This is an optimization exercise on Yosys and OpenROAD, whose aim is small area, a short achievable clock period and few clock cycles, not a production implementation.
Function was checked by simulation only, so behaviour that the tests miss may differ from the original.
The series may have gaps, and a smaller design here may also do less where the tests do not look.

[flow/constraint.sdc]
create_clock -name core_clock -period 11.0 [get_ports {PCLK_IN}]
set_input_delay 2.2000 -clock core_clock [delete_from_list [all_inputs] [get_ports {PCLK_IN}]]
set_output_delay 2.2000 -clock core_clock [all_outputs]
set_load 0.01 [all_outputs]
[flow/config.mk]
export PLATFORM = sky130hd
export DESIGN_NAME = md5
export DESIGN_NICKNAME = md5
export VERILOG_FILES = /design/flow/design.v
export SDC_FILE = /design/flow/constraint.sdc
export NUM_CORES = 4
export LEC_CHECK = 0
export CAP_MARGIN = 20
export CORE_MARGIN = 2
export CORE_UTILIZATION = 30
export SLEW_MARGIN = 20
[flow/design.v]
module rodadas(
	input logic [31:0] a, b, c, d, x, s, t,
	input logic [1:0] e,
	output logic [31:0] output_A
  );
	logic [31:0] aa;
	always_comb
		case(e)
			2'b00: begin
				aa = ((a + (((b) & (c)) | ((~b) & (d))) + x + t) << s) | ((a + (((b) & (c)) | ((~b) & (d))) + x + t) >> (6'd32 - s));
			end
			2'b01: begin
				aa = ((a + (((b) & (d)) | ((c) & (~d))) + x + t) << s) | ((a + (((b) & (d)) | ((c) & (~d))) + x + t) >> (6'd32 - s));
			end
			2'b10: begin
				aa = ((a + ((b) ^ (c) ^ (d)) + x + t) << s) | ((a + ((b) ^ (c) ^ (d)) + x + t) >> (6'd32 - s));
			end
			default: begin
				aa = ((a + ((c) ^ ((b) | (~d))) + x + t) << s) | ((a + ((c) ^ ((b) | (~d))) + x + t) >> (6'd32 - s));
			end
		endcase
	assign output_A = aa + b;
endmodule
module md5(
	input  logic  PCLK_IN,            
	input  logic  PRESETn_IN,         
	input  logic  PSEL_IN,            
	input  logic  PENABLE_IN,         
	input  logic  PWRITE_IN,          
	input  logic  [04:0] PADDR_IN,    
	input  logic  [31:0] PWDATA_IN,   
	output logic  [31:0] PRDATA_OUT,  
	output logic  PREADY_OUT
);
	logic [2:0] APB;
	localparam logic [2:0] IDLE = 3'd0;
	localparam logic [2:0] SETUP = 3'd1;
	localparam logic [2:0] ACCESS = 3'd2;
	logic [31:0]PRDATA[19:0];   
	logic [31:0]S[15:0];		    
	logic [31:0]T[63:0];		    
	logic [31:0] XX, SS, TT, RR,
		     MA, MB, MC, MD;
	logic [01:0] EE;
	logic [0:03]j;      
	logic [0:03]k;      
	logic [0:01]c;      
	logic [0:31]CONS;   
	rodadas rod(
		 .a(MA), .b(MB), .c(MC), .d(MD),
		 .x(XX), .s(SS), .t(TT), .e(EE),
		 .output_A(RR)
	);
	function automatic [31:0] changeEndian;
		input [31:0] value;
		changeEndian = {value[7:0], value[15:8], value[23:16], value[31:24]};
	endfunction
	always @(negedge PRESETn_IN or posedge PCLK_IN) begin
		if (!PRESETn_IN) begin
	S[4'd00] <= 32'd07;
	S[4'd01] <= 32'd12;
	S[4'd02] <= 32'd17;
	S[4'd03] <= 32'd22;
	S[4'd04] <= 32'd05;
	S[4'd05] <= 32'd09;
	S[4'd06] <= 32'd14;
	S[4'd07] <= 32'd20;
	S[4'd08] <= 32'd04;
	S[4'd09] <= 32'd11;
	S[4'd10] <= 32'd16;
	S[4'd11] <= 32'd23;
	S[4'd12] <= 32'd06;
	S[4'd13] <= 32'd10;
	S[4'd14] <= 32'd15;
	S[4'd15] <= 32'd21;
	T[6'd00] <= 32'hd76aa478;
	T[6'd01] <= 32'he8c7b756;
	T[6'd02] <= 32'h242070db;
	T[6'd03] <= 32'hc1bdceee;
	T[6'd04] <= 32'hf57c0faf;
	T[6'd05] <= 32'h4787c62a;
	T[6'd06] <= 32'ha8304613;
	T[6'd07] <= 32'hfd469501;
	T[6'd08] <= 32'h698098d8;
	T[6'd09] <= 32'h8b44f7af;
	T[6'd10] <= 32'hffff5bb1;
	T[6'd11] <= 32'h895cd7be;
	T[6'd12] <= 32'h6b901122;
	T[6'd13] <= 32'hfd987193;
	T[6'd14] <= 32'ha679438e;
	T[6'd15] <= 32'h49b40821;
	T[6'd16] <= 32'hf61e2562;
	T[6'd17] <= 32'hc040b340;
	T[6'd18] <= 32'h265e5a51;
	T[6'd19] <= 32'he9b6c7aa;
	T[6'd20] <= 32'hd62f105d;
	T[6'd21] <= 32'h02441453;
	T[6'd22] <= 32'hd8a1e681;
	T[6'd23] <= 32'he7d3fbc8;
	T[6'd24] <= 32'h21e1cde6;
	T[6'd25] <= 32'hc33707d6;
	T[6'd26] <= 32'hf4d50d87;
	T[6'd27] <= 32'h455a14ed;
	T[6'd28] <= 32'ha9e3e905;
	T[6'd29] <= 32'hfcefa3f8;
	T[6'd30] <= 32'h676f02d9;
	T[6'd31] <= 32'h8d2a4c8a;
	T[6'd32] <= 32'hfffa3942;
	T[6'd33] <= 32'h8771f681;
	T[6'd34] <= 32'h6d9d6122;
	T[6'd35] <= 32'hfde5380c;
	T[6'd36] <= 32'ha4beea44;
	T[6'd37] <= 32'h4bdecfa9;
	T[6'd38] <= 32'hf6bb4b60;
	T[6'd39] <= 32'hbebfbc70;
	T[6'd40] <= 32'h289b7ec6;
	T[6'd41] <= 32'heaa127fa;
	T[6'd42] <= 32'hd4ef3085;
	T[6'd43] <= 32'h04881d05;
	T[6'd44] <= 32'hd9d4d039;
	T[6'd45] <= 32'he6db99e5;
	T[6'd46] <= 32'h1fa27cf8;
	T[6'd47] <= 32'hc4ac5665;
	T[6'd48] <= 32'hf4292244;
	T[6'd49] <= 32'h432aff97;
	T[6'd50] <= 32'hab9423a7;
	T[6'd51] <= 32'hfc93a039;
	T[6'd52] <= 32'h655b59c3;
	T[6'd53] <= 32'h8f0ccc92;
	T[6'd54] <= 32'hffeff47d;
	T[6'd55] <= 32'h85845dd1;
	T[6'd56] <= 32'h6fa87e4f;
	T[6'd57] <= 32'hfe2ce6e0;
	T[6'd58] <= 32'ha3014314;
	T[6'd59] <= 32'h4e0811a1;
	T[6'd60] <= 32'hf7537e82;
	T[6'd61] <= 32'hbd3af235;
	T[6'd62] <= 32'h2ad7d2bb;
	T[6'd63] <= 32'heb86d391;
			for(int i = 0; i <= 15; i++) PRDATA[i] <= 32'h0;
			PRDATA[5'h10] <= 32'h67452301;
			PRDATA[5'h11] <= 32'hefcdab89;
			PRDATA[5'h12] <= 32'h98badcfe;
			PRDATA[5'h13] <= 32'h10325476;
			j <= 4'b0;
			k <= 4'b0;
			c <= 2'b0;
			CONS <= 32'b0;
			PREADY_OUT <= 1'd0;
			APB <= IDLE;
		end
		else begin
			case (APB)
				IDLE : begin
					if (PSEL_IN && !PENABLE_IN)
						APB <= SETUP;
				end
				SETUP : begin
					if (PSEL_IN) begin
						if(PENABLE_IN) begin
							APB <= ACCESS;
							j <= 4'b0;
							k <= 4'b0;
							c <= 2'b0;
							CONS <= 32'b0;
							PREADY_OUT <= 1'd0;
						end
						else
							if (PWRITE_IN) begin
								if(PADDR_IN <= 5'h0f)
									PRDATA[PADDR_IN] <= PWDATA_IN;
							end
							else
								if(PADDR_IN <= 5'h0f)
									PRDATA_OUT <= PRDATA[PADDR_IN];
								else if(PADDR_IN <= 5'h13)
									PRDATA_OUT <= changeEndian(PRDATA[PADDR_IN]);
								else
									PRDATA_OUT <= 32'h0;
					end
				end
				ACCESS : begin
					if(CONS <= 64) begin
						if(CONS == 0) begin
							MA <= PRDATA[5'h10];
							MB <= PRDATA[5'h11];
							MC <= PRDATA[5'h12];
							MD <= PRDATA[5'h13];
						end
						else begin
							MA <= MD;
							MD <= MC;
							MC <= MB;
							MB <= RR;
						end
						XX <= changeEndian(PRDATA[k]);
						SS <= S[j];
						TT <= T[CONS[26:31]];
						EE <= c;
						if((CONS <= 11) && (j == 4'd3 )) j <= 4'd0;
						else if((CONS <= 27) && (j == 4'd07 )) j <= 4'd04;
						else if((CONS <= 43) && (j == 4'd11 )) j <= 4'd08;
						else if((CONS <= 59) && (j == 4'd15 )) j <= 4'd12;
						else j <= j + 1'b1;
						if(CONS < 15) k <= k + 1'b1;
						else if(CONS == 15) begin
							k <= 4'd1;
							c <= c + 1'b1;
						end
						else if(CONS <= 30) k <= k + 4'b0101;
						else if(CONS == 31) begin
							k <= 4'd5;
							c <= c + 1'b1;
						end
						else if(CONS <= 46) k <= k + 4'b0011;
						else if(CONS == 47) begin
							k <= 4'd0;
							c <= c + 1'b1;
						end
						else if(CONS <= 63) k <= k + 4'b0111;
						else k <= 0;
						CONS <= CONS + 32'b1;
						PRDATA_OUT <= 32'b1;
					end
					else begin
						PRDATA[5'h10] <= PRDATA[5'h10] + MA;
						PRDATA[5'h11] <= PRDATA[5'h11] + MB;
						PRDATA[5'h12] <= PRDATA[5'h12] + MC;
						PRDATA[5'h13] <= PRDATA[5'h13] + MD;
						CONS <= CONS + 32'b1;
						PREADY_OUT <= 1'd1;
						APB <= SETUP;
					end
				end
				default : APB <= IDLE;
			endcase
		end
	end
endmodule
[flow/run.sh]
#!/bin/bash
# synth_recipe.tcl (not shown) runs the flow's synth.tcl, then flattens the netlist and writes it again
# the make line also repeats each setting of config.mk as NAME=value (left out here)
make -C /OpenROAD-flow-scripts/flow DESIGN_CONFIG=/design/flow/config.mk WORK_HOME=/design/flow/orfs CLKGATE_MAP_FILE= SYNTH_SCRIPT=/design/flow/synth_recipe.tcl finish
run_1/congestion_map.png
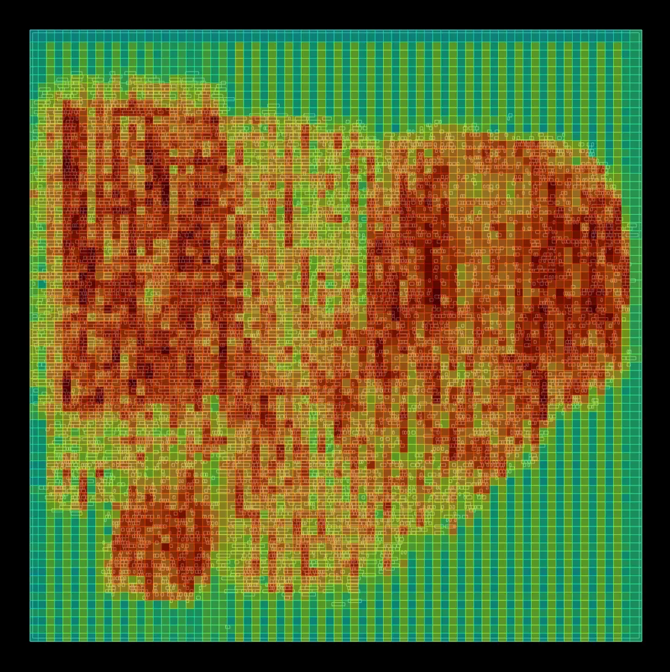
global routing usage on met1: 36.92%
Global Route Usage Sum: 28.90%
Post-Route Utilization: 33.67%

run_1/layers.png
Two of the layers only.
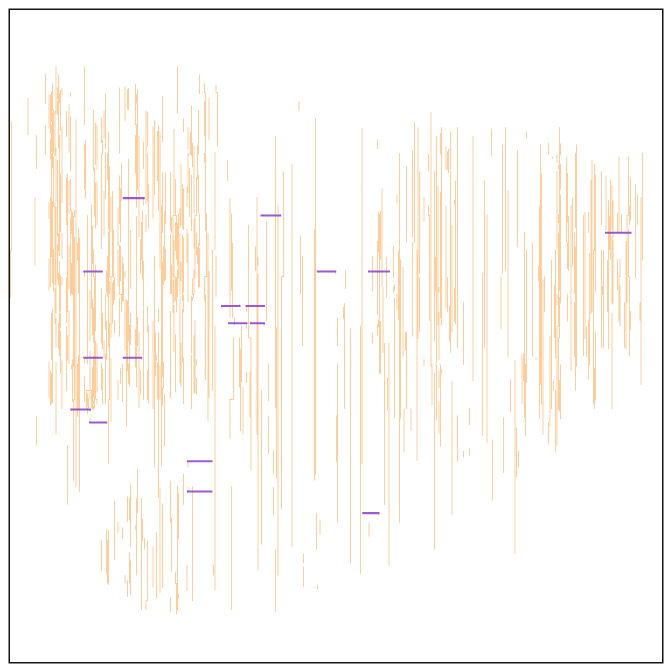
| color | layer | wire length |
|---|---|---|
| orange | M4 | 30.5 mm |
| purple | M5 | 248 microns |

run_1/port_trees.png
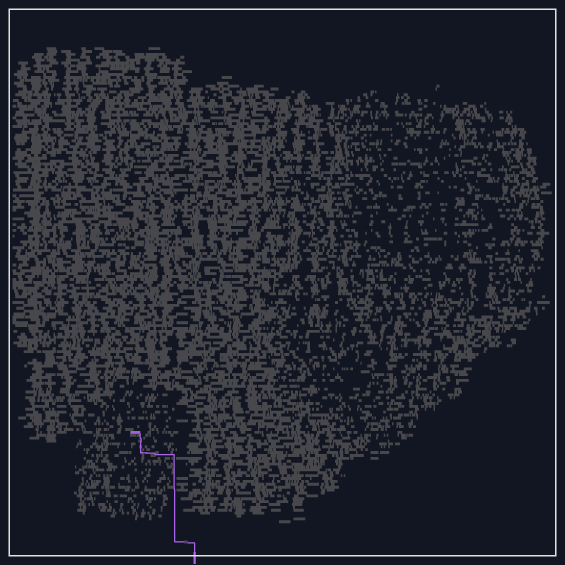
| color | port | bits | direction | edge | end cells | buffers | wire |
|---|---|---|---|---|---|---|---|
| purple | PREADY_OUT | 1 | output | south | 1 | 1 | 164 microns |
Ports: 75
PortBufs: 74

[run 1: per-layer routing]
layer / track usage [%] / up-vias
met5: 0 / -
met4: 18.36 / 34
li1: - / 32110
met3: 5.858 / 1345
met2: 44.43 / 4908
met1: 36.92 / 37750
[run 1: synthesized netlist by cell type (119+ instances only)]
library cell	count
xor2_1	169
xnor2_1	236
fa_1	160
nor3_1	119
dfrtp_1	621
edfxtp_1	231
mux2_2	677
mux2i_1	259
nor2_1	663
a21oi_1	648
clkbuf_1	479
a221oi_1	130
a22oi_1	266
nand2_1	730
a211oi_1	134
inv_1	377
nand3_1	149
buf_1	127
o21ai_0	547
a21o_1	139
ha_1	293
[run 1: final cells by class]
cell class / instances / area [sq um] / area share [%]
antenna: 31 / 77.57 / 0.08895
clock buffer: 128 / 2536 / 2.908
clock inverter: 39 / 513.0 / 0.5882
inverter: 382 / 1444 / 1.656
multi-input combinational: 6758 / 50570 / 57.98
sequential: 916 / 24160 / 27.70
tap: 3402 / 4257 / 4.881
timing repair buffer: 449 / 3654 / 4.189
[run 1: repair_timing]
item                       in CTS  in global routing
setup endpoints to repair       0                  5
hold endpoints to repair        0                  0
gates resized for setup         0                  1
hold buffers                    0                  0
==> summary.txt, run 1 <==
Outcome
  • Status: timing/DRC/antenna clean

Routing
  • Met3 wire len: 38.42 mm
  • Initial DRC count: 10460
  • Pre-antenna DRT Iters: 9
  • Met2 WL: 172.1 mm
  • DRC viols: 0

Critical path
  • Top delay family on crit path: compound AO/OA/AOI/OAI gates
  • Crit-path max FO: 7
  • Delay of the slowest critical-path stage: 600 ps
  • Buf/Inv on CP: 5
  • CP startpoint kind: flop
  • Worst r2r path cells: 35

Clock tree
  • Post-CTS Setup Bufs: 0
  • Cts bufs inserted: 90
  • CTS tree: yes

Synth
  • Ys flop type: dfrtp_1
  • Post-synthesis xor/xnor area fraction: 4.550%
  • #FFs+latches synth: 916
  • Synthesized area per cell: 8.995 sq um
  • Number of flops mapped to enable cells by yosys: 231
  • Leading area contributor after synthesis: dfrtp_1
  • Sequential area share after synthesis: 30.99%

Hold path
  • Hold Crit Depth: 2

Global routing
  • First-pass GRT wire length: 555.8 mm
  • Grt ovf: 0

Placed design
  • Dpl cell area: 84060 sq um

Timing
  • RSZ-0062 raised after global routing: false
  • # setup viols final: 0
  • Fin Setup TNS: 0 ps
  • Clock skew: 77.65 ps

Cells and area
  • Share of cells above drive strength 1: 16.71%
  • Fin area: 87210 sq um

Floorplanning
  • Initial Utilization: 30.10%
Testbench counts for the RTL of run 1, summed over its fixed seeds: cycles 8,352.
run_1/route_heat.png
26 x 26 tiles, from dark blue (low) to red (high), scaled to the fullest tile. Values are wire area over tile area, all layers added.
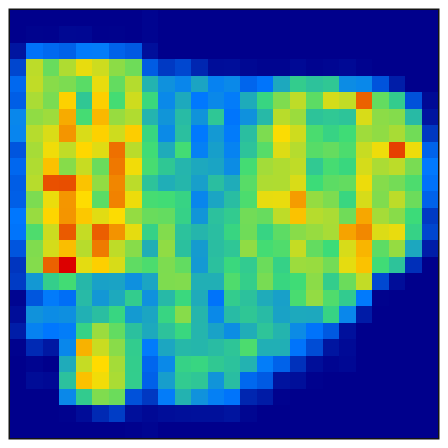

==> run 2: a larger rewrite; changed files in full <==
==> flow/design.v <==
module rodadas(
	input  logic [31:0] b, c, d, p, addend,
	input  logic [1:0]  grp,
	input  logic [3:0]  sidx,
	input  logic        en,
	output logic [31:0] output_A
);
	logic [31:0] f, t, r;
	always_comb
		case (grp)
			2'd0: f = (b & c) | (~b & d);
			2'd1: f = (b & d) | (c & ~d);
			2'd2: f = b ^ c ^ d;
			default: f = c ^ (b | ~d);
		endcase
	assign t = f + p;
	always_comb begin
		case (sidx)
			4'd0:  r = {t[24:0], t[31:25]};   
			4'd1:  r = {t[19:0], t[31:20]};   
			4'd2:  r = {t[14:0], t[31:15]};   
			4'd3:  r = {t[9:0],  t[31:10]};   
			4'd4:  r = {t[26:0], t[31:27]};   
			4'd5:  r = {t[22:0], t[31:23]};   
			4'd6:  r = {t[17:0], t[31:18]};   
			4'd7:  r = {t[11:0], t[31:12]};   
			4'd8:  r = {t[27:0], t[31:28]};   
			4'd9:  r = {t[20:0], t[31:21]};   
			4'd10: r = {t[15:0], t[31:16]};   
			4'd11: r = {t[8:0],  t[31:9]};    
			4'd12: r = {t[25:0], t[31:26]};   
			4'd13: r = {t[21:0], t[31:22]};   
			4'd14: r = {t[16:0], t[31:17]};   
			default: r = {t[10:0], t[31:11]};  
		endcase
		if (!en) r = 32'd0;
	end
	assign output_A = addend + r;
endmodule
module md5(
	input  logic  PCLK_IN,
	input  logic  PRESETn_IN,
	input  logic  PSEL_IN,
	input  logic  PENABLE_IN,
	input  logic  PWRITE_IN,
	input  logic  [04:0] PADDR_IN,
	input  logic  [31:0] PWDATA_IN,
	output logic  [31:0] PRDATA_OUT,
	output logic  PREADY_OUT
);
	logic [31:0] M [15:0];
	logic [31:0] R0, R1, R2, R3;
	logic [31:0] A, B, C, D, P;
	logic [1:0]  ph;
	logic [5:0]  rnd;      
	logic        run;      
	logic        pend;     
	logic        fin;      
	logic        w0;       
	wire wr    = PSEL_IN & ~PENABLE_IN & PWRITE_IN;
	wire start = PSEL_IN & PENABLE_IN & ~run & ~fin;
	wire go0   = ~run & (ph == 2'd0) & (start | pend) & ~w0;    
	wire spec  = run | (ph == 2'd0);    
	wire load3 = ~run & (ph == 2'd3);   
	wire addf  = fin | (run & (rnd >= 6'd61));
	logic [5:0] kidx;
	assign kidx = load3 ? 6'd0 : rnd + 6'd1;
	logic [31:0] K;
	always_comb
		case (kidx)
			6'd00: K = 32'hd76aa478; 6'd01: K = 32'he8c7b756; 6'd02: K = 32'h242070db; 6'd03: K = 32'hc1bdceee;
			6'd04: K = 32'hf57c0faf; 6'd05: K = 32'h4787c62a; 6'd06: K = 32'ha8304613; 6'd07: K = 32'hfd469501;
			6'd08: K = 32'h698098d8; 6'd09: K = 32'h8b44f7af; 6'd10: K = 32'hffff5bb1; 6'd11: K = 32'h895cd7be;
			6'd12: K = 32'h6b901122; 6'd13: K = 32'hfd987193; 6'd14: K = 32'ha679438e; 6'd15: K = 32'h49b40821;
			6'd16: K = 32'hf61e2562; 6'd17: K = 32'hc040b340; 6'd18: K = 32'h265e5a51; 6'd19: K = 32'he9b6c7aa;
			6'd20: K = 32'hd62f105d; 6'd21: K = 32'h02441453; 6'd22: K = 32'hd8a1e681; 6'd23: K = 32'he7d3fbc8;
			6'd24: K = 32'h21e1cde6; 6'd25: K = 32'hc33707d6; 6'd26: K = 32'hf4d50d87; 6'd27: K = 32'h455a14ed;
			6'd28: K = 32'ha9e3e905; 6'd29: K = 32'hfcefa3f8; 6'd30: K = 32'h676f02d9; 6'd31: K = 32'h8d2a4c8a;
			6'd32: K = 32'hfffa3942; 6'd33: K = 32'h8771f681; 6'd34: K = 32'h6d9d6122; 6'd35: K = 32'hfde5380c;
			6'd36: K = 32'ha4beea44; 6'd37: K = 32'h4bdecfa9; 6'd38: K = 32'hf6bb4b60; 6'd39: K = 32'hbebfbc70;
			6'd40: K = 32'h289b7ec6; 6'd41: K = 32'heaa127fa; 6'd42: K = 32'hd4ef3085; 6'd43: K = 32'h04881d05;
			6'd44: K = 32'hd9d4d039; 6'd45: K = 32'he6db99e5; 6'd46: K = 32'h1fa27cf8; 6'd47: K = 32'hc4ac5665;
			6'd48: K = 32'hf4292244; 6'd49: K = 32'h432aff97; 6'd50: K = 32'hab9423a7; 6'd51: K = 32'hfc93a039;
			6'd52: K = 32'h655b59c3; 6'd53: K = 32'h8f0ccc92; 6'd54: K = 32'hffeff47d; 6'd55: K = 32'h85845dd1;
			6'd56: K = 32'h6fa87e4f; 6'd57: K = 32'hfe2ce6e0; 6'd58: K = 32'ha3014314; 6'd59: K = 32'h4e0811a1;
			6'd60: K = 32'hf7537e82; 6'd61: K = 32'hbd3af235; 6'd62: K = 32'h2ad7d2bb; default: K = 32'heb86d391;
		endcase
	logic [3:0] g;
	always_comb
		case (kidx[5:4])
			2'd0: g = kidx[3:0];
			2'd1: g = {kidx[1:0], 2'b0} + kidx[3:0] + 4'd1;           
			2'd2: g = {kidx[2:0], 1'b0} + kidx[3:0] + 4'd5;           
			default: g = {kidx[0], 3'b0} - kidx[3:0];                 
		endcase
	wire [31:0] X = {M[g][7:0], M[g][15:8], M[g][23:16], M[g][31:24]};
	wire [31:0] Ain = load3 ? R1 : D;
	wire [31:0] Bnext;
	rodadas rod(
		.b(B), .c(C), .d(D), .p(P),
		.addend(spec ? B : R2),
		.grp(rnd[5:4]), .sidx({rnd[5:4], rnd[1:0]}), .en(spec),
		.output_A(Bnext)
	);
	wire [31:0] Hsum = R3 + (B & {32{addf}});
	always @(posedge PCLK_IN) begin
		if (wr) M[PADDR_IN[3:0]] <= PWDATA_IN;
		A <= Ain;
		B <= Bnext;
		C <= B;
		D <= C;
		P <= Ain + K + X;
	end
	always @(posedge PCLK_IN or negedge PRESETn_IN) begin
		if (!PRESETn_IN) begin
			R3 <= 32'hefcdab89;
			R2 <= 32'h67452301;
			R1 <= 32'h10325476;
			R0 <= 32'h98badcfe;
			ph <= 2'd0;
			rnd <= 6'd0;
			run <= 1'b0;
			pend <= 1'b0;
			fin <= 1'b0;
			w0 <= 1'b0;
			PREADY_OUT <= 1'b0;
		end else begin
			R0 <= Hsum;
			R1 <= R0;
			R2 <= R1;
			R3 <= R2;
			ph <= ph + 2'd1;
			w0 <= wr & (PADDR_IN[3:0] == 4'd0);
			fin <= run & (rnd == 6'd63);
			if (go0) begin
				run <= 1'b1;
				pend <= 1'b0;
				rnd <= 6'd1;
			end else if (run) begin
				rnd <= rnd + 6'd1;
				if (rnd == 6'd63) run <= 1'b0;
			end else if (start)
				pend <= 1'b1;
			if (start)
				PREADY_OUT <= 1'b0;
			else if (run & (rnd == 6'd63))
				PREADY_OUT <= 1'b1;
		end
	end
	wire [1:0] j = (PADDR_IN[1:0] ^ 2'd1) - ph;
	logic [31:0] rsel;
	always_comb
		case (j)
			2'd0: rsel = Hsum;
			2'd1: rsel = R2;
			2'd2: rsel = R1;
			default: rsel = R0;
		endcase
	always @(posedge PCLK_IN)
		PRDATA_OUT <= {rsel[7:0], rsel[15:8], rsel[23:16], rsel[31:24]};
endmodule
run_2/route_heat.png
39 x 39 tiles, from dark blue (low) to red (high), scaled to the fullest tile. Values are wire area over tile area, all layers added.
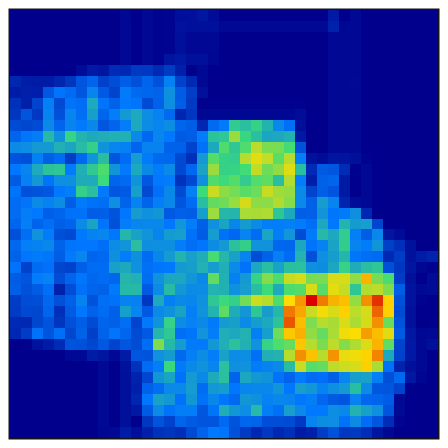
fullest tile: 0.85
emptiest ninth of the die: north-east
densest ninth of the die: center
tiles over half the peak: 9.4%
WL per Instance: 25.09 microns
Global Route Usage Sum: 20.43%
drt total wl: 159.4 mm
via count: 35870

run_2/layers.png
Two of the layers only.
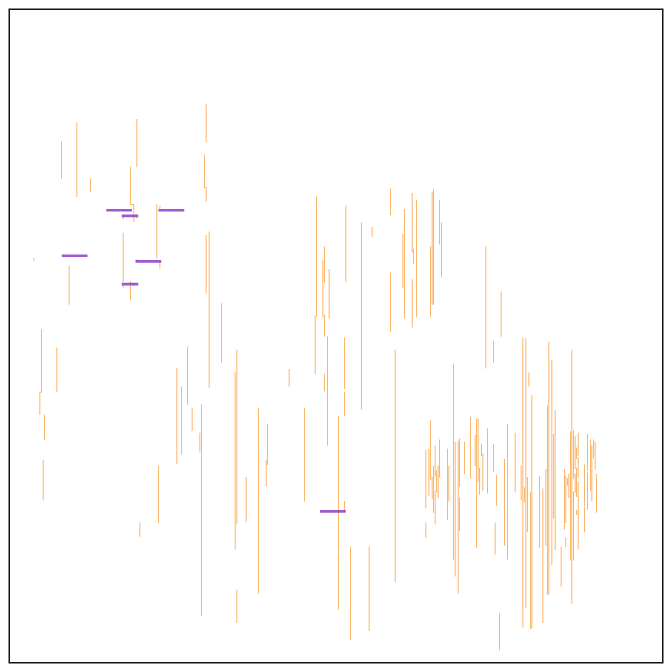
| color | layer | wire length |
|---|---|---|
| orange | M4 | 6070 microns |
| purple | M5 | 85.6 microns |

run_2/port_trees.png
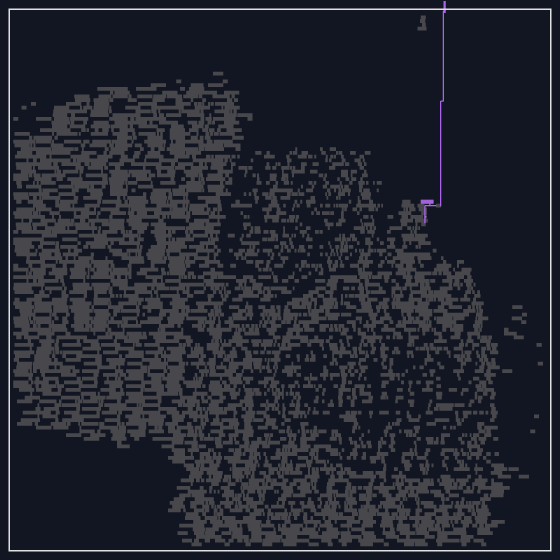
| color | port | bits | direction | edge | end cells | buffers | wire |
|---|---|---|---|---|---|---|---|
| purple | PREADY_OUT | 1 | output | north | 1 | 1 | 172 microns |

==> summary.txt, run 2 <==
Cells and area
  • Diode count: 3 (-90%)
  • Post-Route Utilization: 34.64% (+0.97 points)
  • Sequential cell area share: 43.34% (+16 points)
  • Top cell category: sequential cells
  • Multi-input combinational area share: 41.84% (-16 points)
  • Inverters: 58 (-85%)
  • Count of multi-input combinational gates: 3174 (-53%)
  • Sequential cell area: 22190 sq um (-8.1%)
  • Clock buffers: 119 (-7.0%)
  • Fin area: 51210 sq um (-41%)
  • Area used by multi-input combinational logic: 21430 sq um (-58%)
  • Buffering overhead: 3.550% (-0.64 points)

Synth
  • Synthesized area per cell: 10.29 sq um (+14%)
  • Leading area contributor after synthesis: edfxtp_1
  • Ys flop type: edfxtp_1

Clock tree
  • Post-CTS Setup Bufs: 0 (unchanged)
  • Cts bufs inserted: 89 (-1.1%)

Critical path
  • Delay of the slowest critical-path stage: 850 ps (+250 ps)
  • Top delay family on crit path: compound AO/OA/AOI/OAI gates
  • Worst r2r path cells: 28 (-20%)
  • Buf/Inv on CP: 5 (unchanged)

Floorplanning
  • Tap Cells: 1930 (-43%)
  • Initial Utilization: 30.26% (+0.16 points)
  • Ports: 75 (unchanged)

Routing
  • Pre-antenna DRT Iters: 8 (-1)
  • Initial DRC count: 4039 (-61%)

Global routing
  • GRT met3 Usage: 4.752% (-1.1 points)
  • GR Layer Usage met2: 31.76% (-13 points)
  • Global routing usage on met1: 27.69% (-9.2 points)
  • First-pass GRT wire length: 233.2 mm (-58%)
  • Grt ovf: 0 (unchanged)

Timing
  • # setup viols final: 0 (unchanged)
  • Fin Setup TNS: 0 ps (unchanged)

Outcome
  • Status: timing/DRC/antenna clean

Hold path
  • Hold Crit Depth: 0 (-2)

Placed design
  • PortBufs: 73 (-1.4%)
Testbench counts for the RTL of run 2, summed over its fixed seeds: cycles 8,116.
run 2: cell types whose count changed after synthesis, sizes merged, moves of 125 or more:
| cell | before | now |
|---|---|---|
| mux2 | 677 | 0 |
| mux2i | 259 | 12 |
| a22oi | 266 | 14 |
| nor2 | 664 | 203 |
| inv | 379 | 55 |
| dfrtp | 621 | 77 |
| clkbuf | 479 | 229 |
| dfxtp | 0 | 160 |
| edfxtp | 231 | 512 |
| o21ai | 551 | 240 |
| a21oi | 648 | 337 |
| xor2 | 169 | 44 |
| ha | 293 | 166 |
run 2: kinds of logic (layout without fill, tap and decap cells):
| logic type | count (synthesis) | in the layout | share of synthesized area, % |
|---|---|---|---|
| flip-flops | 813 | 813 | 49.60 |
| adder cells (fa/ha/maj) | 206 | 206 | 6.434 |
| AND/OR/NAND/NOR | 1301 | 1301 | 13.27 |
| AO/OA/AOI/OAI | 1409 | 1409 | 21.19 |
| other | 0 | 3 | 0 |
| XOR/XNOR | 211 | 211 | 4.274 |
| buffers and inverters | 359 | 431 | 3.206 |
| multiplexers | 47 | 47 | 2.031 |
run_2/congestion_map.png
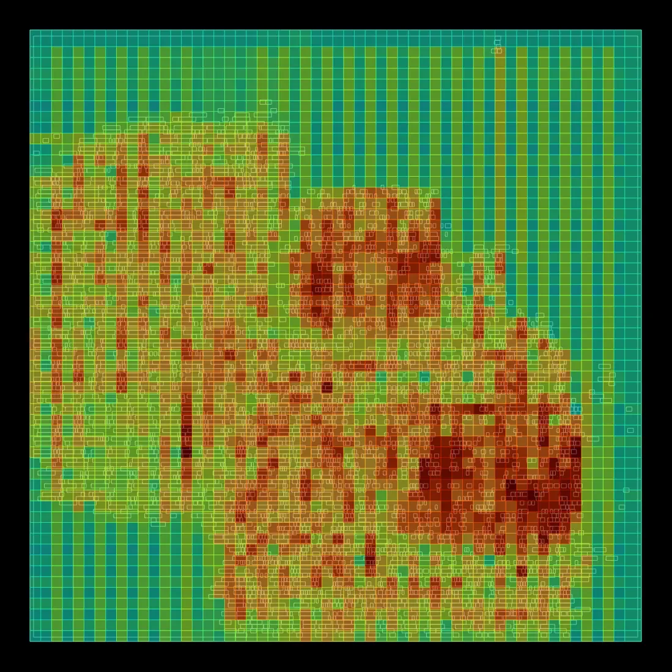

## Run 3: files that changed since run 2, shown whole
==> flow/design.v <==
module rodadas(
	input  logic [31:0] b, c, d, p, addend,
	input  logic [3:0]  fsel,
	input  logic [1:0]  ysel,
	input  logic [3:0]  xsel,
	output logic [31:0] output_A
);
	logic [31:0] f, t, y, r;
	assign f = ({32{fsel[0]}} & ((b & c) | (~b & d)))
	         | ({32{fsel[1]}} & ((b & d) | (c & ~d)))
	         | ({32{fsel[2]}} & (b ^ c ^ d))
	         | ({32{fsel[3]}} & (c ^ (b | ~d)));
	assign t = f + p;
	always_comb
		case (ysel)
			2'd0: y = {t[27:0], t[31:28]};   
			2'd1: y = {t[22:0], t[31:23]};   
			2'd2: y = {t[17:0], t[31:18]};   
			default: y = {t[11:0], t[31:12]};  
		endcase
	assign r = ({32{xsel[0]}} & y)
	         | ({32{xsel[1]}} & {y[30:0], y[31]})
	         | ({32{xsel[2]}} & {y[29:0], y[31:30]})
	         | ({32{xsel[3]}} & {y[28:0], y[31:29]});
	assign output_A = addend + r;
endmodule
module md5(
	input  logic  PCLK_IN,
	input  logic  PRESETn_IN,
	input  logic  PSEL_IN,
	input  logic  PENABLE_IN,
	input  logic  PWRITE_IN,
	input  logic  [04:0] PADDR_IN,
	input  logic  [31:0] PWDATA_IN,
	output logic  [31:0] PRDATA_OUT,
	output logic  PREADY_OUT
);
	logic [31:0] M [15:0];
	logic [31:0] R0, R1, R2, R3;
	logic [31:0] A, B, C, D, P, AK, XR;
	logic [1:0]  ph;
	logic [5:0]  rnd;      
	logic        run;      
	logic        pend;     
	logic        fin;      
	logic        w0;       
	logic        spec;     
	logic [3:0]  fsel;     
	logic [1:0]  ysel;     
	logic [3:0]  xsel;     
	wire wr    = PSEL_IN & ~PENABLE_IN & PWRITE_IN;
	wire start = PSEL_IN & PENABLE_IN & ~run & ~fin;
	wire go0   = ~run & (ph == 2'd0) & (start | pend) & ~w0;    
	wire idle2 = ~run & (ph == 2'd2);   
	wire idle3 = ~run & (ph == 2'd3);   
	wire idle0 = ~run & (ph == 2'd0);   
	wire addf  = fin | (run & (rnd >= 6'd61));
	logic [5:0] n2;
	always_comb
		if (run) n2 = rnd + 6'd2;
		else case (ph)
			2'd2: n2 = 6'd0;
			2'd3: n2 = 6'd1;
			default: n2 = 6'd2;
		endcase
	logic [31:0] K;
	always_comb
		case (n2)
			6'd00: K = 32'hd76aa478; 6'd01: K = 32'he8c7b756; 6'd02: K = 32'h242070db; 6'd03: K = 32'hc1bdceee;
			6'd04: K = 32'hf57c0faf; 6'd05: K = 32'h4787c62a; 6'd06: K = 32'ha8304613; 6'd07: K = 32'hfd469501;
			6'd08: K = 32'h698098d8; 6'd09: K = 32'h8b44f7af; 6'd10: K = 32'hffff5bb1; 6'd11: K = 32'h895cd7be;
			6'd12: K = 32'h6b901122; 6'd13: K = 32'hfd987193; 6'd14: K = 32'ha679438e; 6'd15: K = 32'h49b40821;
			6'd16: K = 32'hf61e2562; 6'd17: K = 32'hc040b340; 6'd18: K = 32'h265e5a51; 6'd19: K = 32'he9b6c7aa;
			6'd20: K = 32'hd62f105d; 6'd21: K = 32'h02441453; 6'd22: K = 32'hd8a1e681; 6'd23: K = 32'he7d3fbc8;
			6'd24: K = 32'h21e1cde6; 6'd25: K = 32'hc33707d6; 6'd26: K = 32'hf4d50d87; 6'd27: K = 32'h455a14ed;
			6'd28: K = 32'ha9e3e905; 6'd29: K = 32'hfcefa3f8; 6'd30: K = 32'h676f02d9; 6'd31: K = 32'h8d2a4c8a;
			6'd32: K = 32'hfffa3942; 6'd33: K = 32'h8771f681; 6'd34: K = 32'h6d9d6122; 6'd35: K = 32'hfde5380c;
			6'd36: K = 32'ha4beea44; 6'd37: K = 32'h4bdecfa9; 6'd38: K = 32'hf6bb4b60; 6'd39: K = 32'hbebfbc70;
			6'd40: K = 32'h289b7ec6; 6'd41: K = 32'heaa127fa; 6'd42: K = 32'hd4ef3085; 6'd43: K = 32'h04881d05;
			6'd44: K = 32'hd9d4d039; 6'd45: K = 32'he6db99e5; 6'd46: K = 32'h1fa27cf8; 6'd47: K = 32'hc4ac5665;
			6'd48: K = 32'hf4292244; 6'd49: K = 32'h432aff97; 6'd50: K = 32'hab9423a7; 6'd51: K = 32'hfc93a039;
			6'd52: K = 32'h655b59c3; 6'd53: K = 32'h8f0ccc92; 6'd54: K = 32'hffeff47d; 6'd55: K = 32'h85845dd1;
			6'd56: K = 32'h6fa87e4f; 6'd57: K = 32'hfe2ce6e0; 6'd58: K = 32'ha3014314; 6'd59: K = 32'h4e0811a1;
			6'd60: K = 32'hf7537e82; 6'd61: K = 32'hbd3af235; 6'd62: K = 32'h2ad7d2bb; default: K = 32'heb86d391;
		endcase
	logic [3:0] g;
	always_comb
		case (n2[5:4])
			2'd0: g = n2[3:0];
			2'd1: g = {n2[1:0], 2'b0} + n2[3:0] + 4'd1;           
			2'd2: g = {n2[2:0], 1'b0} + n2[3:0] + 4'd5;           
			default: g = {n2[0], 3'b0} - n2[3:0];                 
		endcase
	function automatic [31:0] bswap(input [31:0] v);
		bswap = {v[7:0], v[15:8], v[23:16], v[31:24]};
	endfunction
	wire [31:0] Xin = idle3 ? bswap(M[0]) : idle0 ? bswap(M[1]) : XR;
	wire [31:0] Bnext;
	logic [5:0] rnd_n;
	logic       run_n;
	always_comb begin
		rnd_n = rnd;
		run_n = run;
		if (go0) begin
			run_n = 1'b1;
			rnd_n = 6'd1;
		end else if (run) begin
			rnd_n = rnd + 6'd1;
			if (rnd == 6'd63) run_n = 1'b0;
		end
	end
	wire spec_n = run_n | (ph == 2'd3);
	logic [1:0] xs;
	always_comb
		case ({rnd_n[5:4], rnd_n[1:0]})
			4'd0, 4'd1, 4'd2: xs = 2'd3;
			4'd3: xs = 2'd2;
			4'd4: xs = 2'd1;
			4'd5, 4'd6, 4'd7: xs = 2'd0;
			4'd8: xs = 2'd0;
			4'd9, 4'd10: xs = 2'd2;
			4'd11: xs = 2'd3;
			4'd12: xs = 2'd2;
			default: xs = 2'd1;
		endcase
	always @(posedge PCLK_IN) begin
		spec <= spec_n;
		fsel <= 4'b0001 << rnd_n[5:4];
		ysel <= rnd_n[1:0];
		xsel <= {4{spec_n}} & (4'b0001 << xs);
	end
	rodadas rod(
		.b(B), .c(C), .d(D), .p(P),
		.addend(spec ? B : R2),
		.fsel(fsel), .ysel(ysel), .xsel(xsel),
		.output_A(Bnext)
	);
	wire [31:0] Hsum = R3 + (B & {32{addf}});
	always @(posedge PCLK_IN) begin
		if (wr) M[PADDR_IN[3:0]] <= PWDATA_IN;
		A <= idle3 ? R1 : D;
		B <= Bnext;
		C <= B;
		D <= C;
		AK <= (idle2 ? R0 : C) + K;
		XR <= bswap(M[g]);
		P <= AK + Xin;
	end
	always @(posedge PCLK_IN or negedge PRESETn_IN) begin
		if (!PRESETn_IN) begin
			R3 <= 32'hefcdab89;
			R2 <= 32'h67452301;
			R1 <= 32'h10325476;
			R0 <= 32'h98badcfe;
			ph <= 2'd0;
			rnd <= 6'd0;
			run <= 1'b0;
			pend <= 1'b0;
			fin <= 1'b0;
			w0 <= 1'b0;
			PREADY_OUT <= 1'b0;
		end else begin
			R0 <= Hsum;
			R1 <= R0;
			R2 <= R1;
			R3 <= R2;
			ph <= ph + 2'd1;
			w0 <= wr & (PADDR_IN[3:0] == 4'd0);
			fin <= run & (rnd == 6'd63);
			run <= run_n;
			rnd <= rnd_n;
			if (go0)
				pend <= 1'b0;
			else if (start)
				pend <= 1'b1;
			if (start)
				PREADY_OUT <= 1'b0;
			else if (run & (rnd == 6'd63))
				PREADY_OUT <= 1'b1;
		end
	end
	wire [1:0] j = (PADDR_IN[1:0] ^ 2'd1) - ph;
	logic [31:0] rsel;
	always_comb
		case (j)
			2'd0: rsel = Hsum;
			2'd1: rsel = R2;
			2'd2: rsel = R1;
			default: rsel = R0;
		endcase
	always @(posedge PCLK_IN)
		PRDATA_OUT <= bswap(rsel);
endmodule
==> flow/config.mk <==
export PLATFORM = sky130hd
export DESIGN_NAME = md5
export DESIGN_NICKNAME = md5
export VERILOG_FILES = /design/flow/design.v
export SDC_FILE = /design/flow/constraint.sdc
export NUM_CORES = 4
export LEC_CHECK = 0
export CAP_MARGIN = 20
export CORE_MARGIN = 2
export CORE_UTILIZATION = 30
export SETUP_SLACK_MARGIN = 5
export SLEW_MARGIN = 20
run_3/congestion_map.png
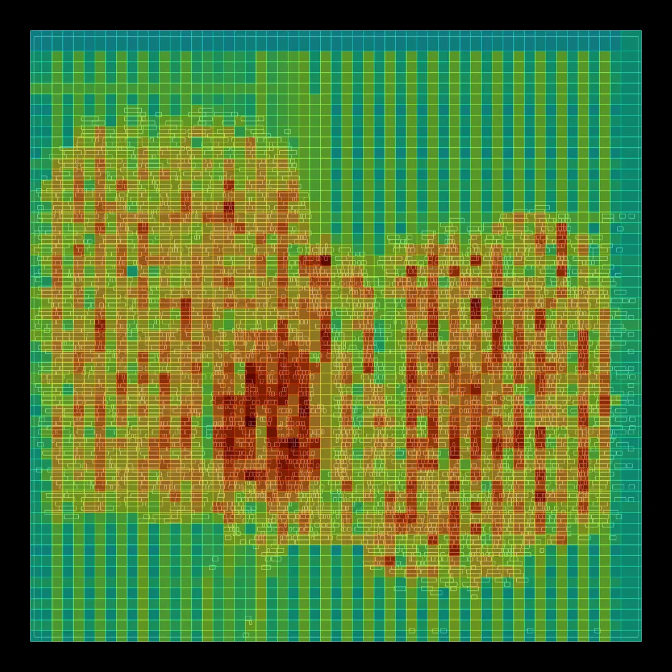
global routing usage on met1: 22.68%
GRT met3 Usage: 2.777%
Global Route Usage Sum: 16.53%
Post-Route Utilization: 36.09%
most used routing layer: met2

run_3/port_trees.png
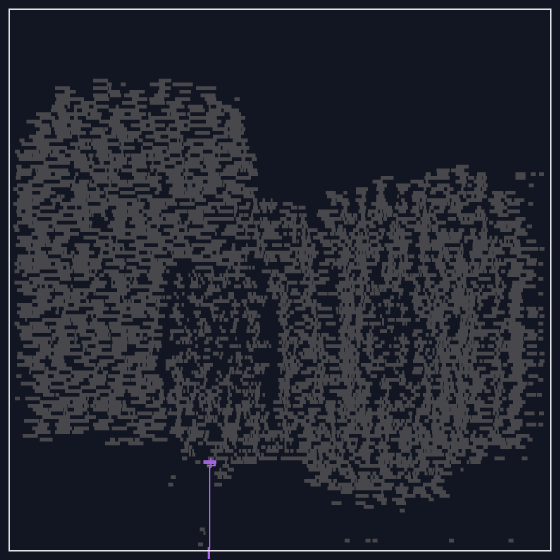
PortBufs: 73

run_3/route_heat.png
39 x 39 tiles, from dark blue (low) to red (high), scaled to the fullest tile. Values are wire area over tile area, all layers added.
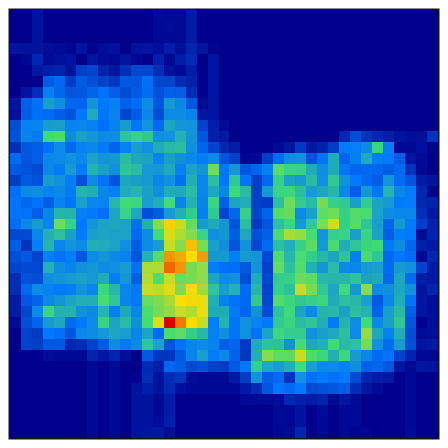
emptiest ninth of the die: north-east
mean over tiles: 0.14
nearly empty tiles: 33%
densest ninth of the die: center

==> summary.txt, run 3 <==
Outcome
  • Status: timing/DRC/antenna clean

Cells and area
  • Sequential cell area: 23710 sq um (+6.8%)
  • Fin area: 54120 sq um (+5.7%)

Routing
  • Pre-antenna DRT Iters: 6 (-2)
  • Drt total wl: 130.7 mm (-18%)
  • Initial DRC count: 2573 (-36%)
  • Via count: 31770 (-11%)
  • WL per Instance: 21.83 microns (-13%)

Synth
  • Post-Synth Adder-Cell Area: 5.926% (-0.51 points)
  • Leading area contributor after synthesis: edfxtp_1
  • Synth Area in Compound Gates: 13.88% (-7.3 points)
  • Multiplexer area fraction after synthesis: 10.99% (+9.0 points)
  • Synthesized area per cell: 12.06 sq um (+17%)
  • Largest family of logic cells by synthesized area: compound AO/OA/AOI/OAI gates
  • Post-synthesis xor/xnor area fraction: 4.186% (-0.088 points)

Floorplanning
  • Initial Utilization: 30.22% (-0.038 points)
  • Ports: 75 (unchanged)

Global routing
  • First-pass GRT wire length: 194.7 mm (-17%)
  • GR Layer Usage met2: 26.81% (-5.0 points)

Clock tree
  • Cts bufs inserted: 90 (+1.1%)
  • CTS tree: yes

Timing
  • Fin Setup TNS: 0 ps (unchanged)
  • # setup viols final: 0 (unchanged)

Critical path
  • Top delay family on crit path: compound AO/OA/AOI/OAI gates
  • Worst r2r path cells: 28 (unchanged)
  • Setup crit start: fsel[1]
Testbench counts for the RTL of run 3, summed over its fixed seeds: cycles 8,116.
==> run 3: cell types whose count changed in the layout (fill, tap and decap cells not counted), sizes merged, moves of 46 or more <==
cell | previous run | this run
and2 | 142 | 44
nand2 | 654 | 350
a31oi | 123 | 66
o21ai | 240 | 194
mux4 | 35 | 166
a221oi | 75 | 8
nand3b | 5 | 56
a211oi | 199 | 95
dfxtp | 160 | 235
a21oi | 337 | 240
mux2 | 0 | 63
a311oi | 75 | 8
==> run 3: how the worst max path moves through the flow <==
stage	to	slack, ps
3_5_place_dp	B[28]	2860
5_1_grt	B[29]	4330
2_1_floorplan	B[28]	5040
6_report	B[31]	4620
3_3_place_gp	B[28]	2850
4_1_cts	B[29]	4730
==> run 3: cell type report <==
type,instances,area share [%]
Sequential cell,888,43.81
Multi-Input combinational cell,2603,40.91
Tap cell,2016,4.661
Clock buffer,118,4.598
Timing Repair Buffer,241,4.420
Clock inverter,52,1.107
Inverter,68,0.4947
Antenna cell,1,0.004624
==> run 3: per-layer routing <==
| layer | vias to the layer above | routed length [microns] |
|---|---|---|
| met5 | - | 37 |
| met4 | 6 | 3548 |
| met3 | 209 | 7531 |
| met2 | 955 | 61640 |
| met1 | 16030 | 57930 |
| li1 | 14570 | - |
run_3/layers.png
Two of the layers only.
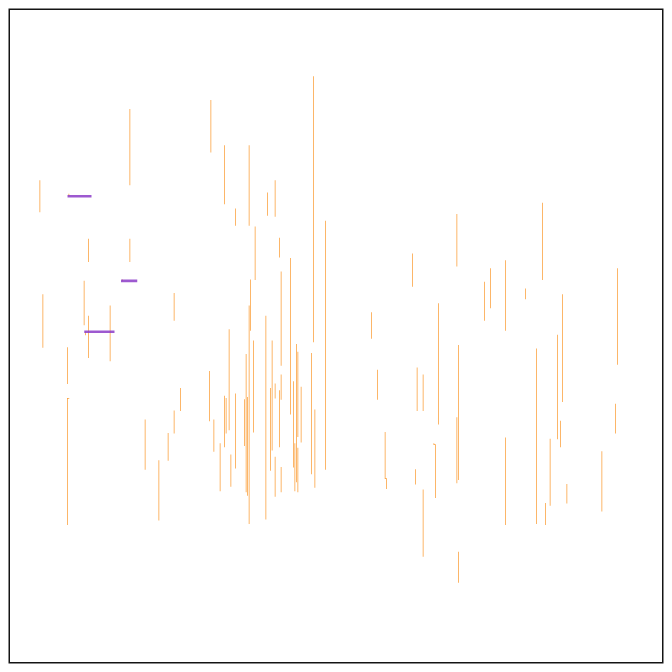

==> inputs of run 4 (changes only) <==
--- a/flow/design.v
+++ b/flow/design.v
@@ -37,7 +37,7 @@
 );
 	logic [31:0] M [15:0];
 	logic [31:0] R0, R1, R2, R3;
-	logic [31:0] A, B, C, D, P, AK, XR;
+	logic [31:0] A, B, C, D, P;
 	logic [1:0]  ph;
 	logic [5:0]  rnd;      
 	logic        run;      
@@ -47,25 +47,17 @@
 	logic        spec;     
 	logic [3:0]  fsel;     
 	logic [1:0]  ysel;     
+	logic [5:0]  ki;       
+	logic [3:0]  gi;       
 	logic [3:0]  xsel;     
 	wire wr    = PSEL_IN & ~PENABLE_IN & PWRITE_IN;
 	wire start = PSEL_IN & PENABLE_IN & ~run & ~fin;
 	wire go0   = ~run & (ph == 2'd0) & (start | pend) & ~w0;    
-	wire idle2 = ~run & (ph == 2'd2);   
 	wire idle3 = ~run & (ph == 2'd3);   
-	wire idle0 = ~run & (ph == 2'd0);   
 	wire addf  = fin | (run & (rnd >= 6'd61));
-	logic [5:0] n2;
-	always_comb
-		if (run) n2 = rnd + 6'd2;
-		else case (ph)
-			2'd2: n2 = 6'd0;
-			2'd3: n2 = 6'd1;
-			default: n2 = 6'd2;
-		endcase
 	logic [31:0] K;
 	always_comb
-		case (n2)
+		case (ki)
 			6'd00: K = 32'hd76aa478; 6'd01: K = 32'he8c7b756; 6'd02: K = 32'h242070db; 6'd03: K = 32'hc1bdceee;
 			6'd04: K = 32'hf57c0faf; 6'd05: K = 32'h4787c62a; 6'd06: K = 32'ha8304613; 6'd07: K = 32'hfd469501;
 			6'd08: K = 32'h698098d8; 6'd09: K = 32'h8b44f7af; 6'd10: K = 32'hffff5bb1; 6'd11: K = 32'h895cd7be;
@@ -83,18 +75,9 @@
 			6'd56: K = 32'h6fa87e4f; 6'd57: K = 32'hfe2ce6e0; 6'd58: K = 32'ha3014314; 6'd59: K = 32'h4e0811a1;
 			6'd60: K = 32'hf7537e82; 6'd61: K = 32'hbd3af235; 6'd62: K = 32'h2ad7d2bb; default: K = 32'heb86d391;
 		endcase
-	logic [3:0] g;
-	always_comb
-		case (n2[5:4])
-			2'd0: g = n2[3:0];
-			2'd1: g = {n2[1:0], 2'b0} + n2[3:0] + 4'd1;           
-			2'd2: g = {n2[2:0], 1'b0} + n2[3:0] + 4'd5;           
-			default: g = {n2[0], 3'b0} - n2[3:0];                 
-		endcase
 	function automatic [31:0] bswap(input [31:0] v);
 		bswap = {v[7:0], v[15:8], v[23:16], v[31:24]};
 	endfunction
-	wire [31:0] Xin = idle3 ? bswap(M[0]) : idle0 ? bswap(M[1]) : XR;
 	wire [31:0] Bnext;
 	logic [5:0] rnd_n;
 	logic       run_n;
@@ -110,6 +93,15 @@
 		end
 	end
 	wire spec_n = run_n | (ph == 2'd3);
+	wire [5:0] ki_n = (~run_n & (ph == 2'd2)) ? 6'd0 : rnd_n + 6'd1;
+	logic [3:0] g_n;
+	always_comb
+		case (ki_n[5:4])
+			2'd0: g_n = ki_n[3:0];
+			2'd1: g_n = {ki_n[1:0], 2'b0} + ki_n[3:0] + 4'd1;           
+			2'd2: g_n = {ki_n[2:0], 1'b0} + ki_n[3:0] + 4'd5;           
+			default: g_n = {ki_n[0], 3'b0} - ki_n[3:0];                 
+		endcase
 	logic [1:0] xs;
 	always_comb
 		case ({rnd_n[5:4], rnd_n[1:0]})
@@ -127,6 +119,8 @@
 		spec <= spec_n;
 		fsel <= 4'b0001 << rnd_n[5:4];
 		ysel <= rnd_n[1:0];
+		ki <= ki_n;
+		gi <= g_n;
 		xsel <= {4{spec_n}} & (4'b0001 << xs);
 	end
 	rodadas rod(
@@ -142,9 +136,7 @@
 		B <= Bnext;
 		C <= B;
 		D <= C;
-		AK <= (idle2 ? R0 : C) + K;
-		XR <= bswap(M[g]);
-		P <= AK + Xin;
+		P <= (idle3 ? R1 : D) + K + bswap(M[gi]);
 	end
 	always @(posedge PCLK_IN or negedge PRESETn_IN) begin
 		if (!PRESETn_IN) begin
@@ -179,15 +171,17 @@
 				PREADY_OUT <= 1'b1;
 		end
 	end
-	wire [1:0] j = (PADDR_IN[1:0] ^ 2'd1) - ph;
+	logic [1:0] ra;
+	always @(posedge PCLK_IN)
+		ra <= PADDR_IN[1:0];
+	wire [1:0] j = (ra ^ 2'd1) - ph;
 	logic [31:0] rsel;
 	always_comb
 		case (j)
-			2'd0: rsel = Hsum;
+			2'd0: rsel = R3;
 			2'd1: rsel = R2;
 			2'd2: rsel = R1;
 			default: rsel = R0;
 		endcase
-	always @(posedge PCLK_IN)
-		PRDATA_OUT <= bswap(rsel);
+	assign PRDATA_OUT = bswap(rsel);
 endmodule
==> flow/flow/run.sh (new file) <==
#!/bin/bash
set -euo pipefail
bash standard.sh SETUP_SLACK_MARGIN=6 finish > standard.log 2>&1
==> flow/standard.sh (new file) <==
#!/bin/bash
# synth_recipe.tcl (not shown) runs the flow's synth.tcl, then flattens the netlist and writes it again
# the make line also repeats each setting of config.mk as NAME=value (left out here)
make -C /OpenROAD-flow-scripts/flow DESIGN_CONFIG=/design/flow/config.mk WORK_HOME=/design/flow/orfs CLKGATE_MAP_FILE= SYNTH_SCRIPT=/design/flow/synth_recipe.tcl "${@:-finish}"
--- a/flow/config.mk
+++ b/flow/config.mk
@@ -5,8 +5,11 @@
 export SDC_FILE = /design/flow/constraint.sdc
 export NUM_CORES = 4
 export LEC_CHECK = 0
+export ABC_AREA = 1
 export CAP_MARGIN = 20
 export CORE_MARGIN = 2
-export CORE_UTILIZATION = 30
+export CORE_UTILIZATION = 50
+export CTS_CLUSTER_DIAMETER = 70
+export CTS_CLUSTER_SIZE = 25
 export SETUP_SLACK_MARGIN = 5
 export SLEW_MARGIN = 20
removed: flow/run.sh
run_4/layers.png
Two of the layers only.
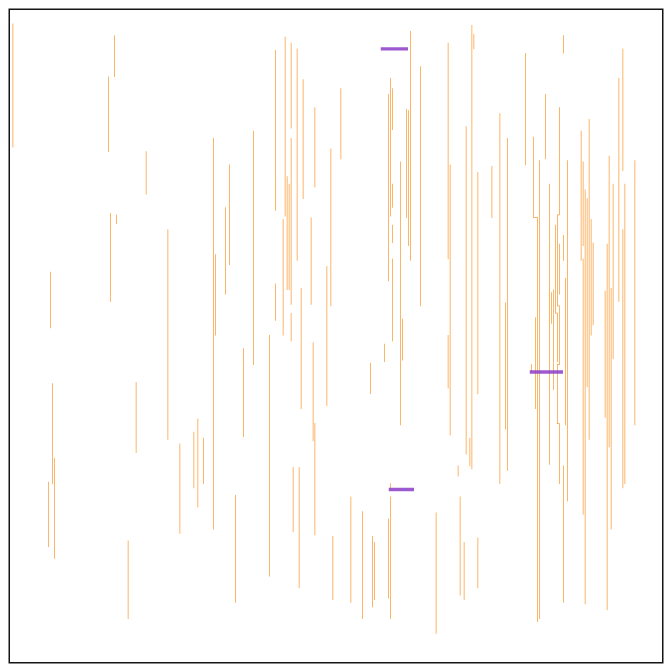
| color | layer | wire length |
|---|---|---|
| orange | M4 | 7790 microns |
| purple | M5 | 35.0 microns |
WL per Instance: 23.98 microns
via count: 36090
drt total wl: 148.6 mm
Global Route Usage Sum: 31.78%

run_4/gates.png
Scale bar: 100 microns.
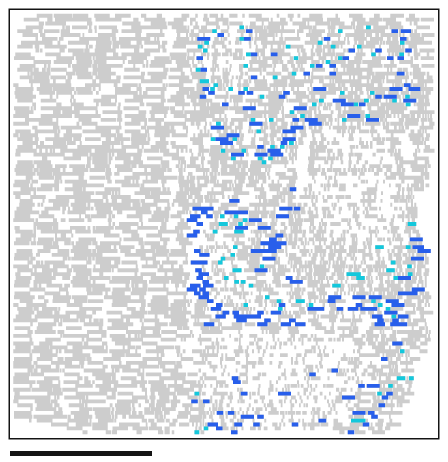
| color | family | cells |
|---|---|---|
| blue | fa/ha/maj cells | 191 |
| cyan | xor and xnor cells | 110 |
most common cell after layout, fill and taps aside: nand2_1
multi-input combinational area share: 41.46%
Layout Cells excl Fill: 6197

==> summary.txt, run 4 <==
Routing
  • Highest Signal Layer: met5
  • Met3 wire len: 9.158 mm (+22%)
  • Initial DRC count: 3710 (+44%)
  • Routed length on met1: 63.29 mm (+9.3%)
  • Vias per cell: 5.823
  • Met2 WL: 68.36 mm (+11%)
  • Pre-antenna DRT Iters: 6 (unchanged)

Floorplanning
  • Core footprint: 88100 sq um
  • Ports: 75 (unchanged)
  • Initial Utilization: 50.36% (+20 points)
  • Rows: 109

Timing
  • RSZ-0062 raised after global routing: true
  • Max Slew Vio Count: 0
  • Endpoints failing hold: 0
  • Worst-margin pin slew: 1005 ps
  • Max_slew headroom: 32.75%
  • # setup viols final: 0 (unchanged)
  • Fin Setup TNS: 0 ps (unchanged)

Critical path
  • Top delay family on crit path: simple AND/OR/NAND/NOR gates
  • Crit path DAT: 2830 ps
  • Worst-path cell chain: ha_4, xnor2_4, or2_4, nand2_8, clkinvlp_4, nor2_4, buf_4, nand2_1, o2111ai_2, clkdlybuf4s15_2
  • R2R Path Start: fsel[1]
  • Setup crit start: ra[0]
  • Setup CP Type: reg -> out
  • CP Capture Point: PRDATA_OUT[20]
  • Buf/Inv on CP: 3
  • CP startpoint kind: flop
  • Worst r2r path cells: 27 (-3.6%)
  • Critical path data required time: 8800 ps

Clock tree
  • Clock Path Buffers: 3
  • CTS tree: yes
  • # clock sinks: 830
  • Cts bufs inserted: 52 (-42%)
  • CTS root buf: clkbuf_16
  • Post_cts resized: 315
  • Hold Buf Count CTS: 0
  • Reg clk slew, reported paths: 90 ps

Hold path
  • Hold Path Origin: R0[6]

Global routing
  • Most used routing layer: met2
  • GR Layer Usage met2: 50.66% (+24 points)
  • First-pass GRT wire length: 215.0 mm (+10%)
  • Initial antenna violation count: 5
  • Vias in the first global route: 33800

Synth
  • Synth cell types: 53
  • Commonest cells in the netlist: 1001 x nand2_1, 569 x inv_1, 512 x edfxtp_1
  • Leading area contributor after synthesis: edfxtp_1
  • Yosys top cell area share: 34.65%
  • Fraction of registers with async set/reset: 16.99%
  • Post-Syn Area: 44370 sq um
  • Synthesized area per cell: 9.070 sq um (-25%)
  • Ys Warns: 2
  • #FFs+latches synth: 830

Placed design
  • PortBufs: 73 (unchanged)
  • HPWL Detailed: 98.36 mm

Outcome
  • Status: timing/DRC/antenna clean

Cells and area
  • Share of cells above drive strength 1: 17.03%
  • Final nets: 5224

Run
  • Max-Cap Viols: 0
Testbench counts for the RTL of run 4, summed over its fixed seeds: cycles 8,116.
run_4/congestion_map.png
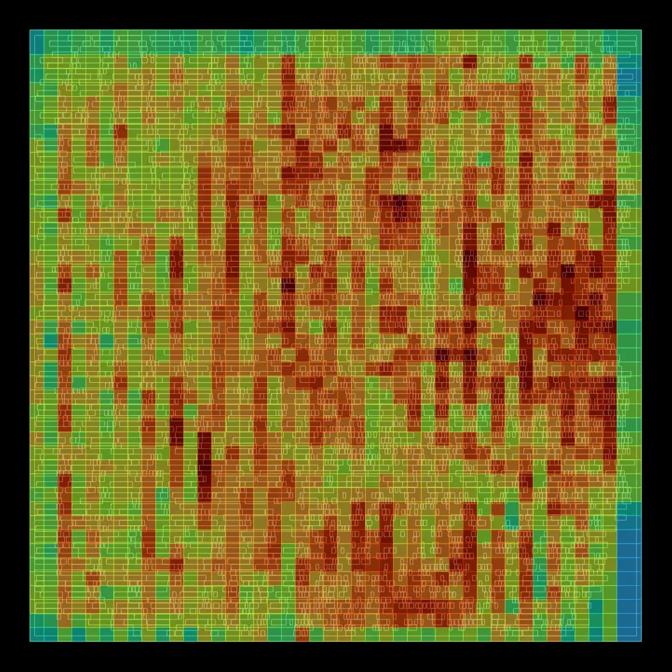
global routing usage on met1: 43.26%
GRT met3 Usage: 4.403%

-- run 4: cell families after synthesis --
group	synth area share, %
AOI/OAI and AO/OA	14.31
xor gates and xnor gates	2.188
and+or+nand+nor	17.11
adders and majority gates	5.995
muxes	2.888
DFF	50.77
buffers and inverters	6.728
-- run 4: stage by stage --
step | util (%) | cells | instance area (sq um) | hold slack, ps
global placement | 52.55 | 5994 | 46300 | 354.2
detailed placement | 52.55 | 5994 | 46300 | 355.3
CTS | 56.26 | 6135 | 49570 | 363.9
finish | 58.89 | 6197 | 51880 | 364.5
global route | 58.89 | 6197 | 51880 | 365.2
floorplan | - | 4892 | 44370 | 353.7
-- run 4: layout make-up --
cell class	instances	area, sq um	area share [%]
clock inverters	35	481.7	0.9285
clock buffers	59	1370	2.641
flip-flops and latches	830	22640	43.63
inverters	584	2228	4.295
multi-input cells	3295	21510	41.46
diodes	1	2.502	0.004823
repair buffers	228	2196	4.233
well taps	1165	1458	2.810
run_4/port_trees.png
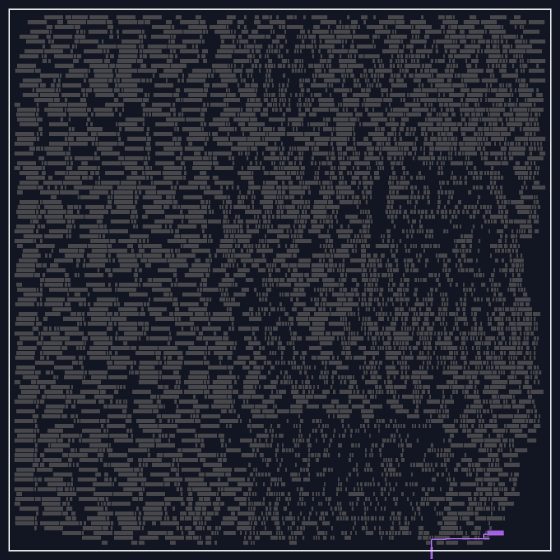

==> inputs of run 5 (changes only) <==
--- a/flow/design.v
+++ b/flow/design.v
@@ -1,15 +1,11 @@
 module rodadas(
-	input  logic [31:0] b, c, d, p, addend,
-	input  logic [3:0]  fsel,
+	input  logic [31:0] b, fu, fv, p, addend,
 	input  logic [1:0]  ysel,
 	input  logic [3:0]  xsel,
 	output logic [31:0] output_A
 );
 	logic [31:0] f, t, y, r;
-	assign f = ({32{fsel[0]}} & ((b & c) | (~b & d)))
-	         | ({32{fsel[1]}} & ((b & d) | (c & ~d)))
-	         | ({32{fsel[2]}} & (b ^ c ^ d))
-	         | ({32{fsel[3]}} & (c ^ (b | ~d)));
+	assign f = (b & fu) | (~b & fv);
 	assign t = f + p;
 	always_comb
 		case (ysel)
@@ -45,7 +41,7 @@
 	logic        fin;      
 	logic        w0;       
 	logic        spec;     
-	logic [3:0]  fsel;     
+	logic [31:0] FU, FV;   
 	logic [1:0]  ysel;     
 	logic [5:0]  ki;       
 	logic [3:0]  gi;       
@@ -93,7 +89,8 @@
 		end
 	end
 	wire spec_n = run_n | (ph == 2'd3);
-	wire [5:0] ki_n = (~run_n & (ph == 2'd2)) ? 6'd0 : rnd_n + 6'd1;
+	wire [5:0] rnd_x = run ? rnd + 6'd1 : {5'd0, ph == 2'd0};
+	wire [5:0] ki_n = (~run & (ph == 2'd2)) ? 6'd0 : rnd_x + 6'd1;
 	logic [3:0] g_n;
 	always_comb
 		case (ki_n[5:4])
@@ -104,7 +101,7 @@
 		endcase
 	logic [1:0] xs;
 	always_comb
-		case ({rnd_n[5:4], rnd_n[1:0]})
+		case ({rnd_x[5:4], rnd_x[1:0]})
 			4'd0, 4'd1, 4'd2: xs = 2'd3;
 			4'd3: xs = 2'd2;
 			4'd4: xs = 2'd1;
@@ -117,16 +114,15 @@
 		endcase
 	always @(posedge PCLK_IN) begin
 		spec <= spec_n;
-		fsel <= 4'b0001 << rnd_n[5:4];
-		ysel <= rnd_n[1:0];
+		ysel <= rnd_x[1:0];
 		ki <= ki_n;
 		gi <= g_n;
 		xsel <= {4{spec_n}} & (4'b0001 << xs);
 	end
 	rodadas rod(
-		.b(B), .c(C), .d(D), .p(P),
+		.b(B), .fu(FU), .fv(FV), .p(P),
 		.addend(spec ? B : R2),
-		.fsel(fsel), .ysel(ysel), .xsel(xsel),
+		.ysel(ysel), .xsel(xsel),
 		.output_A(Bnext)
 	);
 	wire [31:0] Hsum = R3 + (B & {32{addf}});
@@ -136,6 +132,12 @@
 		B <= Bnext;
 		C <= B;
 		D <= C;
+		case (rnd_x[5:4])
+			2'd0: begin FU <= B;       FV <= C;        end
+			2'd1: begin FU <= B | C;   FV <= B & ~C;   end
+			2'd2: begin FU <= ~(B ^ C); FV <= B ^ C;   end
+			default: begin FU <= ~B;   FV <= ~(B ^ C); end
+		endcase
 		P <= (idle3 ? R1 : D) + K + bswap(M[gi]);
 	end
 	always @(posedge PCLK_IN or negedge PRESETn_IN) begin
@@ -171,17 +173,11 @@
 				PREADY_OUT <= 1'b1;
 		end
 	end
-	logic [1:0] ra;
+	logic [3:0] jsel;
+	wire [1:0] j_n = (PADDR_IN[1:0] ^ 2'd1) - (ph + 2'd1);
 	always @(posedge PCLK_IN)
-		ra <= PADDR_IN[1:0];
-	wire [1:0] j = (ra ^ 2'd1) - ph;
-	logic [31:0] rsel;
-	always_comb
-		case (j)
-			2'd0: rsel = R3;
-			2'd1: rsel = R2;
-			2'd2: rsel = R1;
-			default: rsel = R0;
-		endcase
+		jsel <= 4'b0001 << j_n;
+	wire [31:0] rsel = ({32{jsel[0]}} & R3) | ({32{jsel[1]}} & R2)
+	                 | ({32{jsel[2]}} & R1) | ({32{jsel[3]}} & R0);
 	assign PRDATA_OUT = bswap(rsel);
 endmodule
==> flow/flow/run.sh (replaced) <==
#!/bin/bash
set -euo pipefail
bash standard.sh SETUP_SLACK_MARGIN=6.5 finish > standard.log 2>&1
run_5/port_trees.png
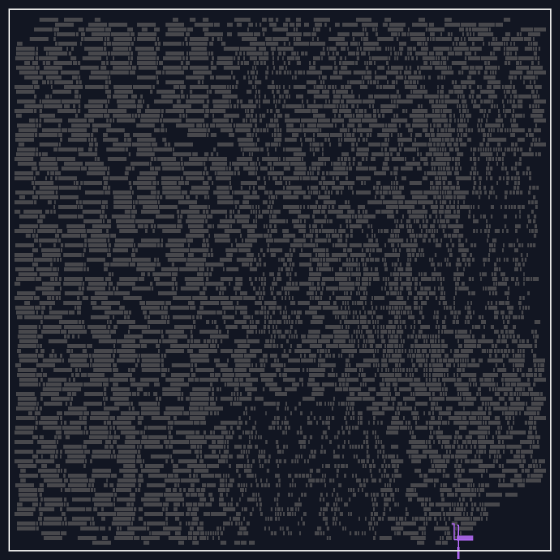
| color | port | bits | direction | edge | end cells | buffers | wire |
|---|---|---|---|---|---|---|---|
| purple | PREADY_OUT | 1 | output | south | 1 | 1 | 35.0 microns |

run_5/layers.png
Two of the layers only.
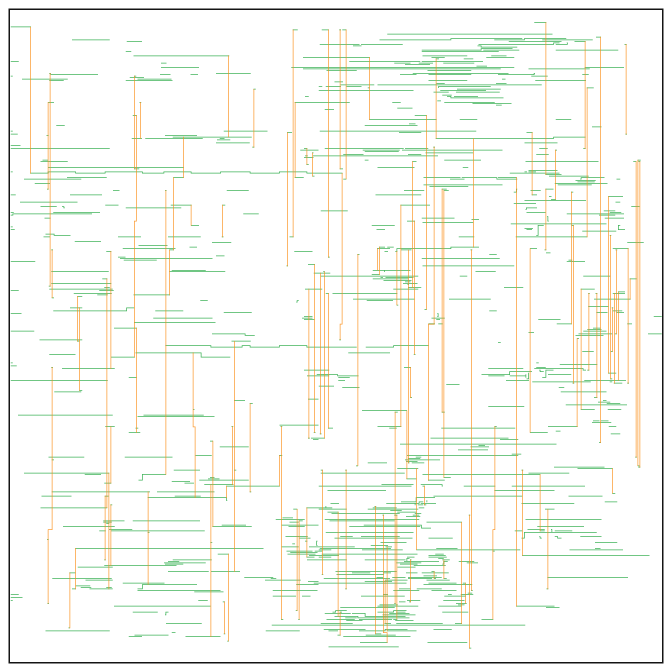
| color | layer | wire length |
|---|---|---|
| orange | M4 | 6940 microns |
| green | M3 | 9820 microns |

run_5/congestion_map.png
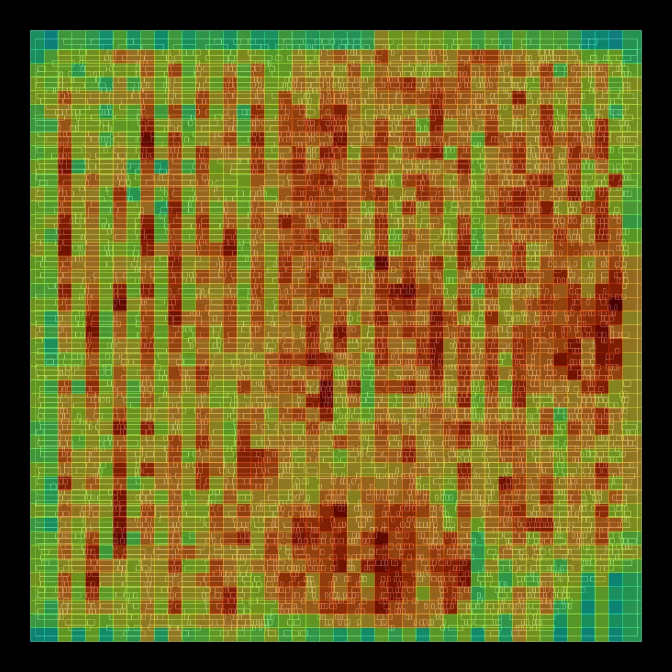
GR Layer Usage met2: 51.23%
global routing usage on met1: 44.10%
GRT met3 Usage: 3.297%
Post-Route Utilization: 58.42%
Global Route Usage Sum: 31.82%

==> summary.txt, run 5 <==
Synth
  • Synth cell types: 61 (+15%)
  • Commonest cells in the netlist: 962 x nand2_1, 567 x inv_1, 512 x edfxtp_1
  • Ys Warns: 2 (unchanged)
  • Yosys top cell area share: 33.68% (-0.97 points)
  • Leading area contributor after synthesis: edfxtp_1

Clock tree
  • CTS tree: yes
  • Cts bufs inserted: 52 (unchanged)
  • # clock sinks: 892 (+7.5%)
  • CTS root buf: clkbuf_16
  • Clock Path Buffers: 3 (unchanged)

Cells and area
  • Clock buf/inv share: 3.387% (-0.18 points)
  • Layout Cells excl Fill: 6176 (-0.34%)
  • Multi-input combinational area share: 39.86% (-1.6 points)
  • Area used by multi-input combinational logic: 21030 sq um (-2.2%)
  • Count of multi-input combinational gates: 3186 (-3.3%)
  • Most common cell after layout, fill and taps aside: nand2_1
  • Diode count: 3 (+2)
  • Sequential cell area share: 45.29% (+1.7 points)
  • Sequential cell area: 23890 sq um (+5.5%)
  • Final nets: 5249 (+0.48%)
  • Buffering overhead: 4.457% (+0.22 points)
  • Plain + repair buffers: 245 (+7.5%)
  • Clock buffers: 70 (+19%)

Outcome
  • Status: timing/DRC/antenna clean

Routing
  • Pre-antenna DRT Iters: 6 (unchanged)

Timing
  • Max Slew Vio Count: 0 (unchanged)
  • # setup viols final: 0 (unchanged)
  • Worst-margin pin slew: 996.6 ps (-8.368 ps)
  • RSZ-0062 raised after global routing: true
  • Fin Setup TNS: 0 ps (unchanged)

Run
  • Max-Cap Viols: 0 (unchanged)

Placed design
  • PortBufs: 73 (unchanged)

Floorplanning
  • Tap Cells: 1176 (+0.94%)
  • Core footprint: 90290 sq um (+2.5%)
  • Initial Utilization: 50.56% (+0.19 points)
  • Rows: 110 (+0.92%)

Critical path
  • Top delay family on crit path: buffers and inverters
  • Worst r2r path cells: 32 (+19%)
  • Buf/Inv on CP: 4 (+1)
  • Critical path data required time: 8800 ps (about the same)
  • Worst-path cell chain: buf_12, clkinvlp_4, buf_4, o21ai_0, a21oi_1, o21ai_2, clkdlybuf4s15_2
  • Crit path DAT: 2260 ps (-570 ps)

Global routing
  • First-pass GRT wire length: 221.3 mm (+2.9%)
Testbench counts for the RTL of run 5, summed over its fixed seeds: cycles 8,116.
[run 5: layer usage]
layer	part of all wire [%]	track usage (%)	routed length [microns]	vias to the layer above
met5	0	0	0	-
met4	4.6	13.34	6937	0
met3	6.5	3.297	9823	284
met2	46	51.23	70270	1450
met1	43	44.10	65180	17570
li1	-	-	-	16890
[run 5: what timing repair did]
| action | CTS | global route |
|---|---|---|
| pin swaps | 49 | 114 |
| hold endpoints to repair | 0 | 0 |
| setup buffers | 44 | 64 |
| cloned | 3 | 2 |
| resized for setup | 332 | 288 |
| setup endpoints to repair | 93 | 48 |
[run 5: worst paths after layout]
path / from / to
min reg2reg: C[0] / D[0]
min: C[0] / D[0]
max in group asynchronous: PRESETn_IN / R3[6]
min in group asynchronous: PRESETn_IN / R1[27]
max reg2reg: B[0] / B[26]
max: jsel[2] / PRDATA_OUT[25]
[run 5: kinds of logic after synthesis]
kind of cell | count (synthesis) | synth area share (%)
AND/OR/NAND/NOR | 1568 | 14.32
AO/OA/AOI/OAI | 1106 | 14.10
flip-flops | 892 | 52.07
buffers and inverters | 772 | 6.540
adder cells (fa/ha/maj) | 253 | 7.527
multiplexers | 144 | 3.196
XOR/XNOR | 115 | 2.248
run_5/gates.png
Scale bar: 100 microns.
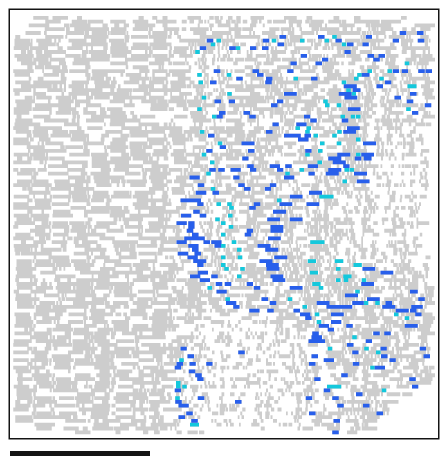

==> inputs of run 6 (changes only) <==
==> flow/flow/run.sh (replaced) <==
#!/bin/bash
set -euo pipefail
bash standard.sh SETUP_SLACK_MARGIN=7 finish > standard.log 2>&1
run_6/gates.png
Scale bar: 100 microns.
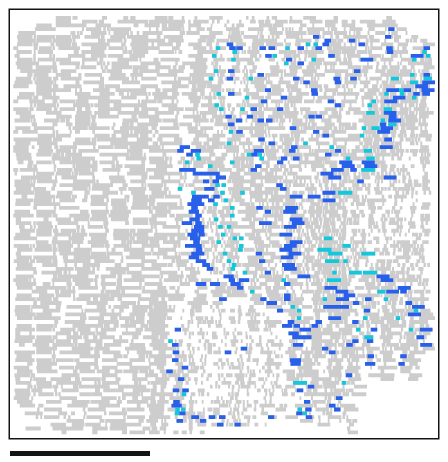
Layout Cells excl Fill: 6259
multi-input combinational area share: 39.71%

run_6/port_trees.png
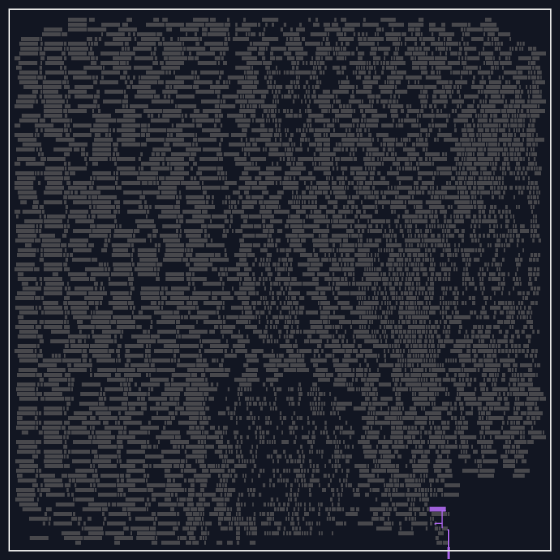
| color | port | bits | direction | edge | end cells | buffers | wire |
|---|---|---|---|---|---|---|---|
| purple | PREADY_OUT | 1 | output | south | 1 | 1 | 27.7 microns |

run_6/route_heat.png
31 x 31 tiles, from dark blue (low) to red (high), scaled to the fullest tile. Values are wire area over tile area, all layers added.
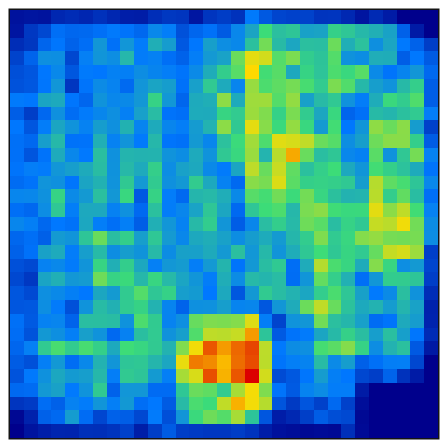
mean over tiles: 0.27
fullest tile: 0.79
tiles over half the peak: 17%
nearly empty tiles: 3.2%
Global Route Usage Sum: 31.89%
via count: 36940
drt total wl: 155.0 mm
WL per Instance: 24.77 microns

==> summary.txt, run 6 <==
Outcome
  • Status: timing/DRC/antenna clean

Hold path
  • Worst Hold Path EP: D[0]
  • Hold Crit Class: reg -> reg
  • Hold Path Origin: C[0]

Global routing
  • First-pass GRT wire length: 223.0 mm (+0.79%)

Clock tree
  • CTS root buf: clkbuf_16
  • Post_cts resized: 665 (+100%)
  • # clock sinks: 892 (unchanged)
  • CTS tree: yes
  • Post-CTS Setup Bufs: 128 (+190%)
  • Clock Path Buffers: 3 (unchanged)
  • Cts bufs inserted: 52 (unchanged)

Timing
  • RSZ-0062 raised after global routing: true
  • Worst-margin pin slew: 1104 ps (+107.0 ps)
  • Fmax: 230.3 MHz
  • Fin Setup TNS: 0 ps (unchanged)
  • Minimum clock period: 4343 ps
  • Max Slew Vio Count: 0 (unchanged)
  • # setup viols final: 0 (unchanged)
  • Clock skew: 58.48 ps

Floorplanning
  • Rows: 110 (unchanged)
  • Die area: 93720 sq um
  • Initial Utilization: 50.56% (unchanged)
  • DIE HEIGHT: 306.1 microns
  • Core footprint: 90290 sq um (unchanged)

Cells and area
  • Post-Route Utilization: 60.68% (+2.3 points)
  • Most common cell after layout, fill and taps aside: nand2_1
  • Sequential cell area: 23910 sq um (about the same)
  • Area used by multi-input combinational logic: 21750 sq um (+3.5%)
  • Fin area: 54790 sq um
  • Final nets: 5344 (+1.8%)

Run
  • Max-Cap Viols: 0 (unchanged)

Placed design
  • GPL Wtd Cong: 0.9965
  • PortBufs: 73 (unchanged)
  • Dpl cell area: 47610 sq um

Critical path
  • Worst r2r path cells: 31 (-3.1%)
  • Setup crit start: B[10]
  • Buf/Inv on CP: 7 (+3)
  • CP Capture Point: B[23]
  • Reg-to-Reg End: B[23]
  • Crit path DAT: 4900 ps (+2640 ps)
  • Critical path data required time: 11550 ps (+2750 ps)
  • Crit-path max FO: 4
  • R2R Path Start: B[10]
  • Top delay family on crit path: simple AND/OR/NAND/NOR gates

Synth
  • Synthesized area per cell: 9.411 sq um
  • Yosys top cell area share: 33.68% (unchanged)
  • Commonest cells in the netlist: 962 x nand2_1, 567 x inv_1, 512 x edfxtp_1
  • Leading area contributor after synthesis: edfxtp_1
  • Ys Warns: 2 (unchanged)
  • Synth cell types: 61 (unchanged)

Routing
  • Pre-antenna DRT Iters: 6 (unchanged)
[run 6: metal layers]
layer	routed length [microns]	track usage (%)	vias to the layer above
met2	74400	53.50	1442
met5	27	0	-
met3	10520	4.230	336
met1	63030	42.09	18060
li1	-	-	17100
met4	7062	12.48	4
[run 6: logic make-up (layout without fill, tap and decap cells)]
| family | Yosys count | after routing | synth area share, % |
|---|---|---|---|
| xor gates and xnor gates | 115 | 115 | 2.248 |
| adders and majority gates | 253 | 253 | 7.527 |
| other | 0 | 2 | 0 |
| muxes | 144 | 144 | 3.196 |
| AOI/OAI and AO/OA | 1106 | 1106 | 14.10 |
| buffers and inverters | 772 | 1003 | 6.540 |
| DFF | 892 | 892 | 52.07 |
| and+or+nand+nor | 1568 | 1568 | 14.32 |
[run 6: area by class of cell]
cell class,instances,area share (%)
flip-flops and latches,892,43.64
multi-input cells,3186,39.71
repair buffers,340,6.787
inverters,577,4.058
well taps,1176,2.686
clock buffers,56,2.498
clock inverters,30,0.6120
diodes,2,0.009135
run_6/layers.png
Two of the layers only.
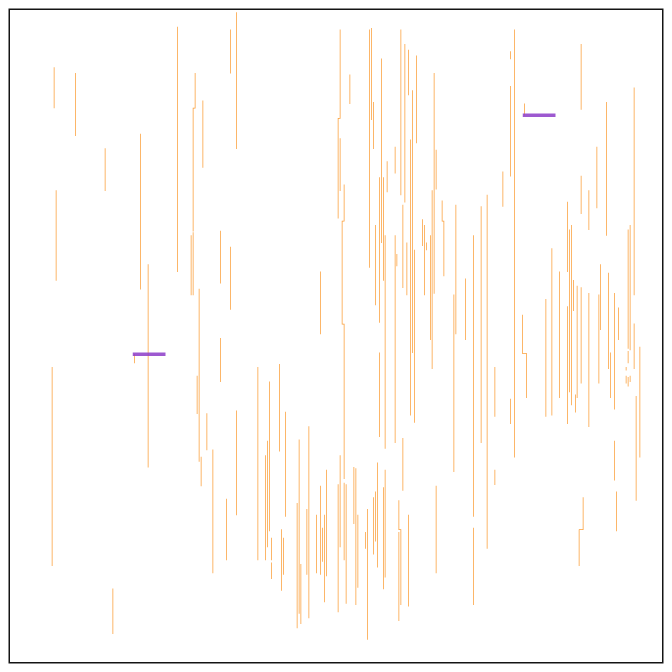

==> inputs of run 7 (changes only) <==
--- a/flow/design.v
+++ b/flow/design.v
@@ -31,7 +31,7 @@
 	output logic  [31:0] PRDATA_OUT,
 	output logic  PREADY_OUT
 );
-	logic [31:0] M [15:0];
+	logic [511:0] M;
 	logic [31:0] R0, R1, R2, R3;
 	logic [31:0] A, B, C, D, P;
 	logic [1:0]  ph;
@@ -125,9 +125,16 @@
 		.ysel(ysel), .xsel(xsel),
 		.output_A(Bnext)
 	);
+	logic [31:0] Mg;
+	always_comb begin
+		Mg = 32'd0;
+		for (int i = 0; i < 16; i++)
+			if (gi == i) Mg = M[32*i +: 32];
+	end
 	wire [31:0] Hsum = R3 + (B & {32{addf}});
 	always @(posedge PCLK_IN) begin
-		if (wr) M[PADDR_IN[3:0]] <= PWDATA_IN;
+		for (int i = 0; i < 16; i++)
+			if (wr & (PADDR_IN[3:0] == i)) M[32*i +: 32] <= PWDATA_IN;
 		A <= idle3 ? R1 : D;
 		B <= Bnext;
 		C <= B;
@@ -138,7 +145,7 @@
 			2'd2: begin FU <= ~(B ^ C); FV <= B ^ C;   end
 			default: begin FU <= ~B;   FV <= ~(B ^ C); end
 		endcase
-		P <= (idle3 ? R1 : D) + K + bswap(M[gi]);
+		P <= (idle3 ? R1 : D) + K + bswap(Mg);
 	end
 	always @(posedge PCLK_IN or negedge PRESETn_IN) begin
 		if (!PRESETn_IN) begin
==> flow/flow/run.sh (replaced) <==
#!/bin/bash
set -euo pipefail
bash standard.sh ADDER_MAP_FILE= SETUP_SLACK_MARGIN=7 finish > standard.log 2>&1
run_7/layers.png
Two of the layers only.
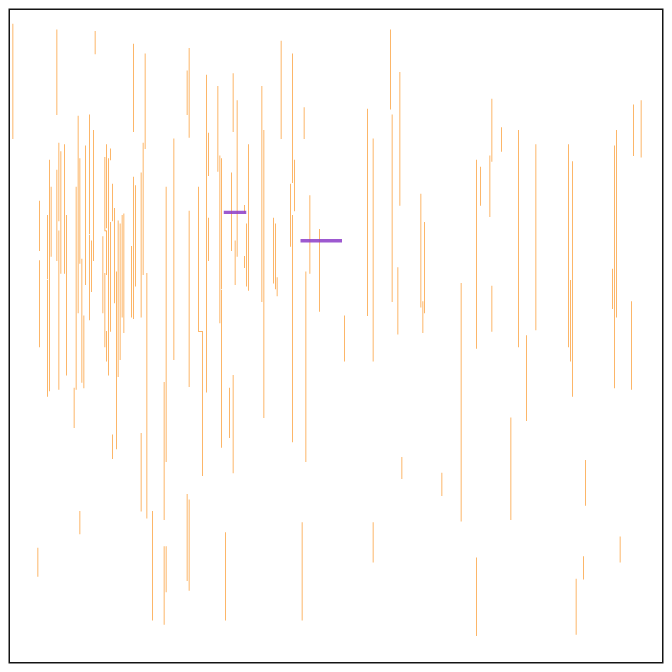
| color | layer | wire length |
|---|---|---|
| purple | M5 | 27.6 microns |
| orange | M4 | 6980 microns |
via count: 42970
Global Route Usage Sum: 34.42%
WL per Instance: 22.70 microns
drt total wl: 171.8 mm

run_7/gates.png
Scale bar: 100 microns.
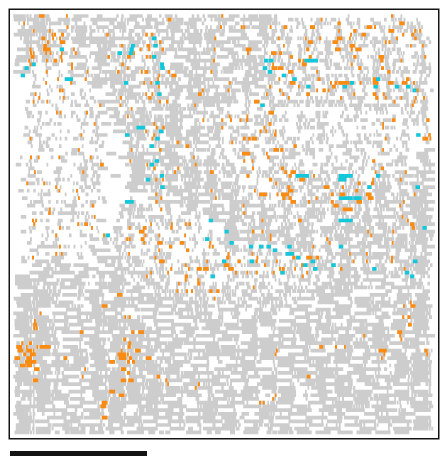
multi-input combinational area share: 40.20%
Layout Cells excl Fill: 7566

==> summary.txt, run 7 <==
Outcome
  • Status: timing/DRC/antenna clean

Synth
  • Multiplexer area fraction after synthesis: 0.08380% (-3.1 points)
  • Post-synthesis xor/xnor area fraction: 1.569% (-0.68 points)
  • Synthesized area per cell: 7.806 sq um (-17%)
  • Yosys top cell area share: 32.18% (-1.5 points)
  • Largest family of logic cells by synthesized area: simple AND/OR/NAND/NOR gates
  • Synth Area in Compound Gates: 10.17% (-3.9 points)

Cells and area
  • Diode count: 0 (-2)
  • Plain + repair buffers: 239 (-30%)
  • Final nets: 6301 (+18%)
  • Seq cells: 892 (unchanged)
  • Most common cell after layout, fill and taps aside: nand2_1

Run
  • Max-Cap Viols: 0 (unchanged)

Timing
  • Minimum clock period: 4433 ps (+90.85 ps)
  • Worst-margin pin slew: 1124 ps (+20.77 ps)

Floorplanning
  • Rows: 113 (+2.7%)
  • Tap Cells: 1265 (+7.6%)

Clock tree
  • # clock sinks: 892 (unchanged)
  • Post_cts resized: 346 (-48%)
  • CTS tree: yes

Placed design
  • Dpl cell area: 49970 sq um (+5.0%)

Hold path
  • Hold Crit Class: reg -> reg

Global routing
  • First-pass GRT wire length: 251.7 mm (+13%)

Critical path
  • Crit path DAT: 2230 ps (-2670 ps)
Testbench counts for the RTL of run 7, summed over its fixed seeds: cycles 8,116.
run_7/port_trees.png
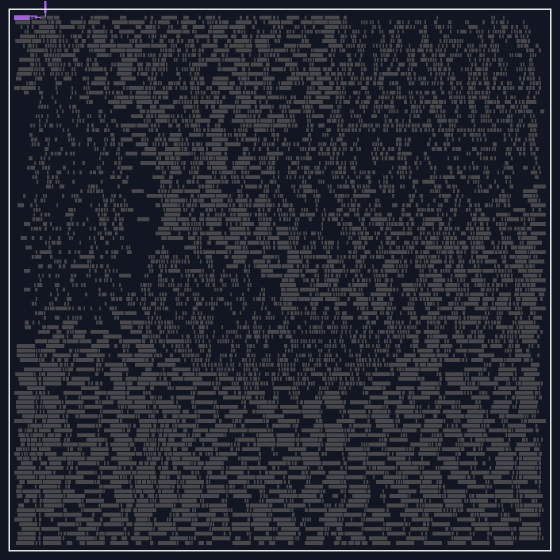
| color | port | bits | direction | edge | end cells | buffers | wire |
|---|---|---|---|---|---|---|---|
| purple | PREADY_OUT | 1 | output | north | 1 | 1 | 12.5 microns |

[run 7: metal layers]
metal	vias up	share of wire, %
met5	-	0.016
met3	288	8.4
met1	20590	45
li1	20370	-
met2	1708	43
met4	4	4.1
[run 7: worst paths after layout]
kind,from,to,slack (ps),depth (start not counted)
min in group asynchronous,PRESETn_IN,R1[24],1590,1
max,jsel[0],PRDATA_OUT[18],6570,7
min,R2[10],R3[10],360,0
max in group asynchronous,PRESETn_IN,R3[1],8120,2
min reg2reg,R2[10],R3[10],360,0
max reg2reg,B[11],B[31],7070,29
[run 7: per-stage QoR]
step	worst slack, ps	util (%)	hold WS [ps]
floorplan	6644	-	325.8
global placement	5580	52.67	354.5
detailed placement	5543	52.67	357.5
CTS	6583	56.26	359.2
global route	6548	57.82	357.1
finish	6567	57.82	357.2
run_7/route_heat.png
31 x 31 tiles, from dark blue (low) to red (high), scaled to the fullest tile. Values are wire area over tile area, all layers added.
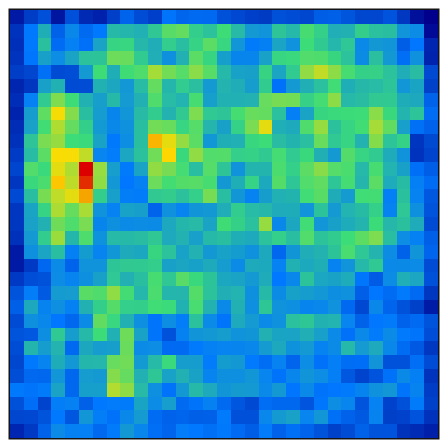

--- run 8 (changed files replaced; the others as in run 7) ---
removed: flow/flow/run.sh
removed: flow/standard.sh
==> flow/design.v <==
module rodadas(
	input  logic [31:0] b, fu, fv, p, addend,
	input  logic [15:0] ssel,
	output logic [31:0] output_A
);
	logic [31:0] f, t, r;
	assign f = (b & fu) | (~b & fv);
	assign t = f + p;
	function automatic [31:0] rotl(input [31:0] v, input integer s);
		rotl = (v << s) | (v >> (32 - s));
	endfunction
	assign r = ({32{ssel[0]}}  & rotl(t, 7))  | ({32{ssel[1]}}  & rotl(t, 12))
	         | ({32{ssel[2]}}  & rotl(t, 17)) | ({32{ssel[3]}}  & rotl(t, 22))
	         | ({32{ssel[4]}}  & rotl(t, 5))  | ({32{ssel[5]}}  & rotl(t, 9))
	         | ({32{ssel[6]}}  & rotl(t, 14)) | ({32{ssel[7]}}  & rotl(t, 20))
	         | ({32{ssel[8]}}  & rotl(t, 4))  | ({32{ssel[9]}}  & rotl(t, 11))
	         | ({32{ssel[10]}} & rotl(t, 16)) | ({32{ssel[11]}} & rotl(t, 23))
	         | ({32{ssel[12]}} & rotl(t, 6))  | ({32{ssel[13]}} & rotl(t, 10))
	         | ({32{ssel[14]}} & rotl(t, 15)) | ({32{ssel[15]}} & rotl(t, 21));
	assign output_A = addend + r;
endmodule
module md5(
	input  logic  PCLK_IN,
	input  logic  PRESETn_IN,
	input  logic  PSEL_IN,
	input  logic  PENABLE_IN,
	input  logic  PWRITE_IN,
	input  logic  [04:0] PADDR_IN,
	input  logic  [31:0] PWDATA_IN,
	output logic  [31:0] PRDATA_OUT,
	output logic  PREADY_OUT
);
	logic [31:0] M [15:0];
	logic [31:0] R0, R1, R2, R3;
	logic [31:0] A, B, C, D, P;
	logic [1:0]  ph;
	logic [5:0]  rnd;      
	logic        run;      
	logic        pend;     
	logic        fin;      
	logic        w0;       
	logic        spec;     
	logic [31:0] FU, FV;   
	logic [15:0] ssel;     
	logic [5:0]  ki;       
	logic [3:0]  gi;       
	wire wr    = PSEL_IN & ~PENABLE_IN & PWRITE_IN;
	wire start = PSEL_IN & PENABLE_IN & ~run & ~fin;
	wire go0   = ~run & (ph == 2'd0) & (start | pend) & ~w0;    
	wire idle3 = ~run & (ph == 2'd3);   
	wire addf  = fin | (run & (rnd >= 6'd61));
	logic [31:0] K;
	always_comb
		case (ki)
			6'd00: K = 32'hd76aa478; 6'd01: K = 32'he8c7b756; 6'd02: K = 32'h242070db; 6'd03: K = 32'hc1bdceee;
			6'd04: K = 32'hf57c0faf; 6'd05: K = 32'h4787c62a; 6'd06: K = 32'ha8304613; 6'd07: K = 32'hfd469501;
			6'd08: K = 32'h698098d8; 6'd09: K = 32'h8b44f7af; 6'd10: K = 32'hffff5bb1; 6'd11: K = 32'h895cd7be;
			6'd12: K = 32'h6b901122; 6'd13: K = 32'hfd987193; 6'd14: K = 32'ha679438e; 6'd15: K = 32'h49b40821;
			6'd16: K = 32'hf61e2562; 6'd17: K = 32'hc040b340; 6'd18: K = 32'h265e5a51; 6'd19: K = 32'he9b6c7aa;
			6'd20: K = 32'hd62f105d; 6'd21: K = 32'h02441453; 6'd22: K = 32'hd8a1e681; 6'd23: K = 32'he7d3fbc8;
			6'd24: K = 32'h21e1cde6; 6'd25: K = 32'hc33707d6; 6'd26: K = 32'hf4d50d87; 6'd27: K = 32'h455a14ed;
			6'd28: K = 32'ha9e3e905; 6'd29: K = 32'hfcefa3f8; 6'd30: K = 32'h676f02d9; 6'd31: K = 32'h8d2a4c8a;
			6'd32: K = 32'hfffa3942; 6'd33: K = 32'h8771f681; 6'd34: K = 32'h6d9d6122; 6'd35: K = 32'hfde5380c;
			6'd36: K = 32'ha4beea44; 6'd37: K = 32'h4bdecfa9; 6'd38: K = 32'hf6bb4b60; 6'd39: K = 32'hbebfbc70;
			6'd40: K = 32'h289b7ec6; 6'd41: K = 32'heaa127fa; 6'd42: K = 32'hd4ef3085; 6'd43: K = 32'h04881d05;
			6'd44: K = 32'hd9d4d039; 6'd45: K = 32'he6db99e5; 6'd46: K = 32'h1fa27cf8; 6'd47: K = 32'hc4ac5665;
			6'd48: K = 32'hf4292244; 6'd49: K = 32'h432aff97; 6'd50: K = 32'hab9423a7; 6'd51: K = 32'hfc93a039;
			6'd52: K = 32'h655b59c3; 6'd53: K = 32'h8f0ccc92; 6'd54: K = 32'hffeff47d; 6'd55: K = 32'h85845dd1;
			6'd56: K = 32'h6fa87e4f; 6'd57: K = 32'hfe2ce6e0; 6'd58: K = 32'ha3014314; 6'd59: K = 32'h4e0811a1;
			6'd60: K = 32'hf7537e82; 6'd61: K = 32'hbd3af235; 6'd62: K = 32'h2ad7d2bb; default: K = 32'heb86d391;
		endcase
	function automatic [31:0] bswap(input [31:0] v);
		bswap = {v[7:0], v[15:8], v[23:16], v[31:24]};
	endfunction
	wire [31:0] Bnext;
	logic [5:0] rnd_n;
	logic       run_n;
	always_comb begin
		rnd_n = rnd;
		run_n = run;
		if (go0) begin
			run_n = 1'b1;
			rnd_n = 6'd1;
		end else if (run) begin
			rnd_n = rnd + 6'd1;
			if (rnd == 6'd63) run_n = 1'b0;
		end
	end
	wire spec_n = run_n | (ph == 2'd3);
	wire [5:0] ki_n = (~run_n & (ph == 2'd2)) ? 6'd0 : rnd_n + 6'd1;
	logic [3:0] g_n;
	always_comb
		case (ki_n[5:4])
			2'd0: g_n = ki_n[3:0];
			2'd1: g_n = {ki_n[1:0], 2'b0} + ki_n[3:0] + 4'd1;           
			2'd2: g_n = {ki_n[2:0], 1'b0} + ki_n[3:0] + 4'd5;           
			default: g_n = {ki_n[0], 3'b0} - ki_n[3:0];                 
		endcase
	always @(posedge PCLK_IN) begin
		spec <= spec_n;
		ssel <= {16{spec_n}} & (16'd1 << {rnd_n[5:4], rnd_n[1:0]});
		ki <= ki_n;
		gi <= g_n;
	end
	rodadas rod(
		.b(B), .fu(FU), .fv(FV), .p(P),
		.addend(spec ? B : R2),
		.ssel(ssel),
		.output_A(Bnext)
	);
	wire [31:0] Hsum = R3 + (B & {32{addf}});
	always @(posedge PCLK_IN) begin
		if (wr) M[PADDR_IN[3:0]] <= PWDATA_IN;
		A <= idle3 ? R1 : D;
		B <= Bnext;
		C <= B;
		D <= C;
		case (rnd_n[5:4])
			2'd0: begin FU <= B;       FV <= C;        end
			2'd1: begin FU <= B | C;   FV <= B & ~C;   end
			2'd2: begin FU <= ~(B ^ C); FV <= B ^ C;   end
			default: begin FU <= ~B;   FV <= ~(B ^ C); end
		endcase
		P <= (idle3 ? R1 : D) + K + bswap(M[gi]);
	end
	always @(posedge PCLK_IN or negedge PRESETn_IN) begin
		if (!PRESETn_IN) begin
			R3 <= 32'hefcdab89;
			R2 <= 32'h67452301;
			R1 <= 32'h10325476;
			R0 <= 32'h98badcfe;
			ph <= 2'd0;
			rnd <= 6'd0;
			run <= 1'b0;
			pend <= 1'b0;
			fin <= 1'b0;
			w0 <= 1'b0;
			PREADY_OUT <= 1'b0;
		end else begin
			R0 <= Hsum;
			R1 <= R0;
			R2 <= R1;
			R3 <= R2;
			ph <= ph + 2'd1;
			w0 <= wr & (PADDR_IN[3:0] == 4'd0);
			fin <= run & (rnd == 6'd63);
			run <= run_n;
			rnd <= rnd_n;
			if (go0)
				pend <= 1'b0;
			else if (start)
				pend <= 1'b1;
			if (start)
				PREADY_OUT <= 1'b0;
			else if (run & (rnd == 6'd63))
				PREADY_OUT <= 1'b1;
		end
	end
	logic [1:0] ra;
	always @(posedge PCLK_IN)
		ra <= PADDR_IN[1:0];
	wire [1:0] j = (ra ^ 2'd1) - ph;
	logic [31:0] rsel;
	always_comb
		case (j)
			2'd0: rsel = R3;
			2'd1: rsel = R2;
			2'd2: rsel = R1;
			default: rsel = R0;
		endcase
	assign PRDATA_OUT = bswap(rsel);
endmodule
==> flow/run.sh <==
#!/bin/bash
# synth_recipe.tcl (not shown) runs the flow's synth.tcl, then flattens the netlist and writes it again
# the make line also repeats each setting of config.mk as NAME=value (left out here)
make -C /OpenROAD-flow-scripts/flow DESIGN_CONFIG=/design/flow/config.mk WORK_HOME=/design/flow/orfs CLKGATE_MAP_FILE= SYNTH_SCRIPT=/design/flow/synth_recipe.tcl finish
==> flow/config.mk <==
export PLATFORM = sky130hd
export DESIGN_NAME = md5
export DESIGN_NICKNAME = md5
export VERILOG_FILES = /design/flow/design.v
export SDC_FILE = /design/flow/constraint.sdc
export NUM_CORES = 4
export LEC_CHECK = 0
export CAP_MARGIN = 20
export CORE_MARGIN = 2
export CORE_UTILIZATION = 50
export CTS_CLUSTER_DIAMETER = 100
export CTS_CLUSTER_SIZE = 30
export SETUP_SLACK_MARGIN = 5
export SLEW_MARGIN = 20
run_8/route_heat.png
31 x 31 tiles, from dark blue (low) to red (high), scaled to the fullest tile. Values are wire area over tile area, all layers added.
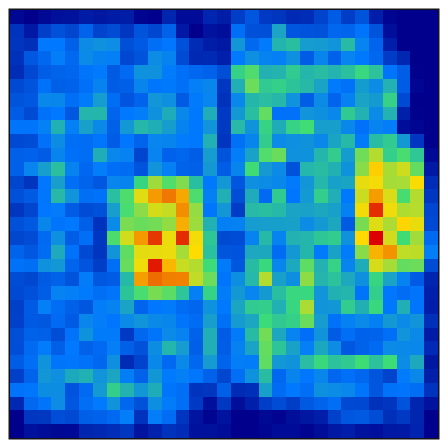
via count: 32500
Global Route Usage Sum: 27.83%
WL per Instance: 26.42 microns
drt total wl: 133.6 mm

run_8/gates.png
Scale bar: 100 microns.
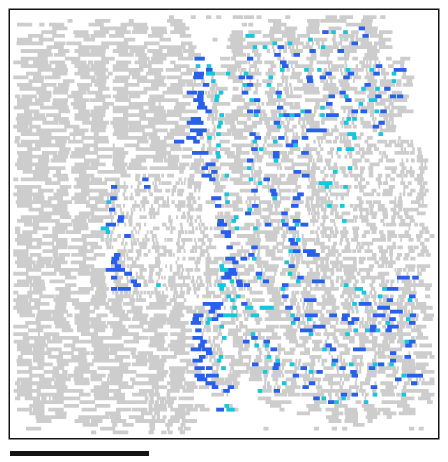
Layout Cells excl Fill: 5058
multi-input combinational area share: 42.62%
most common cell after layout, fill and taps aside: edfxtp_1

run_8/layers.png
Two of the layers only.
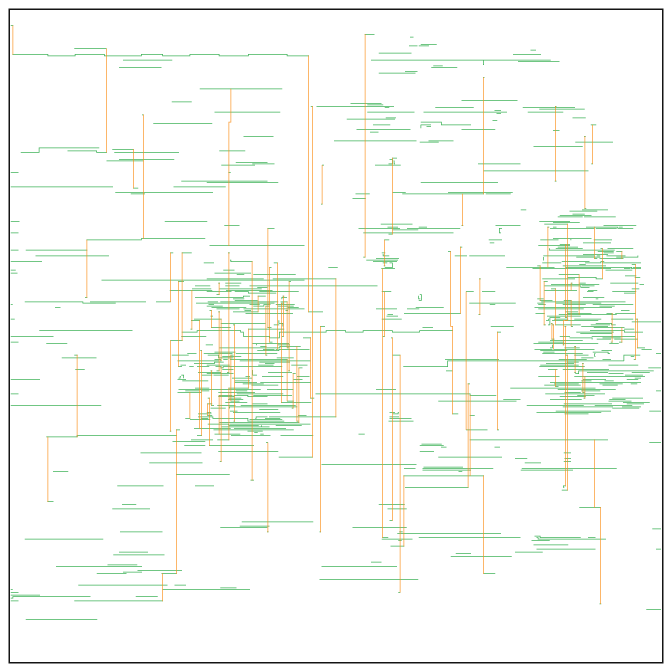

==> summary.txt, run 8 <==
Critical path
  • R2R Path Start: B[1]
  • Worst r2r path cells: 27 (-6.9%)
  • Reg-to-Reg End: B[30]
  • Worst reg-to-reg setup slack: 4550 ps (-2520 ps)
  • Critical path depth: 27 (+20)
  • Crit path DAT: 7020 ps (+4790 ps)
  • Critical path data required time: 11560 ps
  • Setup crit start: B[1]
  • CP Capture Point: B[30]
  • Setup CP Type: reg -> reg

Timing
  • Minimum clock period: 6453 ps (+2019 ps)
  • Max Slew Vio Count: 0
  • Worst Hold Margin: 365.0 ps (+7.784 ps)
  • Worst-margin pin slew: 1098 ps (-26.12 ps)
  • Final WS setup: 4547 ps (-2019 ps)

Cells and area
  • Post-Route Utilization: 55.84% (-2.0 points)
  • Diode count: 0 (unchanged)
  • Final nets: 4137 (-34%)
  • Max reg flops: 512

Synth
  • Synth Area in Compound Gates: 15.24% (+5.1 points)
  • Ys Warns: 2
  • Synthesized area per cell: 12.07 sq um (+55%)
  • Synth top area cells: edfxtp_1 33%, dfxtp_1 11%, mux4_2 9.3%, ha_1 5.9%, dfrtp_1 4.2%
  • Largest family of logic cells by synthesized area: compound AO/OA/AOI/OAI gates
  • Yosys top cell area share: 33.20% (+1.0 points)
  • Post-synthesis xor/xnor area fraction: 3.083% (+1.5 points)
  • Multiplexer area fraction after synthesis: 11.72% (+12 points)
  • #FFs+latches synth: 900

Outcome
  • Status: timing/DRC/antenna clean

Routing
  • Met3 wire len: 8.880 mm (-39%)
  • Highest Signal Layer: met4
  • Met2 WL: 63.58 mm (-14%)
  • Routed length on met1: 57.48 mm (-25%)

Placed design
  • Post-Place Setup Slack: 3072 ps (-2471 ps)
  • Dpl cell area: 48550 sq um (-2.8%)
  • GPL Wtd Cong: 0.9737

Clock tree
  • Post_cts resized: 127 (-63%)
  • CTS tree: yes
  • CTS H-tree depth: 2
  • Hold Buf Count CTS: 0
  • # clock sinks: 900 (+0.90%)

Run
  • Max-Cap Viols: 0 (unchanged)

Floorplanning
  • Initial Utilization: 50.52%
  • Die area: 95070 sq um

Hold path
  • Hold Crit Class: reg -> reg
  • Hold Crit Depth: 0 (unchanged)
Testbench counts for the RTL of run 8, summed over its fixed seeds: cycles 8,116.
run 8: cell count changes in the layout (fill, tap and decap cells not counted), sizes merged, moves of 101 or more:
cell,before,now
mux4,0,192
nand2,2031,270
nor2,515,243
nand4,135,24
nand3,507,93
ha,0,218
inv,794,146
o21ai,410,170
a21oi,204,305
run 8: worst min path at each step:
stage | slack [ps] | endpoint | start
floorplan | 350 | R1[0] | R0[0]
global route | 370 | D[16] | C[16]
detailed placement | 360 | R1[5] | R0[5]
finish | 360 | R1[24] | R0[24]
global placement | 350 | R1[0] | R0[0]
CTS | 360 | D[16] | C[16]
run 8: layer usage:
layer | track usage, % | vias up
li1 | - | 14680
met1 | 39.56 | 16250
met2 | 45.62 | 1352
met3 | 3.017 | 222
met4 | 7.442 | 0
met5 | 0 | -
run 8: cell families after synthesis:
group           after synthesis
compound gates             1045
flops                       900
simple gates                777
buf+inv                     406
mux                         291
fa+ha+maj                   254
xor+xnor                    163
run 8: area by class of cell:
type / instances / share of cell area (%)
well taps: 1186 / 2.899
inverters: 140 / 1.066
repair buffers: 229 / 4.000
clock buffers: 59 / 2.137
flip-flops and latches: 900 / 46.91
multi-input cells: 2531 / 42.62
clock inverters: 13 / 0.3716
run_8/congestion_map.png
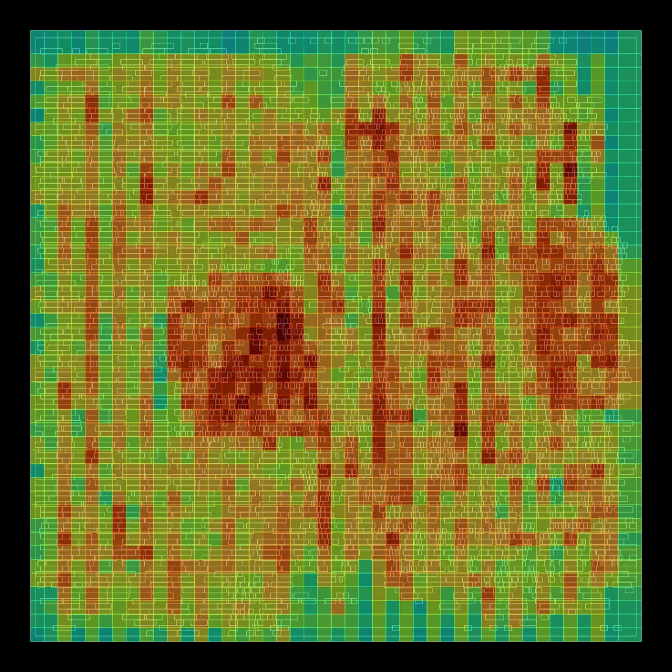

==> inputs of run 9 (changes only) <==
--- a/flow/design.v
+++ b/flow/design.v
@@ -1,10 +1,17 @@
 module rodadas(
-	input  logic [31:0] b, fu, fv, p, addend,
+	input  logic [31:0] b, c, d, p, addend,
+	input  logic [15:0] fsel,
 	input  logic [15:0] ssel,
 	output logic [31:0] output_A
 );
 	logic [31:0] f, t, r;
-	assign f = (b & fu) | (~b & fv);
+	integer i;
+	always_comb
+		for (i = 0; i < 32; i++)
+			f[i] = (fsel[4*(i/8)+0] & ((b[i] & c[i]) | (~b[i] & d[i])))
+			     | (fsel[4*(i/8)+1] & ((b[i] & d[i]) | (c[i] & ~d[i])))
+			     | (fsel[4*(i/8)+2] & (b[i] ^ c[i] ^ d[i]))
+			     | (fsel[4*(i/8)+3] & (c[i] ^ (b[i] | ~d[i])));
 	assign t = f + p;
 	function automatic [31:0] rotl(input [31:0] v, input integer s);
 		rotl = (v << s) | (v >> (32 - s));
@@ -40,7 +47,7 @@
 	logic        fin;      
 	logic        w0;       
 	logic        spec;     
-	logic [31:0] FU, FV;   
+	logic [15:0] fsel;     
 	logic [15:0] ssel;     
 	logic [5:0]  ki;       
 	logic [3:0]  gi;       
@@ -98,14 +105,15 @@
 		endcase
 	always @(posedge PCLK_IN) begin
 		spec <= spec_n;
+		fsel <= {4{4'b0001 << rnd_n[5:4]}};
 		ssel <= {16{spec_n}} & (16'd1 << {rnd_n[5:4], rnd_n[1:0]});
 		ki <= ki_n;
 		gi <= g_n;
 	end
 	rodadas rod(
-		.b(B), .fu(FU), .fv(FV), .p(P),
+		.b(B), .c(C), .d(D), .p(P),
 		.addend(spec ? B : R2),
-		.ssel(ssel),
+		.fsel(fsel), .ssel(ssel),
 		.output_A(Bnext)
 	);
 	wire [31:0] Hsum = R3 + (B & {32{addf}});
@@ -115,12 +123,6 @@
 		B <= Bnext;
 		C <= B;
 		D <= C;
-		case (rnd_n[5:4])
-			2'd0: begin FU <= B;       FV <= C;        end
-			2'd1: begin FU <= B | C;   FV <= B & ~C;   end
-			2'd2: begin FU <= ~(B ^ C); FV <= B ^ C;   end
-			default: begin FU <= ~B;   FV <= ~(B ^ C); end
-		endcase
 		P <= (idle3 ? R1 : D) + K + bswap(M[gi]);
 	end
 	always @(posedge PCLK_IN or negedge PRESETn_IN) begin
==> flow/flow/run.sh (new file) <==
#!/bin/bash
set -euo pipefail
bash standard.sh SETUP_SLACK_MARGIN=6 finish > standard.log 2>&1
==> flow/standard.sh (new file) <==
#!/bin/bash
# synth_recipe.tcl (not shown) runs the flow's synth.tcl, then flattens the netlist and writes it again
# the make line also repeats each setting of config.mk as NAME=value (left out here)
make -C /OpenROAD-flow-scripts/flow DESIGN_CONFIG=/design/flow/config.mk WORK_HOME=/design/flow/orfs CLKGATE_MAP_FILE= SYNTH_SCRIPT=/design/flow/synth_recipe.tcl "${@:-finish}"
--- a/flow/config.mk
+++ b/flow/config.mk
@@ -5,6 +5,7 @@
 export SDC_FILE = /design/flow/constraint.sdc
 export NUM_CORES = 4
 export LEC_CHECK = 0
+export ABC_AREA = 1
 export CAP_MARGIN = 20
 export CORE_MARGIN = 2
 export CORE_UTILIZATION = 50
removed: flow/run.sh
run_9/congestion_map.png
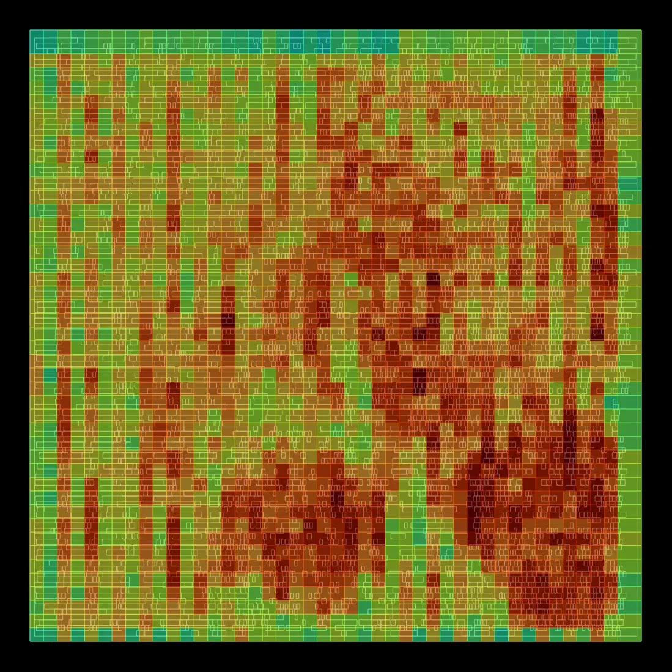
global routing usage on met1: 43.37%
GRT met3 Usage: 4.871%
GR Layer Usage met2: 57.52%
Global Route Usage Sum: 34.32%
Post-Route Utilization: 59.33%

run_9/layers.png
Two of the layers only.
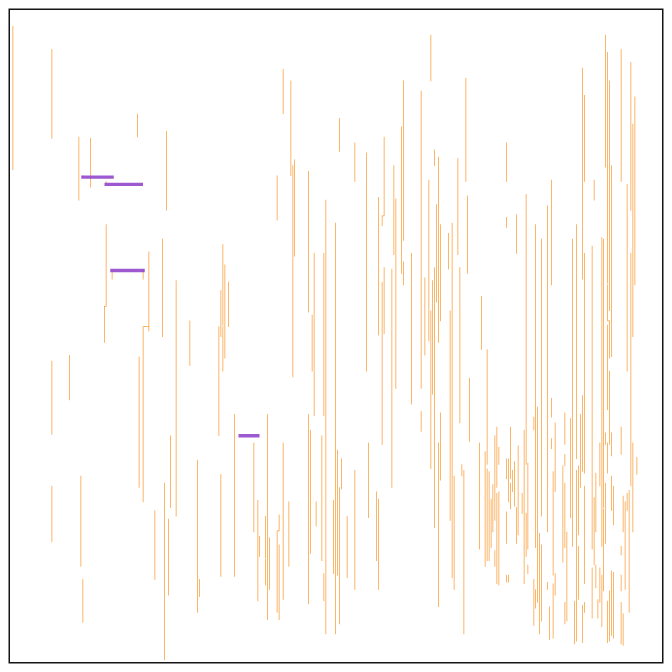
| color | layer | wire length |
|---|---|---|
| orange | M4 | 10500 microns |
| purple | M5 | 53.4 microns |
drt total wl: 168.2 mm
WL per Instance: 24.79 microns

==> summary.txt, run 9 <==
Outcome
  • Status: timing/DRC/antenna clean

Global routing
  • Most used routing layer: met2

Cells and area
  • Diode count: 2 (+2)
  • Sequential cell area share: 41.86% (-5.1 points)
  • Top cell category: multi-input combinational cells
  • Most common cell after layout, fill and taps aside: nand2_1
  • Buffering overhead: 6.044% (+2.0 points)
  • Count of multi-input combinational gates: 3646 (+44%)

Synth
  • Synth top area cells: edfxtp_1 33%, nand2_1 9.8%, dfxtp_1 8.1%, inv_1 5.1%, ha_1 4.3%
  • Ys Warns: 2 (unchanged)
  • Synthesized area per cell: 8.668 sq um (-28%)
  • #FFs+latches synth: 840 (-6.7%)

Critical path
  • Crit path DAT: 5620 ps (-1400 ps)
  • Setup CP Type: reg -> reg
  • R2R Path Start: fsel[11]
  • Critical path data required time: 11540 ps (-20 ps)
  • Reg-to-Reg End: B[30]
  • CP Capture Point: B[30]

Clock tree
  • CTS H-tree depth: 2 (unchanged)
  • Hold Buf Count CTS: 0 (unchanged)

Hold path
  • Hold Path Origin: C[12]
  • Worst Hold Path EP: D[12]
  • Hold Crit Depth: 0 (unchanged)

Timing
  • Max Slew Vio Count: 0 (unchanged)
  • Minimum clock period: 5076 ps (-1377 ps)

Floorplanning
  • Tap Cells: 1243 (+4.8%)
  • Die area: 95260 sq um (+0.19%)

Routing
  • Routed length on met1: 66.06 mm (+15%)
  • Highest Signal Layer: met5
Testbench counts for the RTL of run 9, summed over its fixed seeds: cycles 8,116.
run_9/port_trees.png
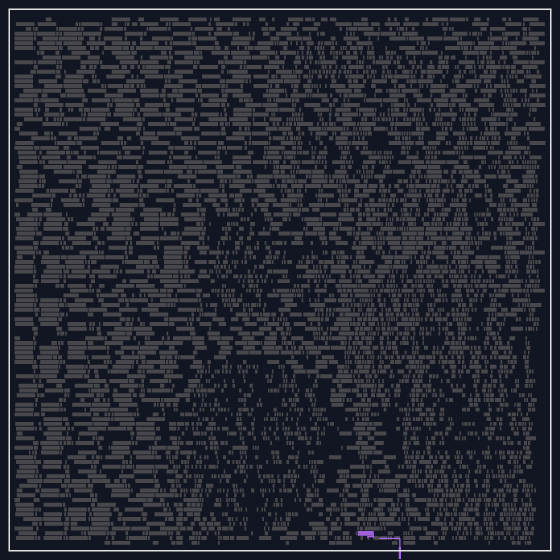
| color | port | bits | direction | edge | end cells | buffers | wire |
|---|---|---|---|---|---|---|---|
| purple | PREADY_OUT | 1 | output | south | 1 | 1 | 23.9 microns |

run 9: worst max-delay path: cells and delay by family, from the launching register on:
family	cells	cell delay (ps)
AOI/OAI and AO/OA	5	720
DFF	1	370
adders and majority gates	2	840
buffers and inverters	3	440
and+or+nand+nor	19	2580
run 9: logic make-up (layout without fill, tap and decap cells):
group                    Yosys count  count (layout)  share of synthesized area (%)
multiplexers                     128             128                          2.761
other                              0               2                              0
flip-flops                       840             840                          48.98
AO/OA/AOI/OAI                   1181            1181                          14.87
adder cells (fa/ha/maj)          196             196                          5.868
XOR/XNOR                          99              99                          1.917
buffers and inverters            870            1056                          7.305
AND/OR/NAND/NOR                 2039            2042                          18.30
run 9: metrics by stage:
step,hold slack (ps),std cells,cell area (sq um),setup WS [ps]
6_report,365.5,6787,54460,5924
5_1_grt,370.6,6786,54460,5729
4_1_cts,357.1,6698,52370,5821
3_5_place_dp,356.7,6505,48330,4575
3_3_place_gp,354.2,6505,48330,4517
2_1_floorplan,353.7,5353,46400,6087
run 9: what timing repair did:
item,in CTS,in global routing
gates cloned,7,5
pin swaps,74,179
setup endpoints to repair,119,102
resized for setup,454,368
buffers inserted,122,82

==> layout pictures side by side <==
Wiring heat map.
picture 1
31 x 31 tiles, from dark blue (low) to red (high), scaled to the fullest tile. Values are wire area over tile area, all layers added.
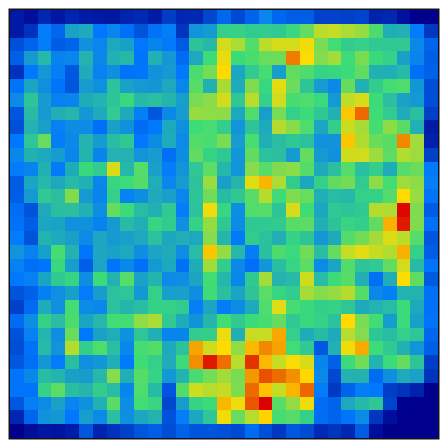
picture 2
30 x 30 tiles, from dark blue (low) to red (high), scaled to the fullest tile. Values are wire area over tile area, all layers added.
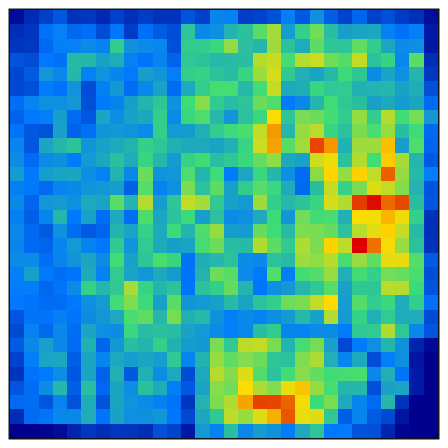
picture 3
31 x 31 tiles, from dark blue (low) to red (high), scaled to the fullest tile. Values are wire area over tile area, all layers added.
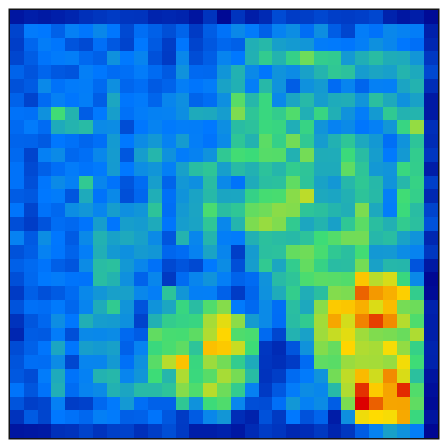
run 4: picture 2
run 9: picture 3
run 5: picture 1

[port drivers added, routing unchanged]
The flow's constraints put no driver on any port. The routed layouts listed below were extracted and timed again, unchanged, in two steps. Step 1 sets driving cells, clkbuf_16 on the clock port and buf_2 on the other inputs (assumed; they add their load-dependent delay and slew). Step 2 moves the port delays by t, midway between the first and last clock arrival at a register: inputs arrive t later, outputs are due t later. That takes back most of the time a late clock gives input paths. Slacks: ideal ports / drivers / drivers and shift; pairs: ideal ports / drivers.
| run | t (ns) | setup WS [ns] | clock arrival spread, ns |
|---|---|---|---|
| run 1 | 0.787 | 0.349 / 0.349 / 0.349 | 0.080 / 0.079 |
| run 2 | 0.772 | 1.940 / 1.940 / 1.940 | 0.068 / 0.068 |
| run 3 | 0.774 | 4.621 / 4.621 / 4.621 | 0.061 / 0.060 |
| run 4 | 0.719 | 5.968 / 5.901 / 5.454 | 0.067 / 0.066 |
| run 5 | 0.728 | 6.537 / 6.464 / 6.143 | 0.047 / 0.048 |
| run 6 | 0.707 | 6.657 / 6.657 / 6.503 | 0.063 / 0.063 |
| run 7 | 0.751 | 6.567 / 6.490 / 6.455 | 0.040 / 0.040 |
| run 8 | 0.701 | 4.547 / 4.547 / 4.505 | 0.037 / 0.037 |
| run 9 | 0.715 | 5.924 / 5.888 / 5.412 | 0.041 / 0.042 |
After both steps setup and hold are still met in every run listed. The setup slack of run 4, which loses most, moves by -0.067 ns with the drivers and by -0.514 ns with both steps.
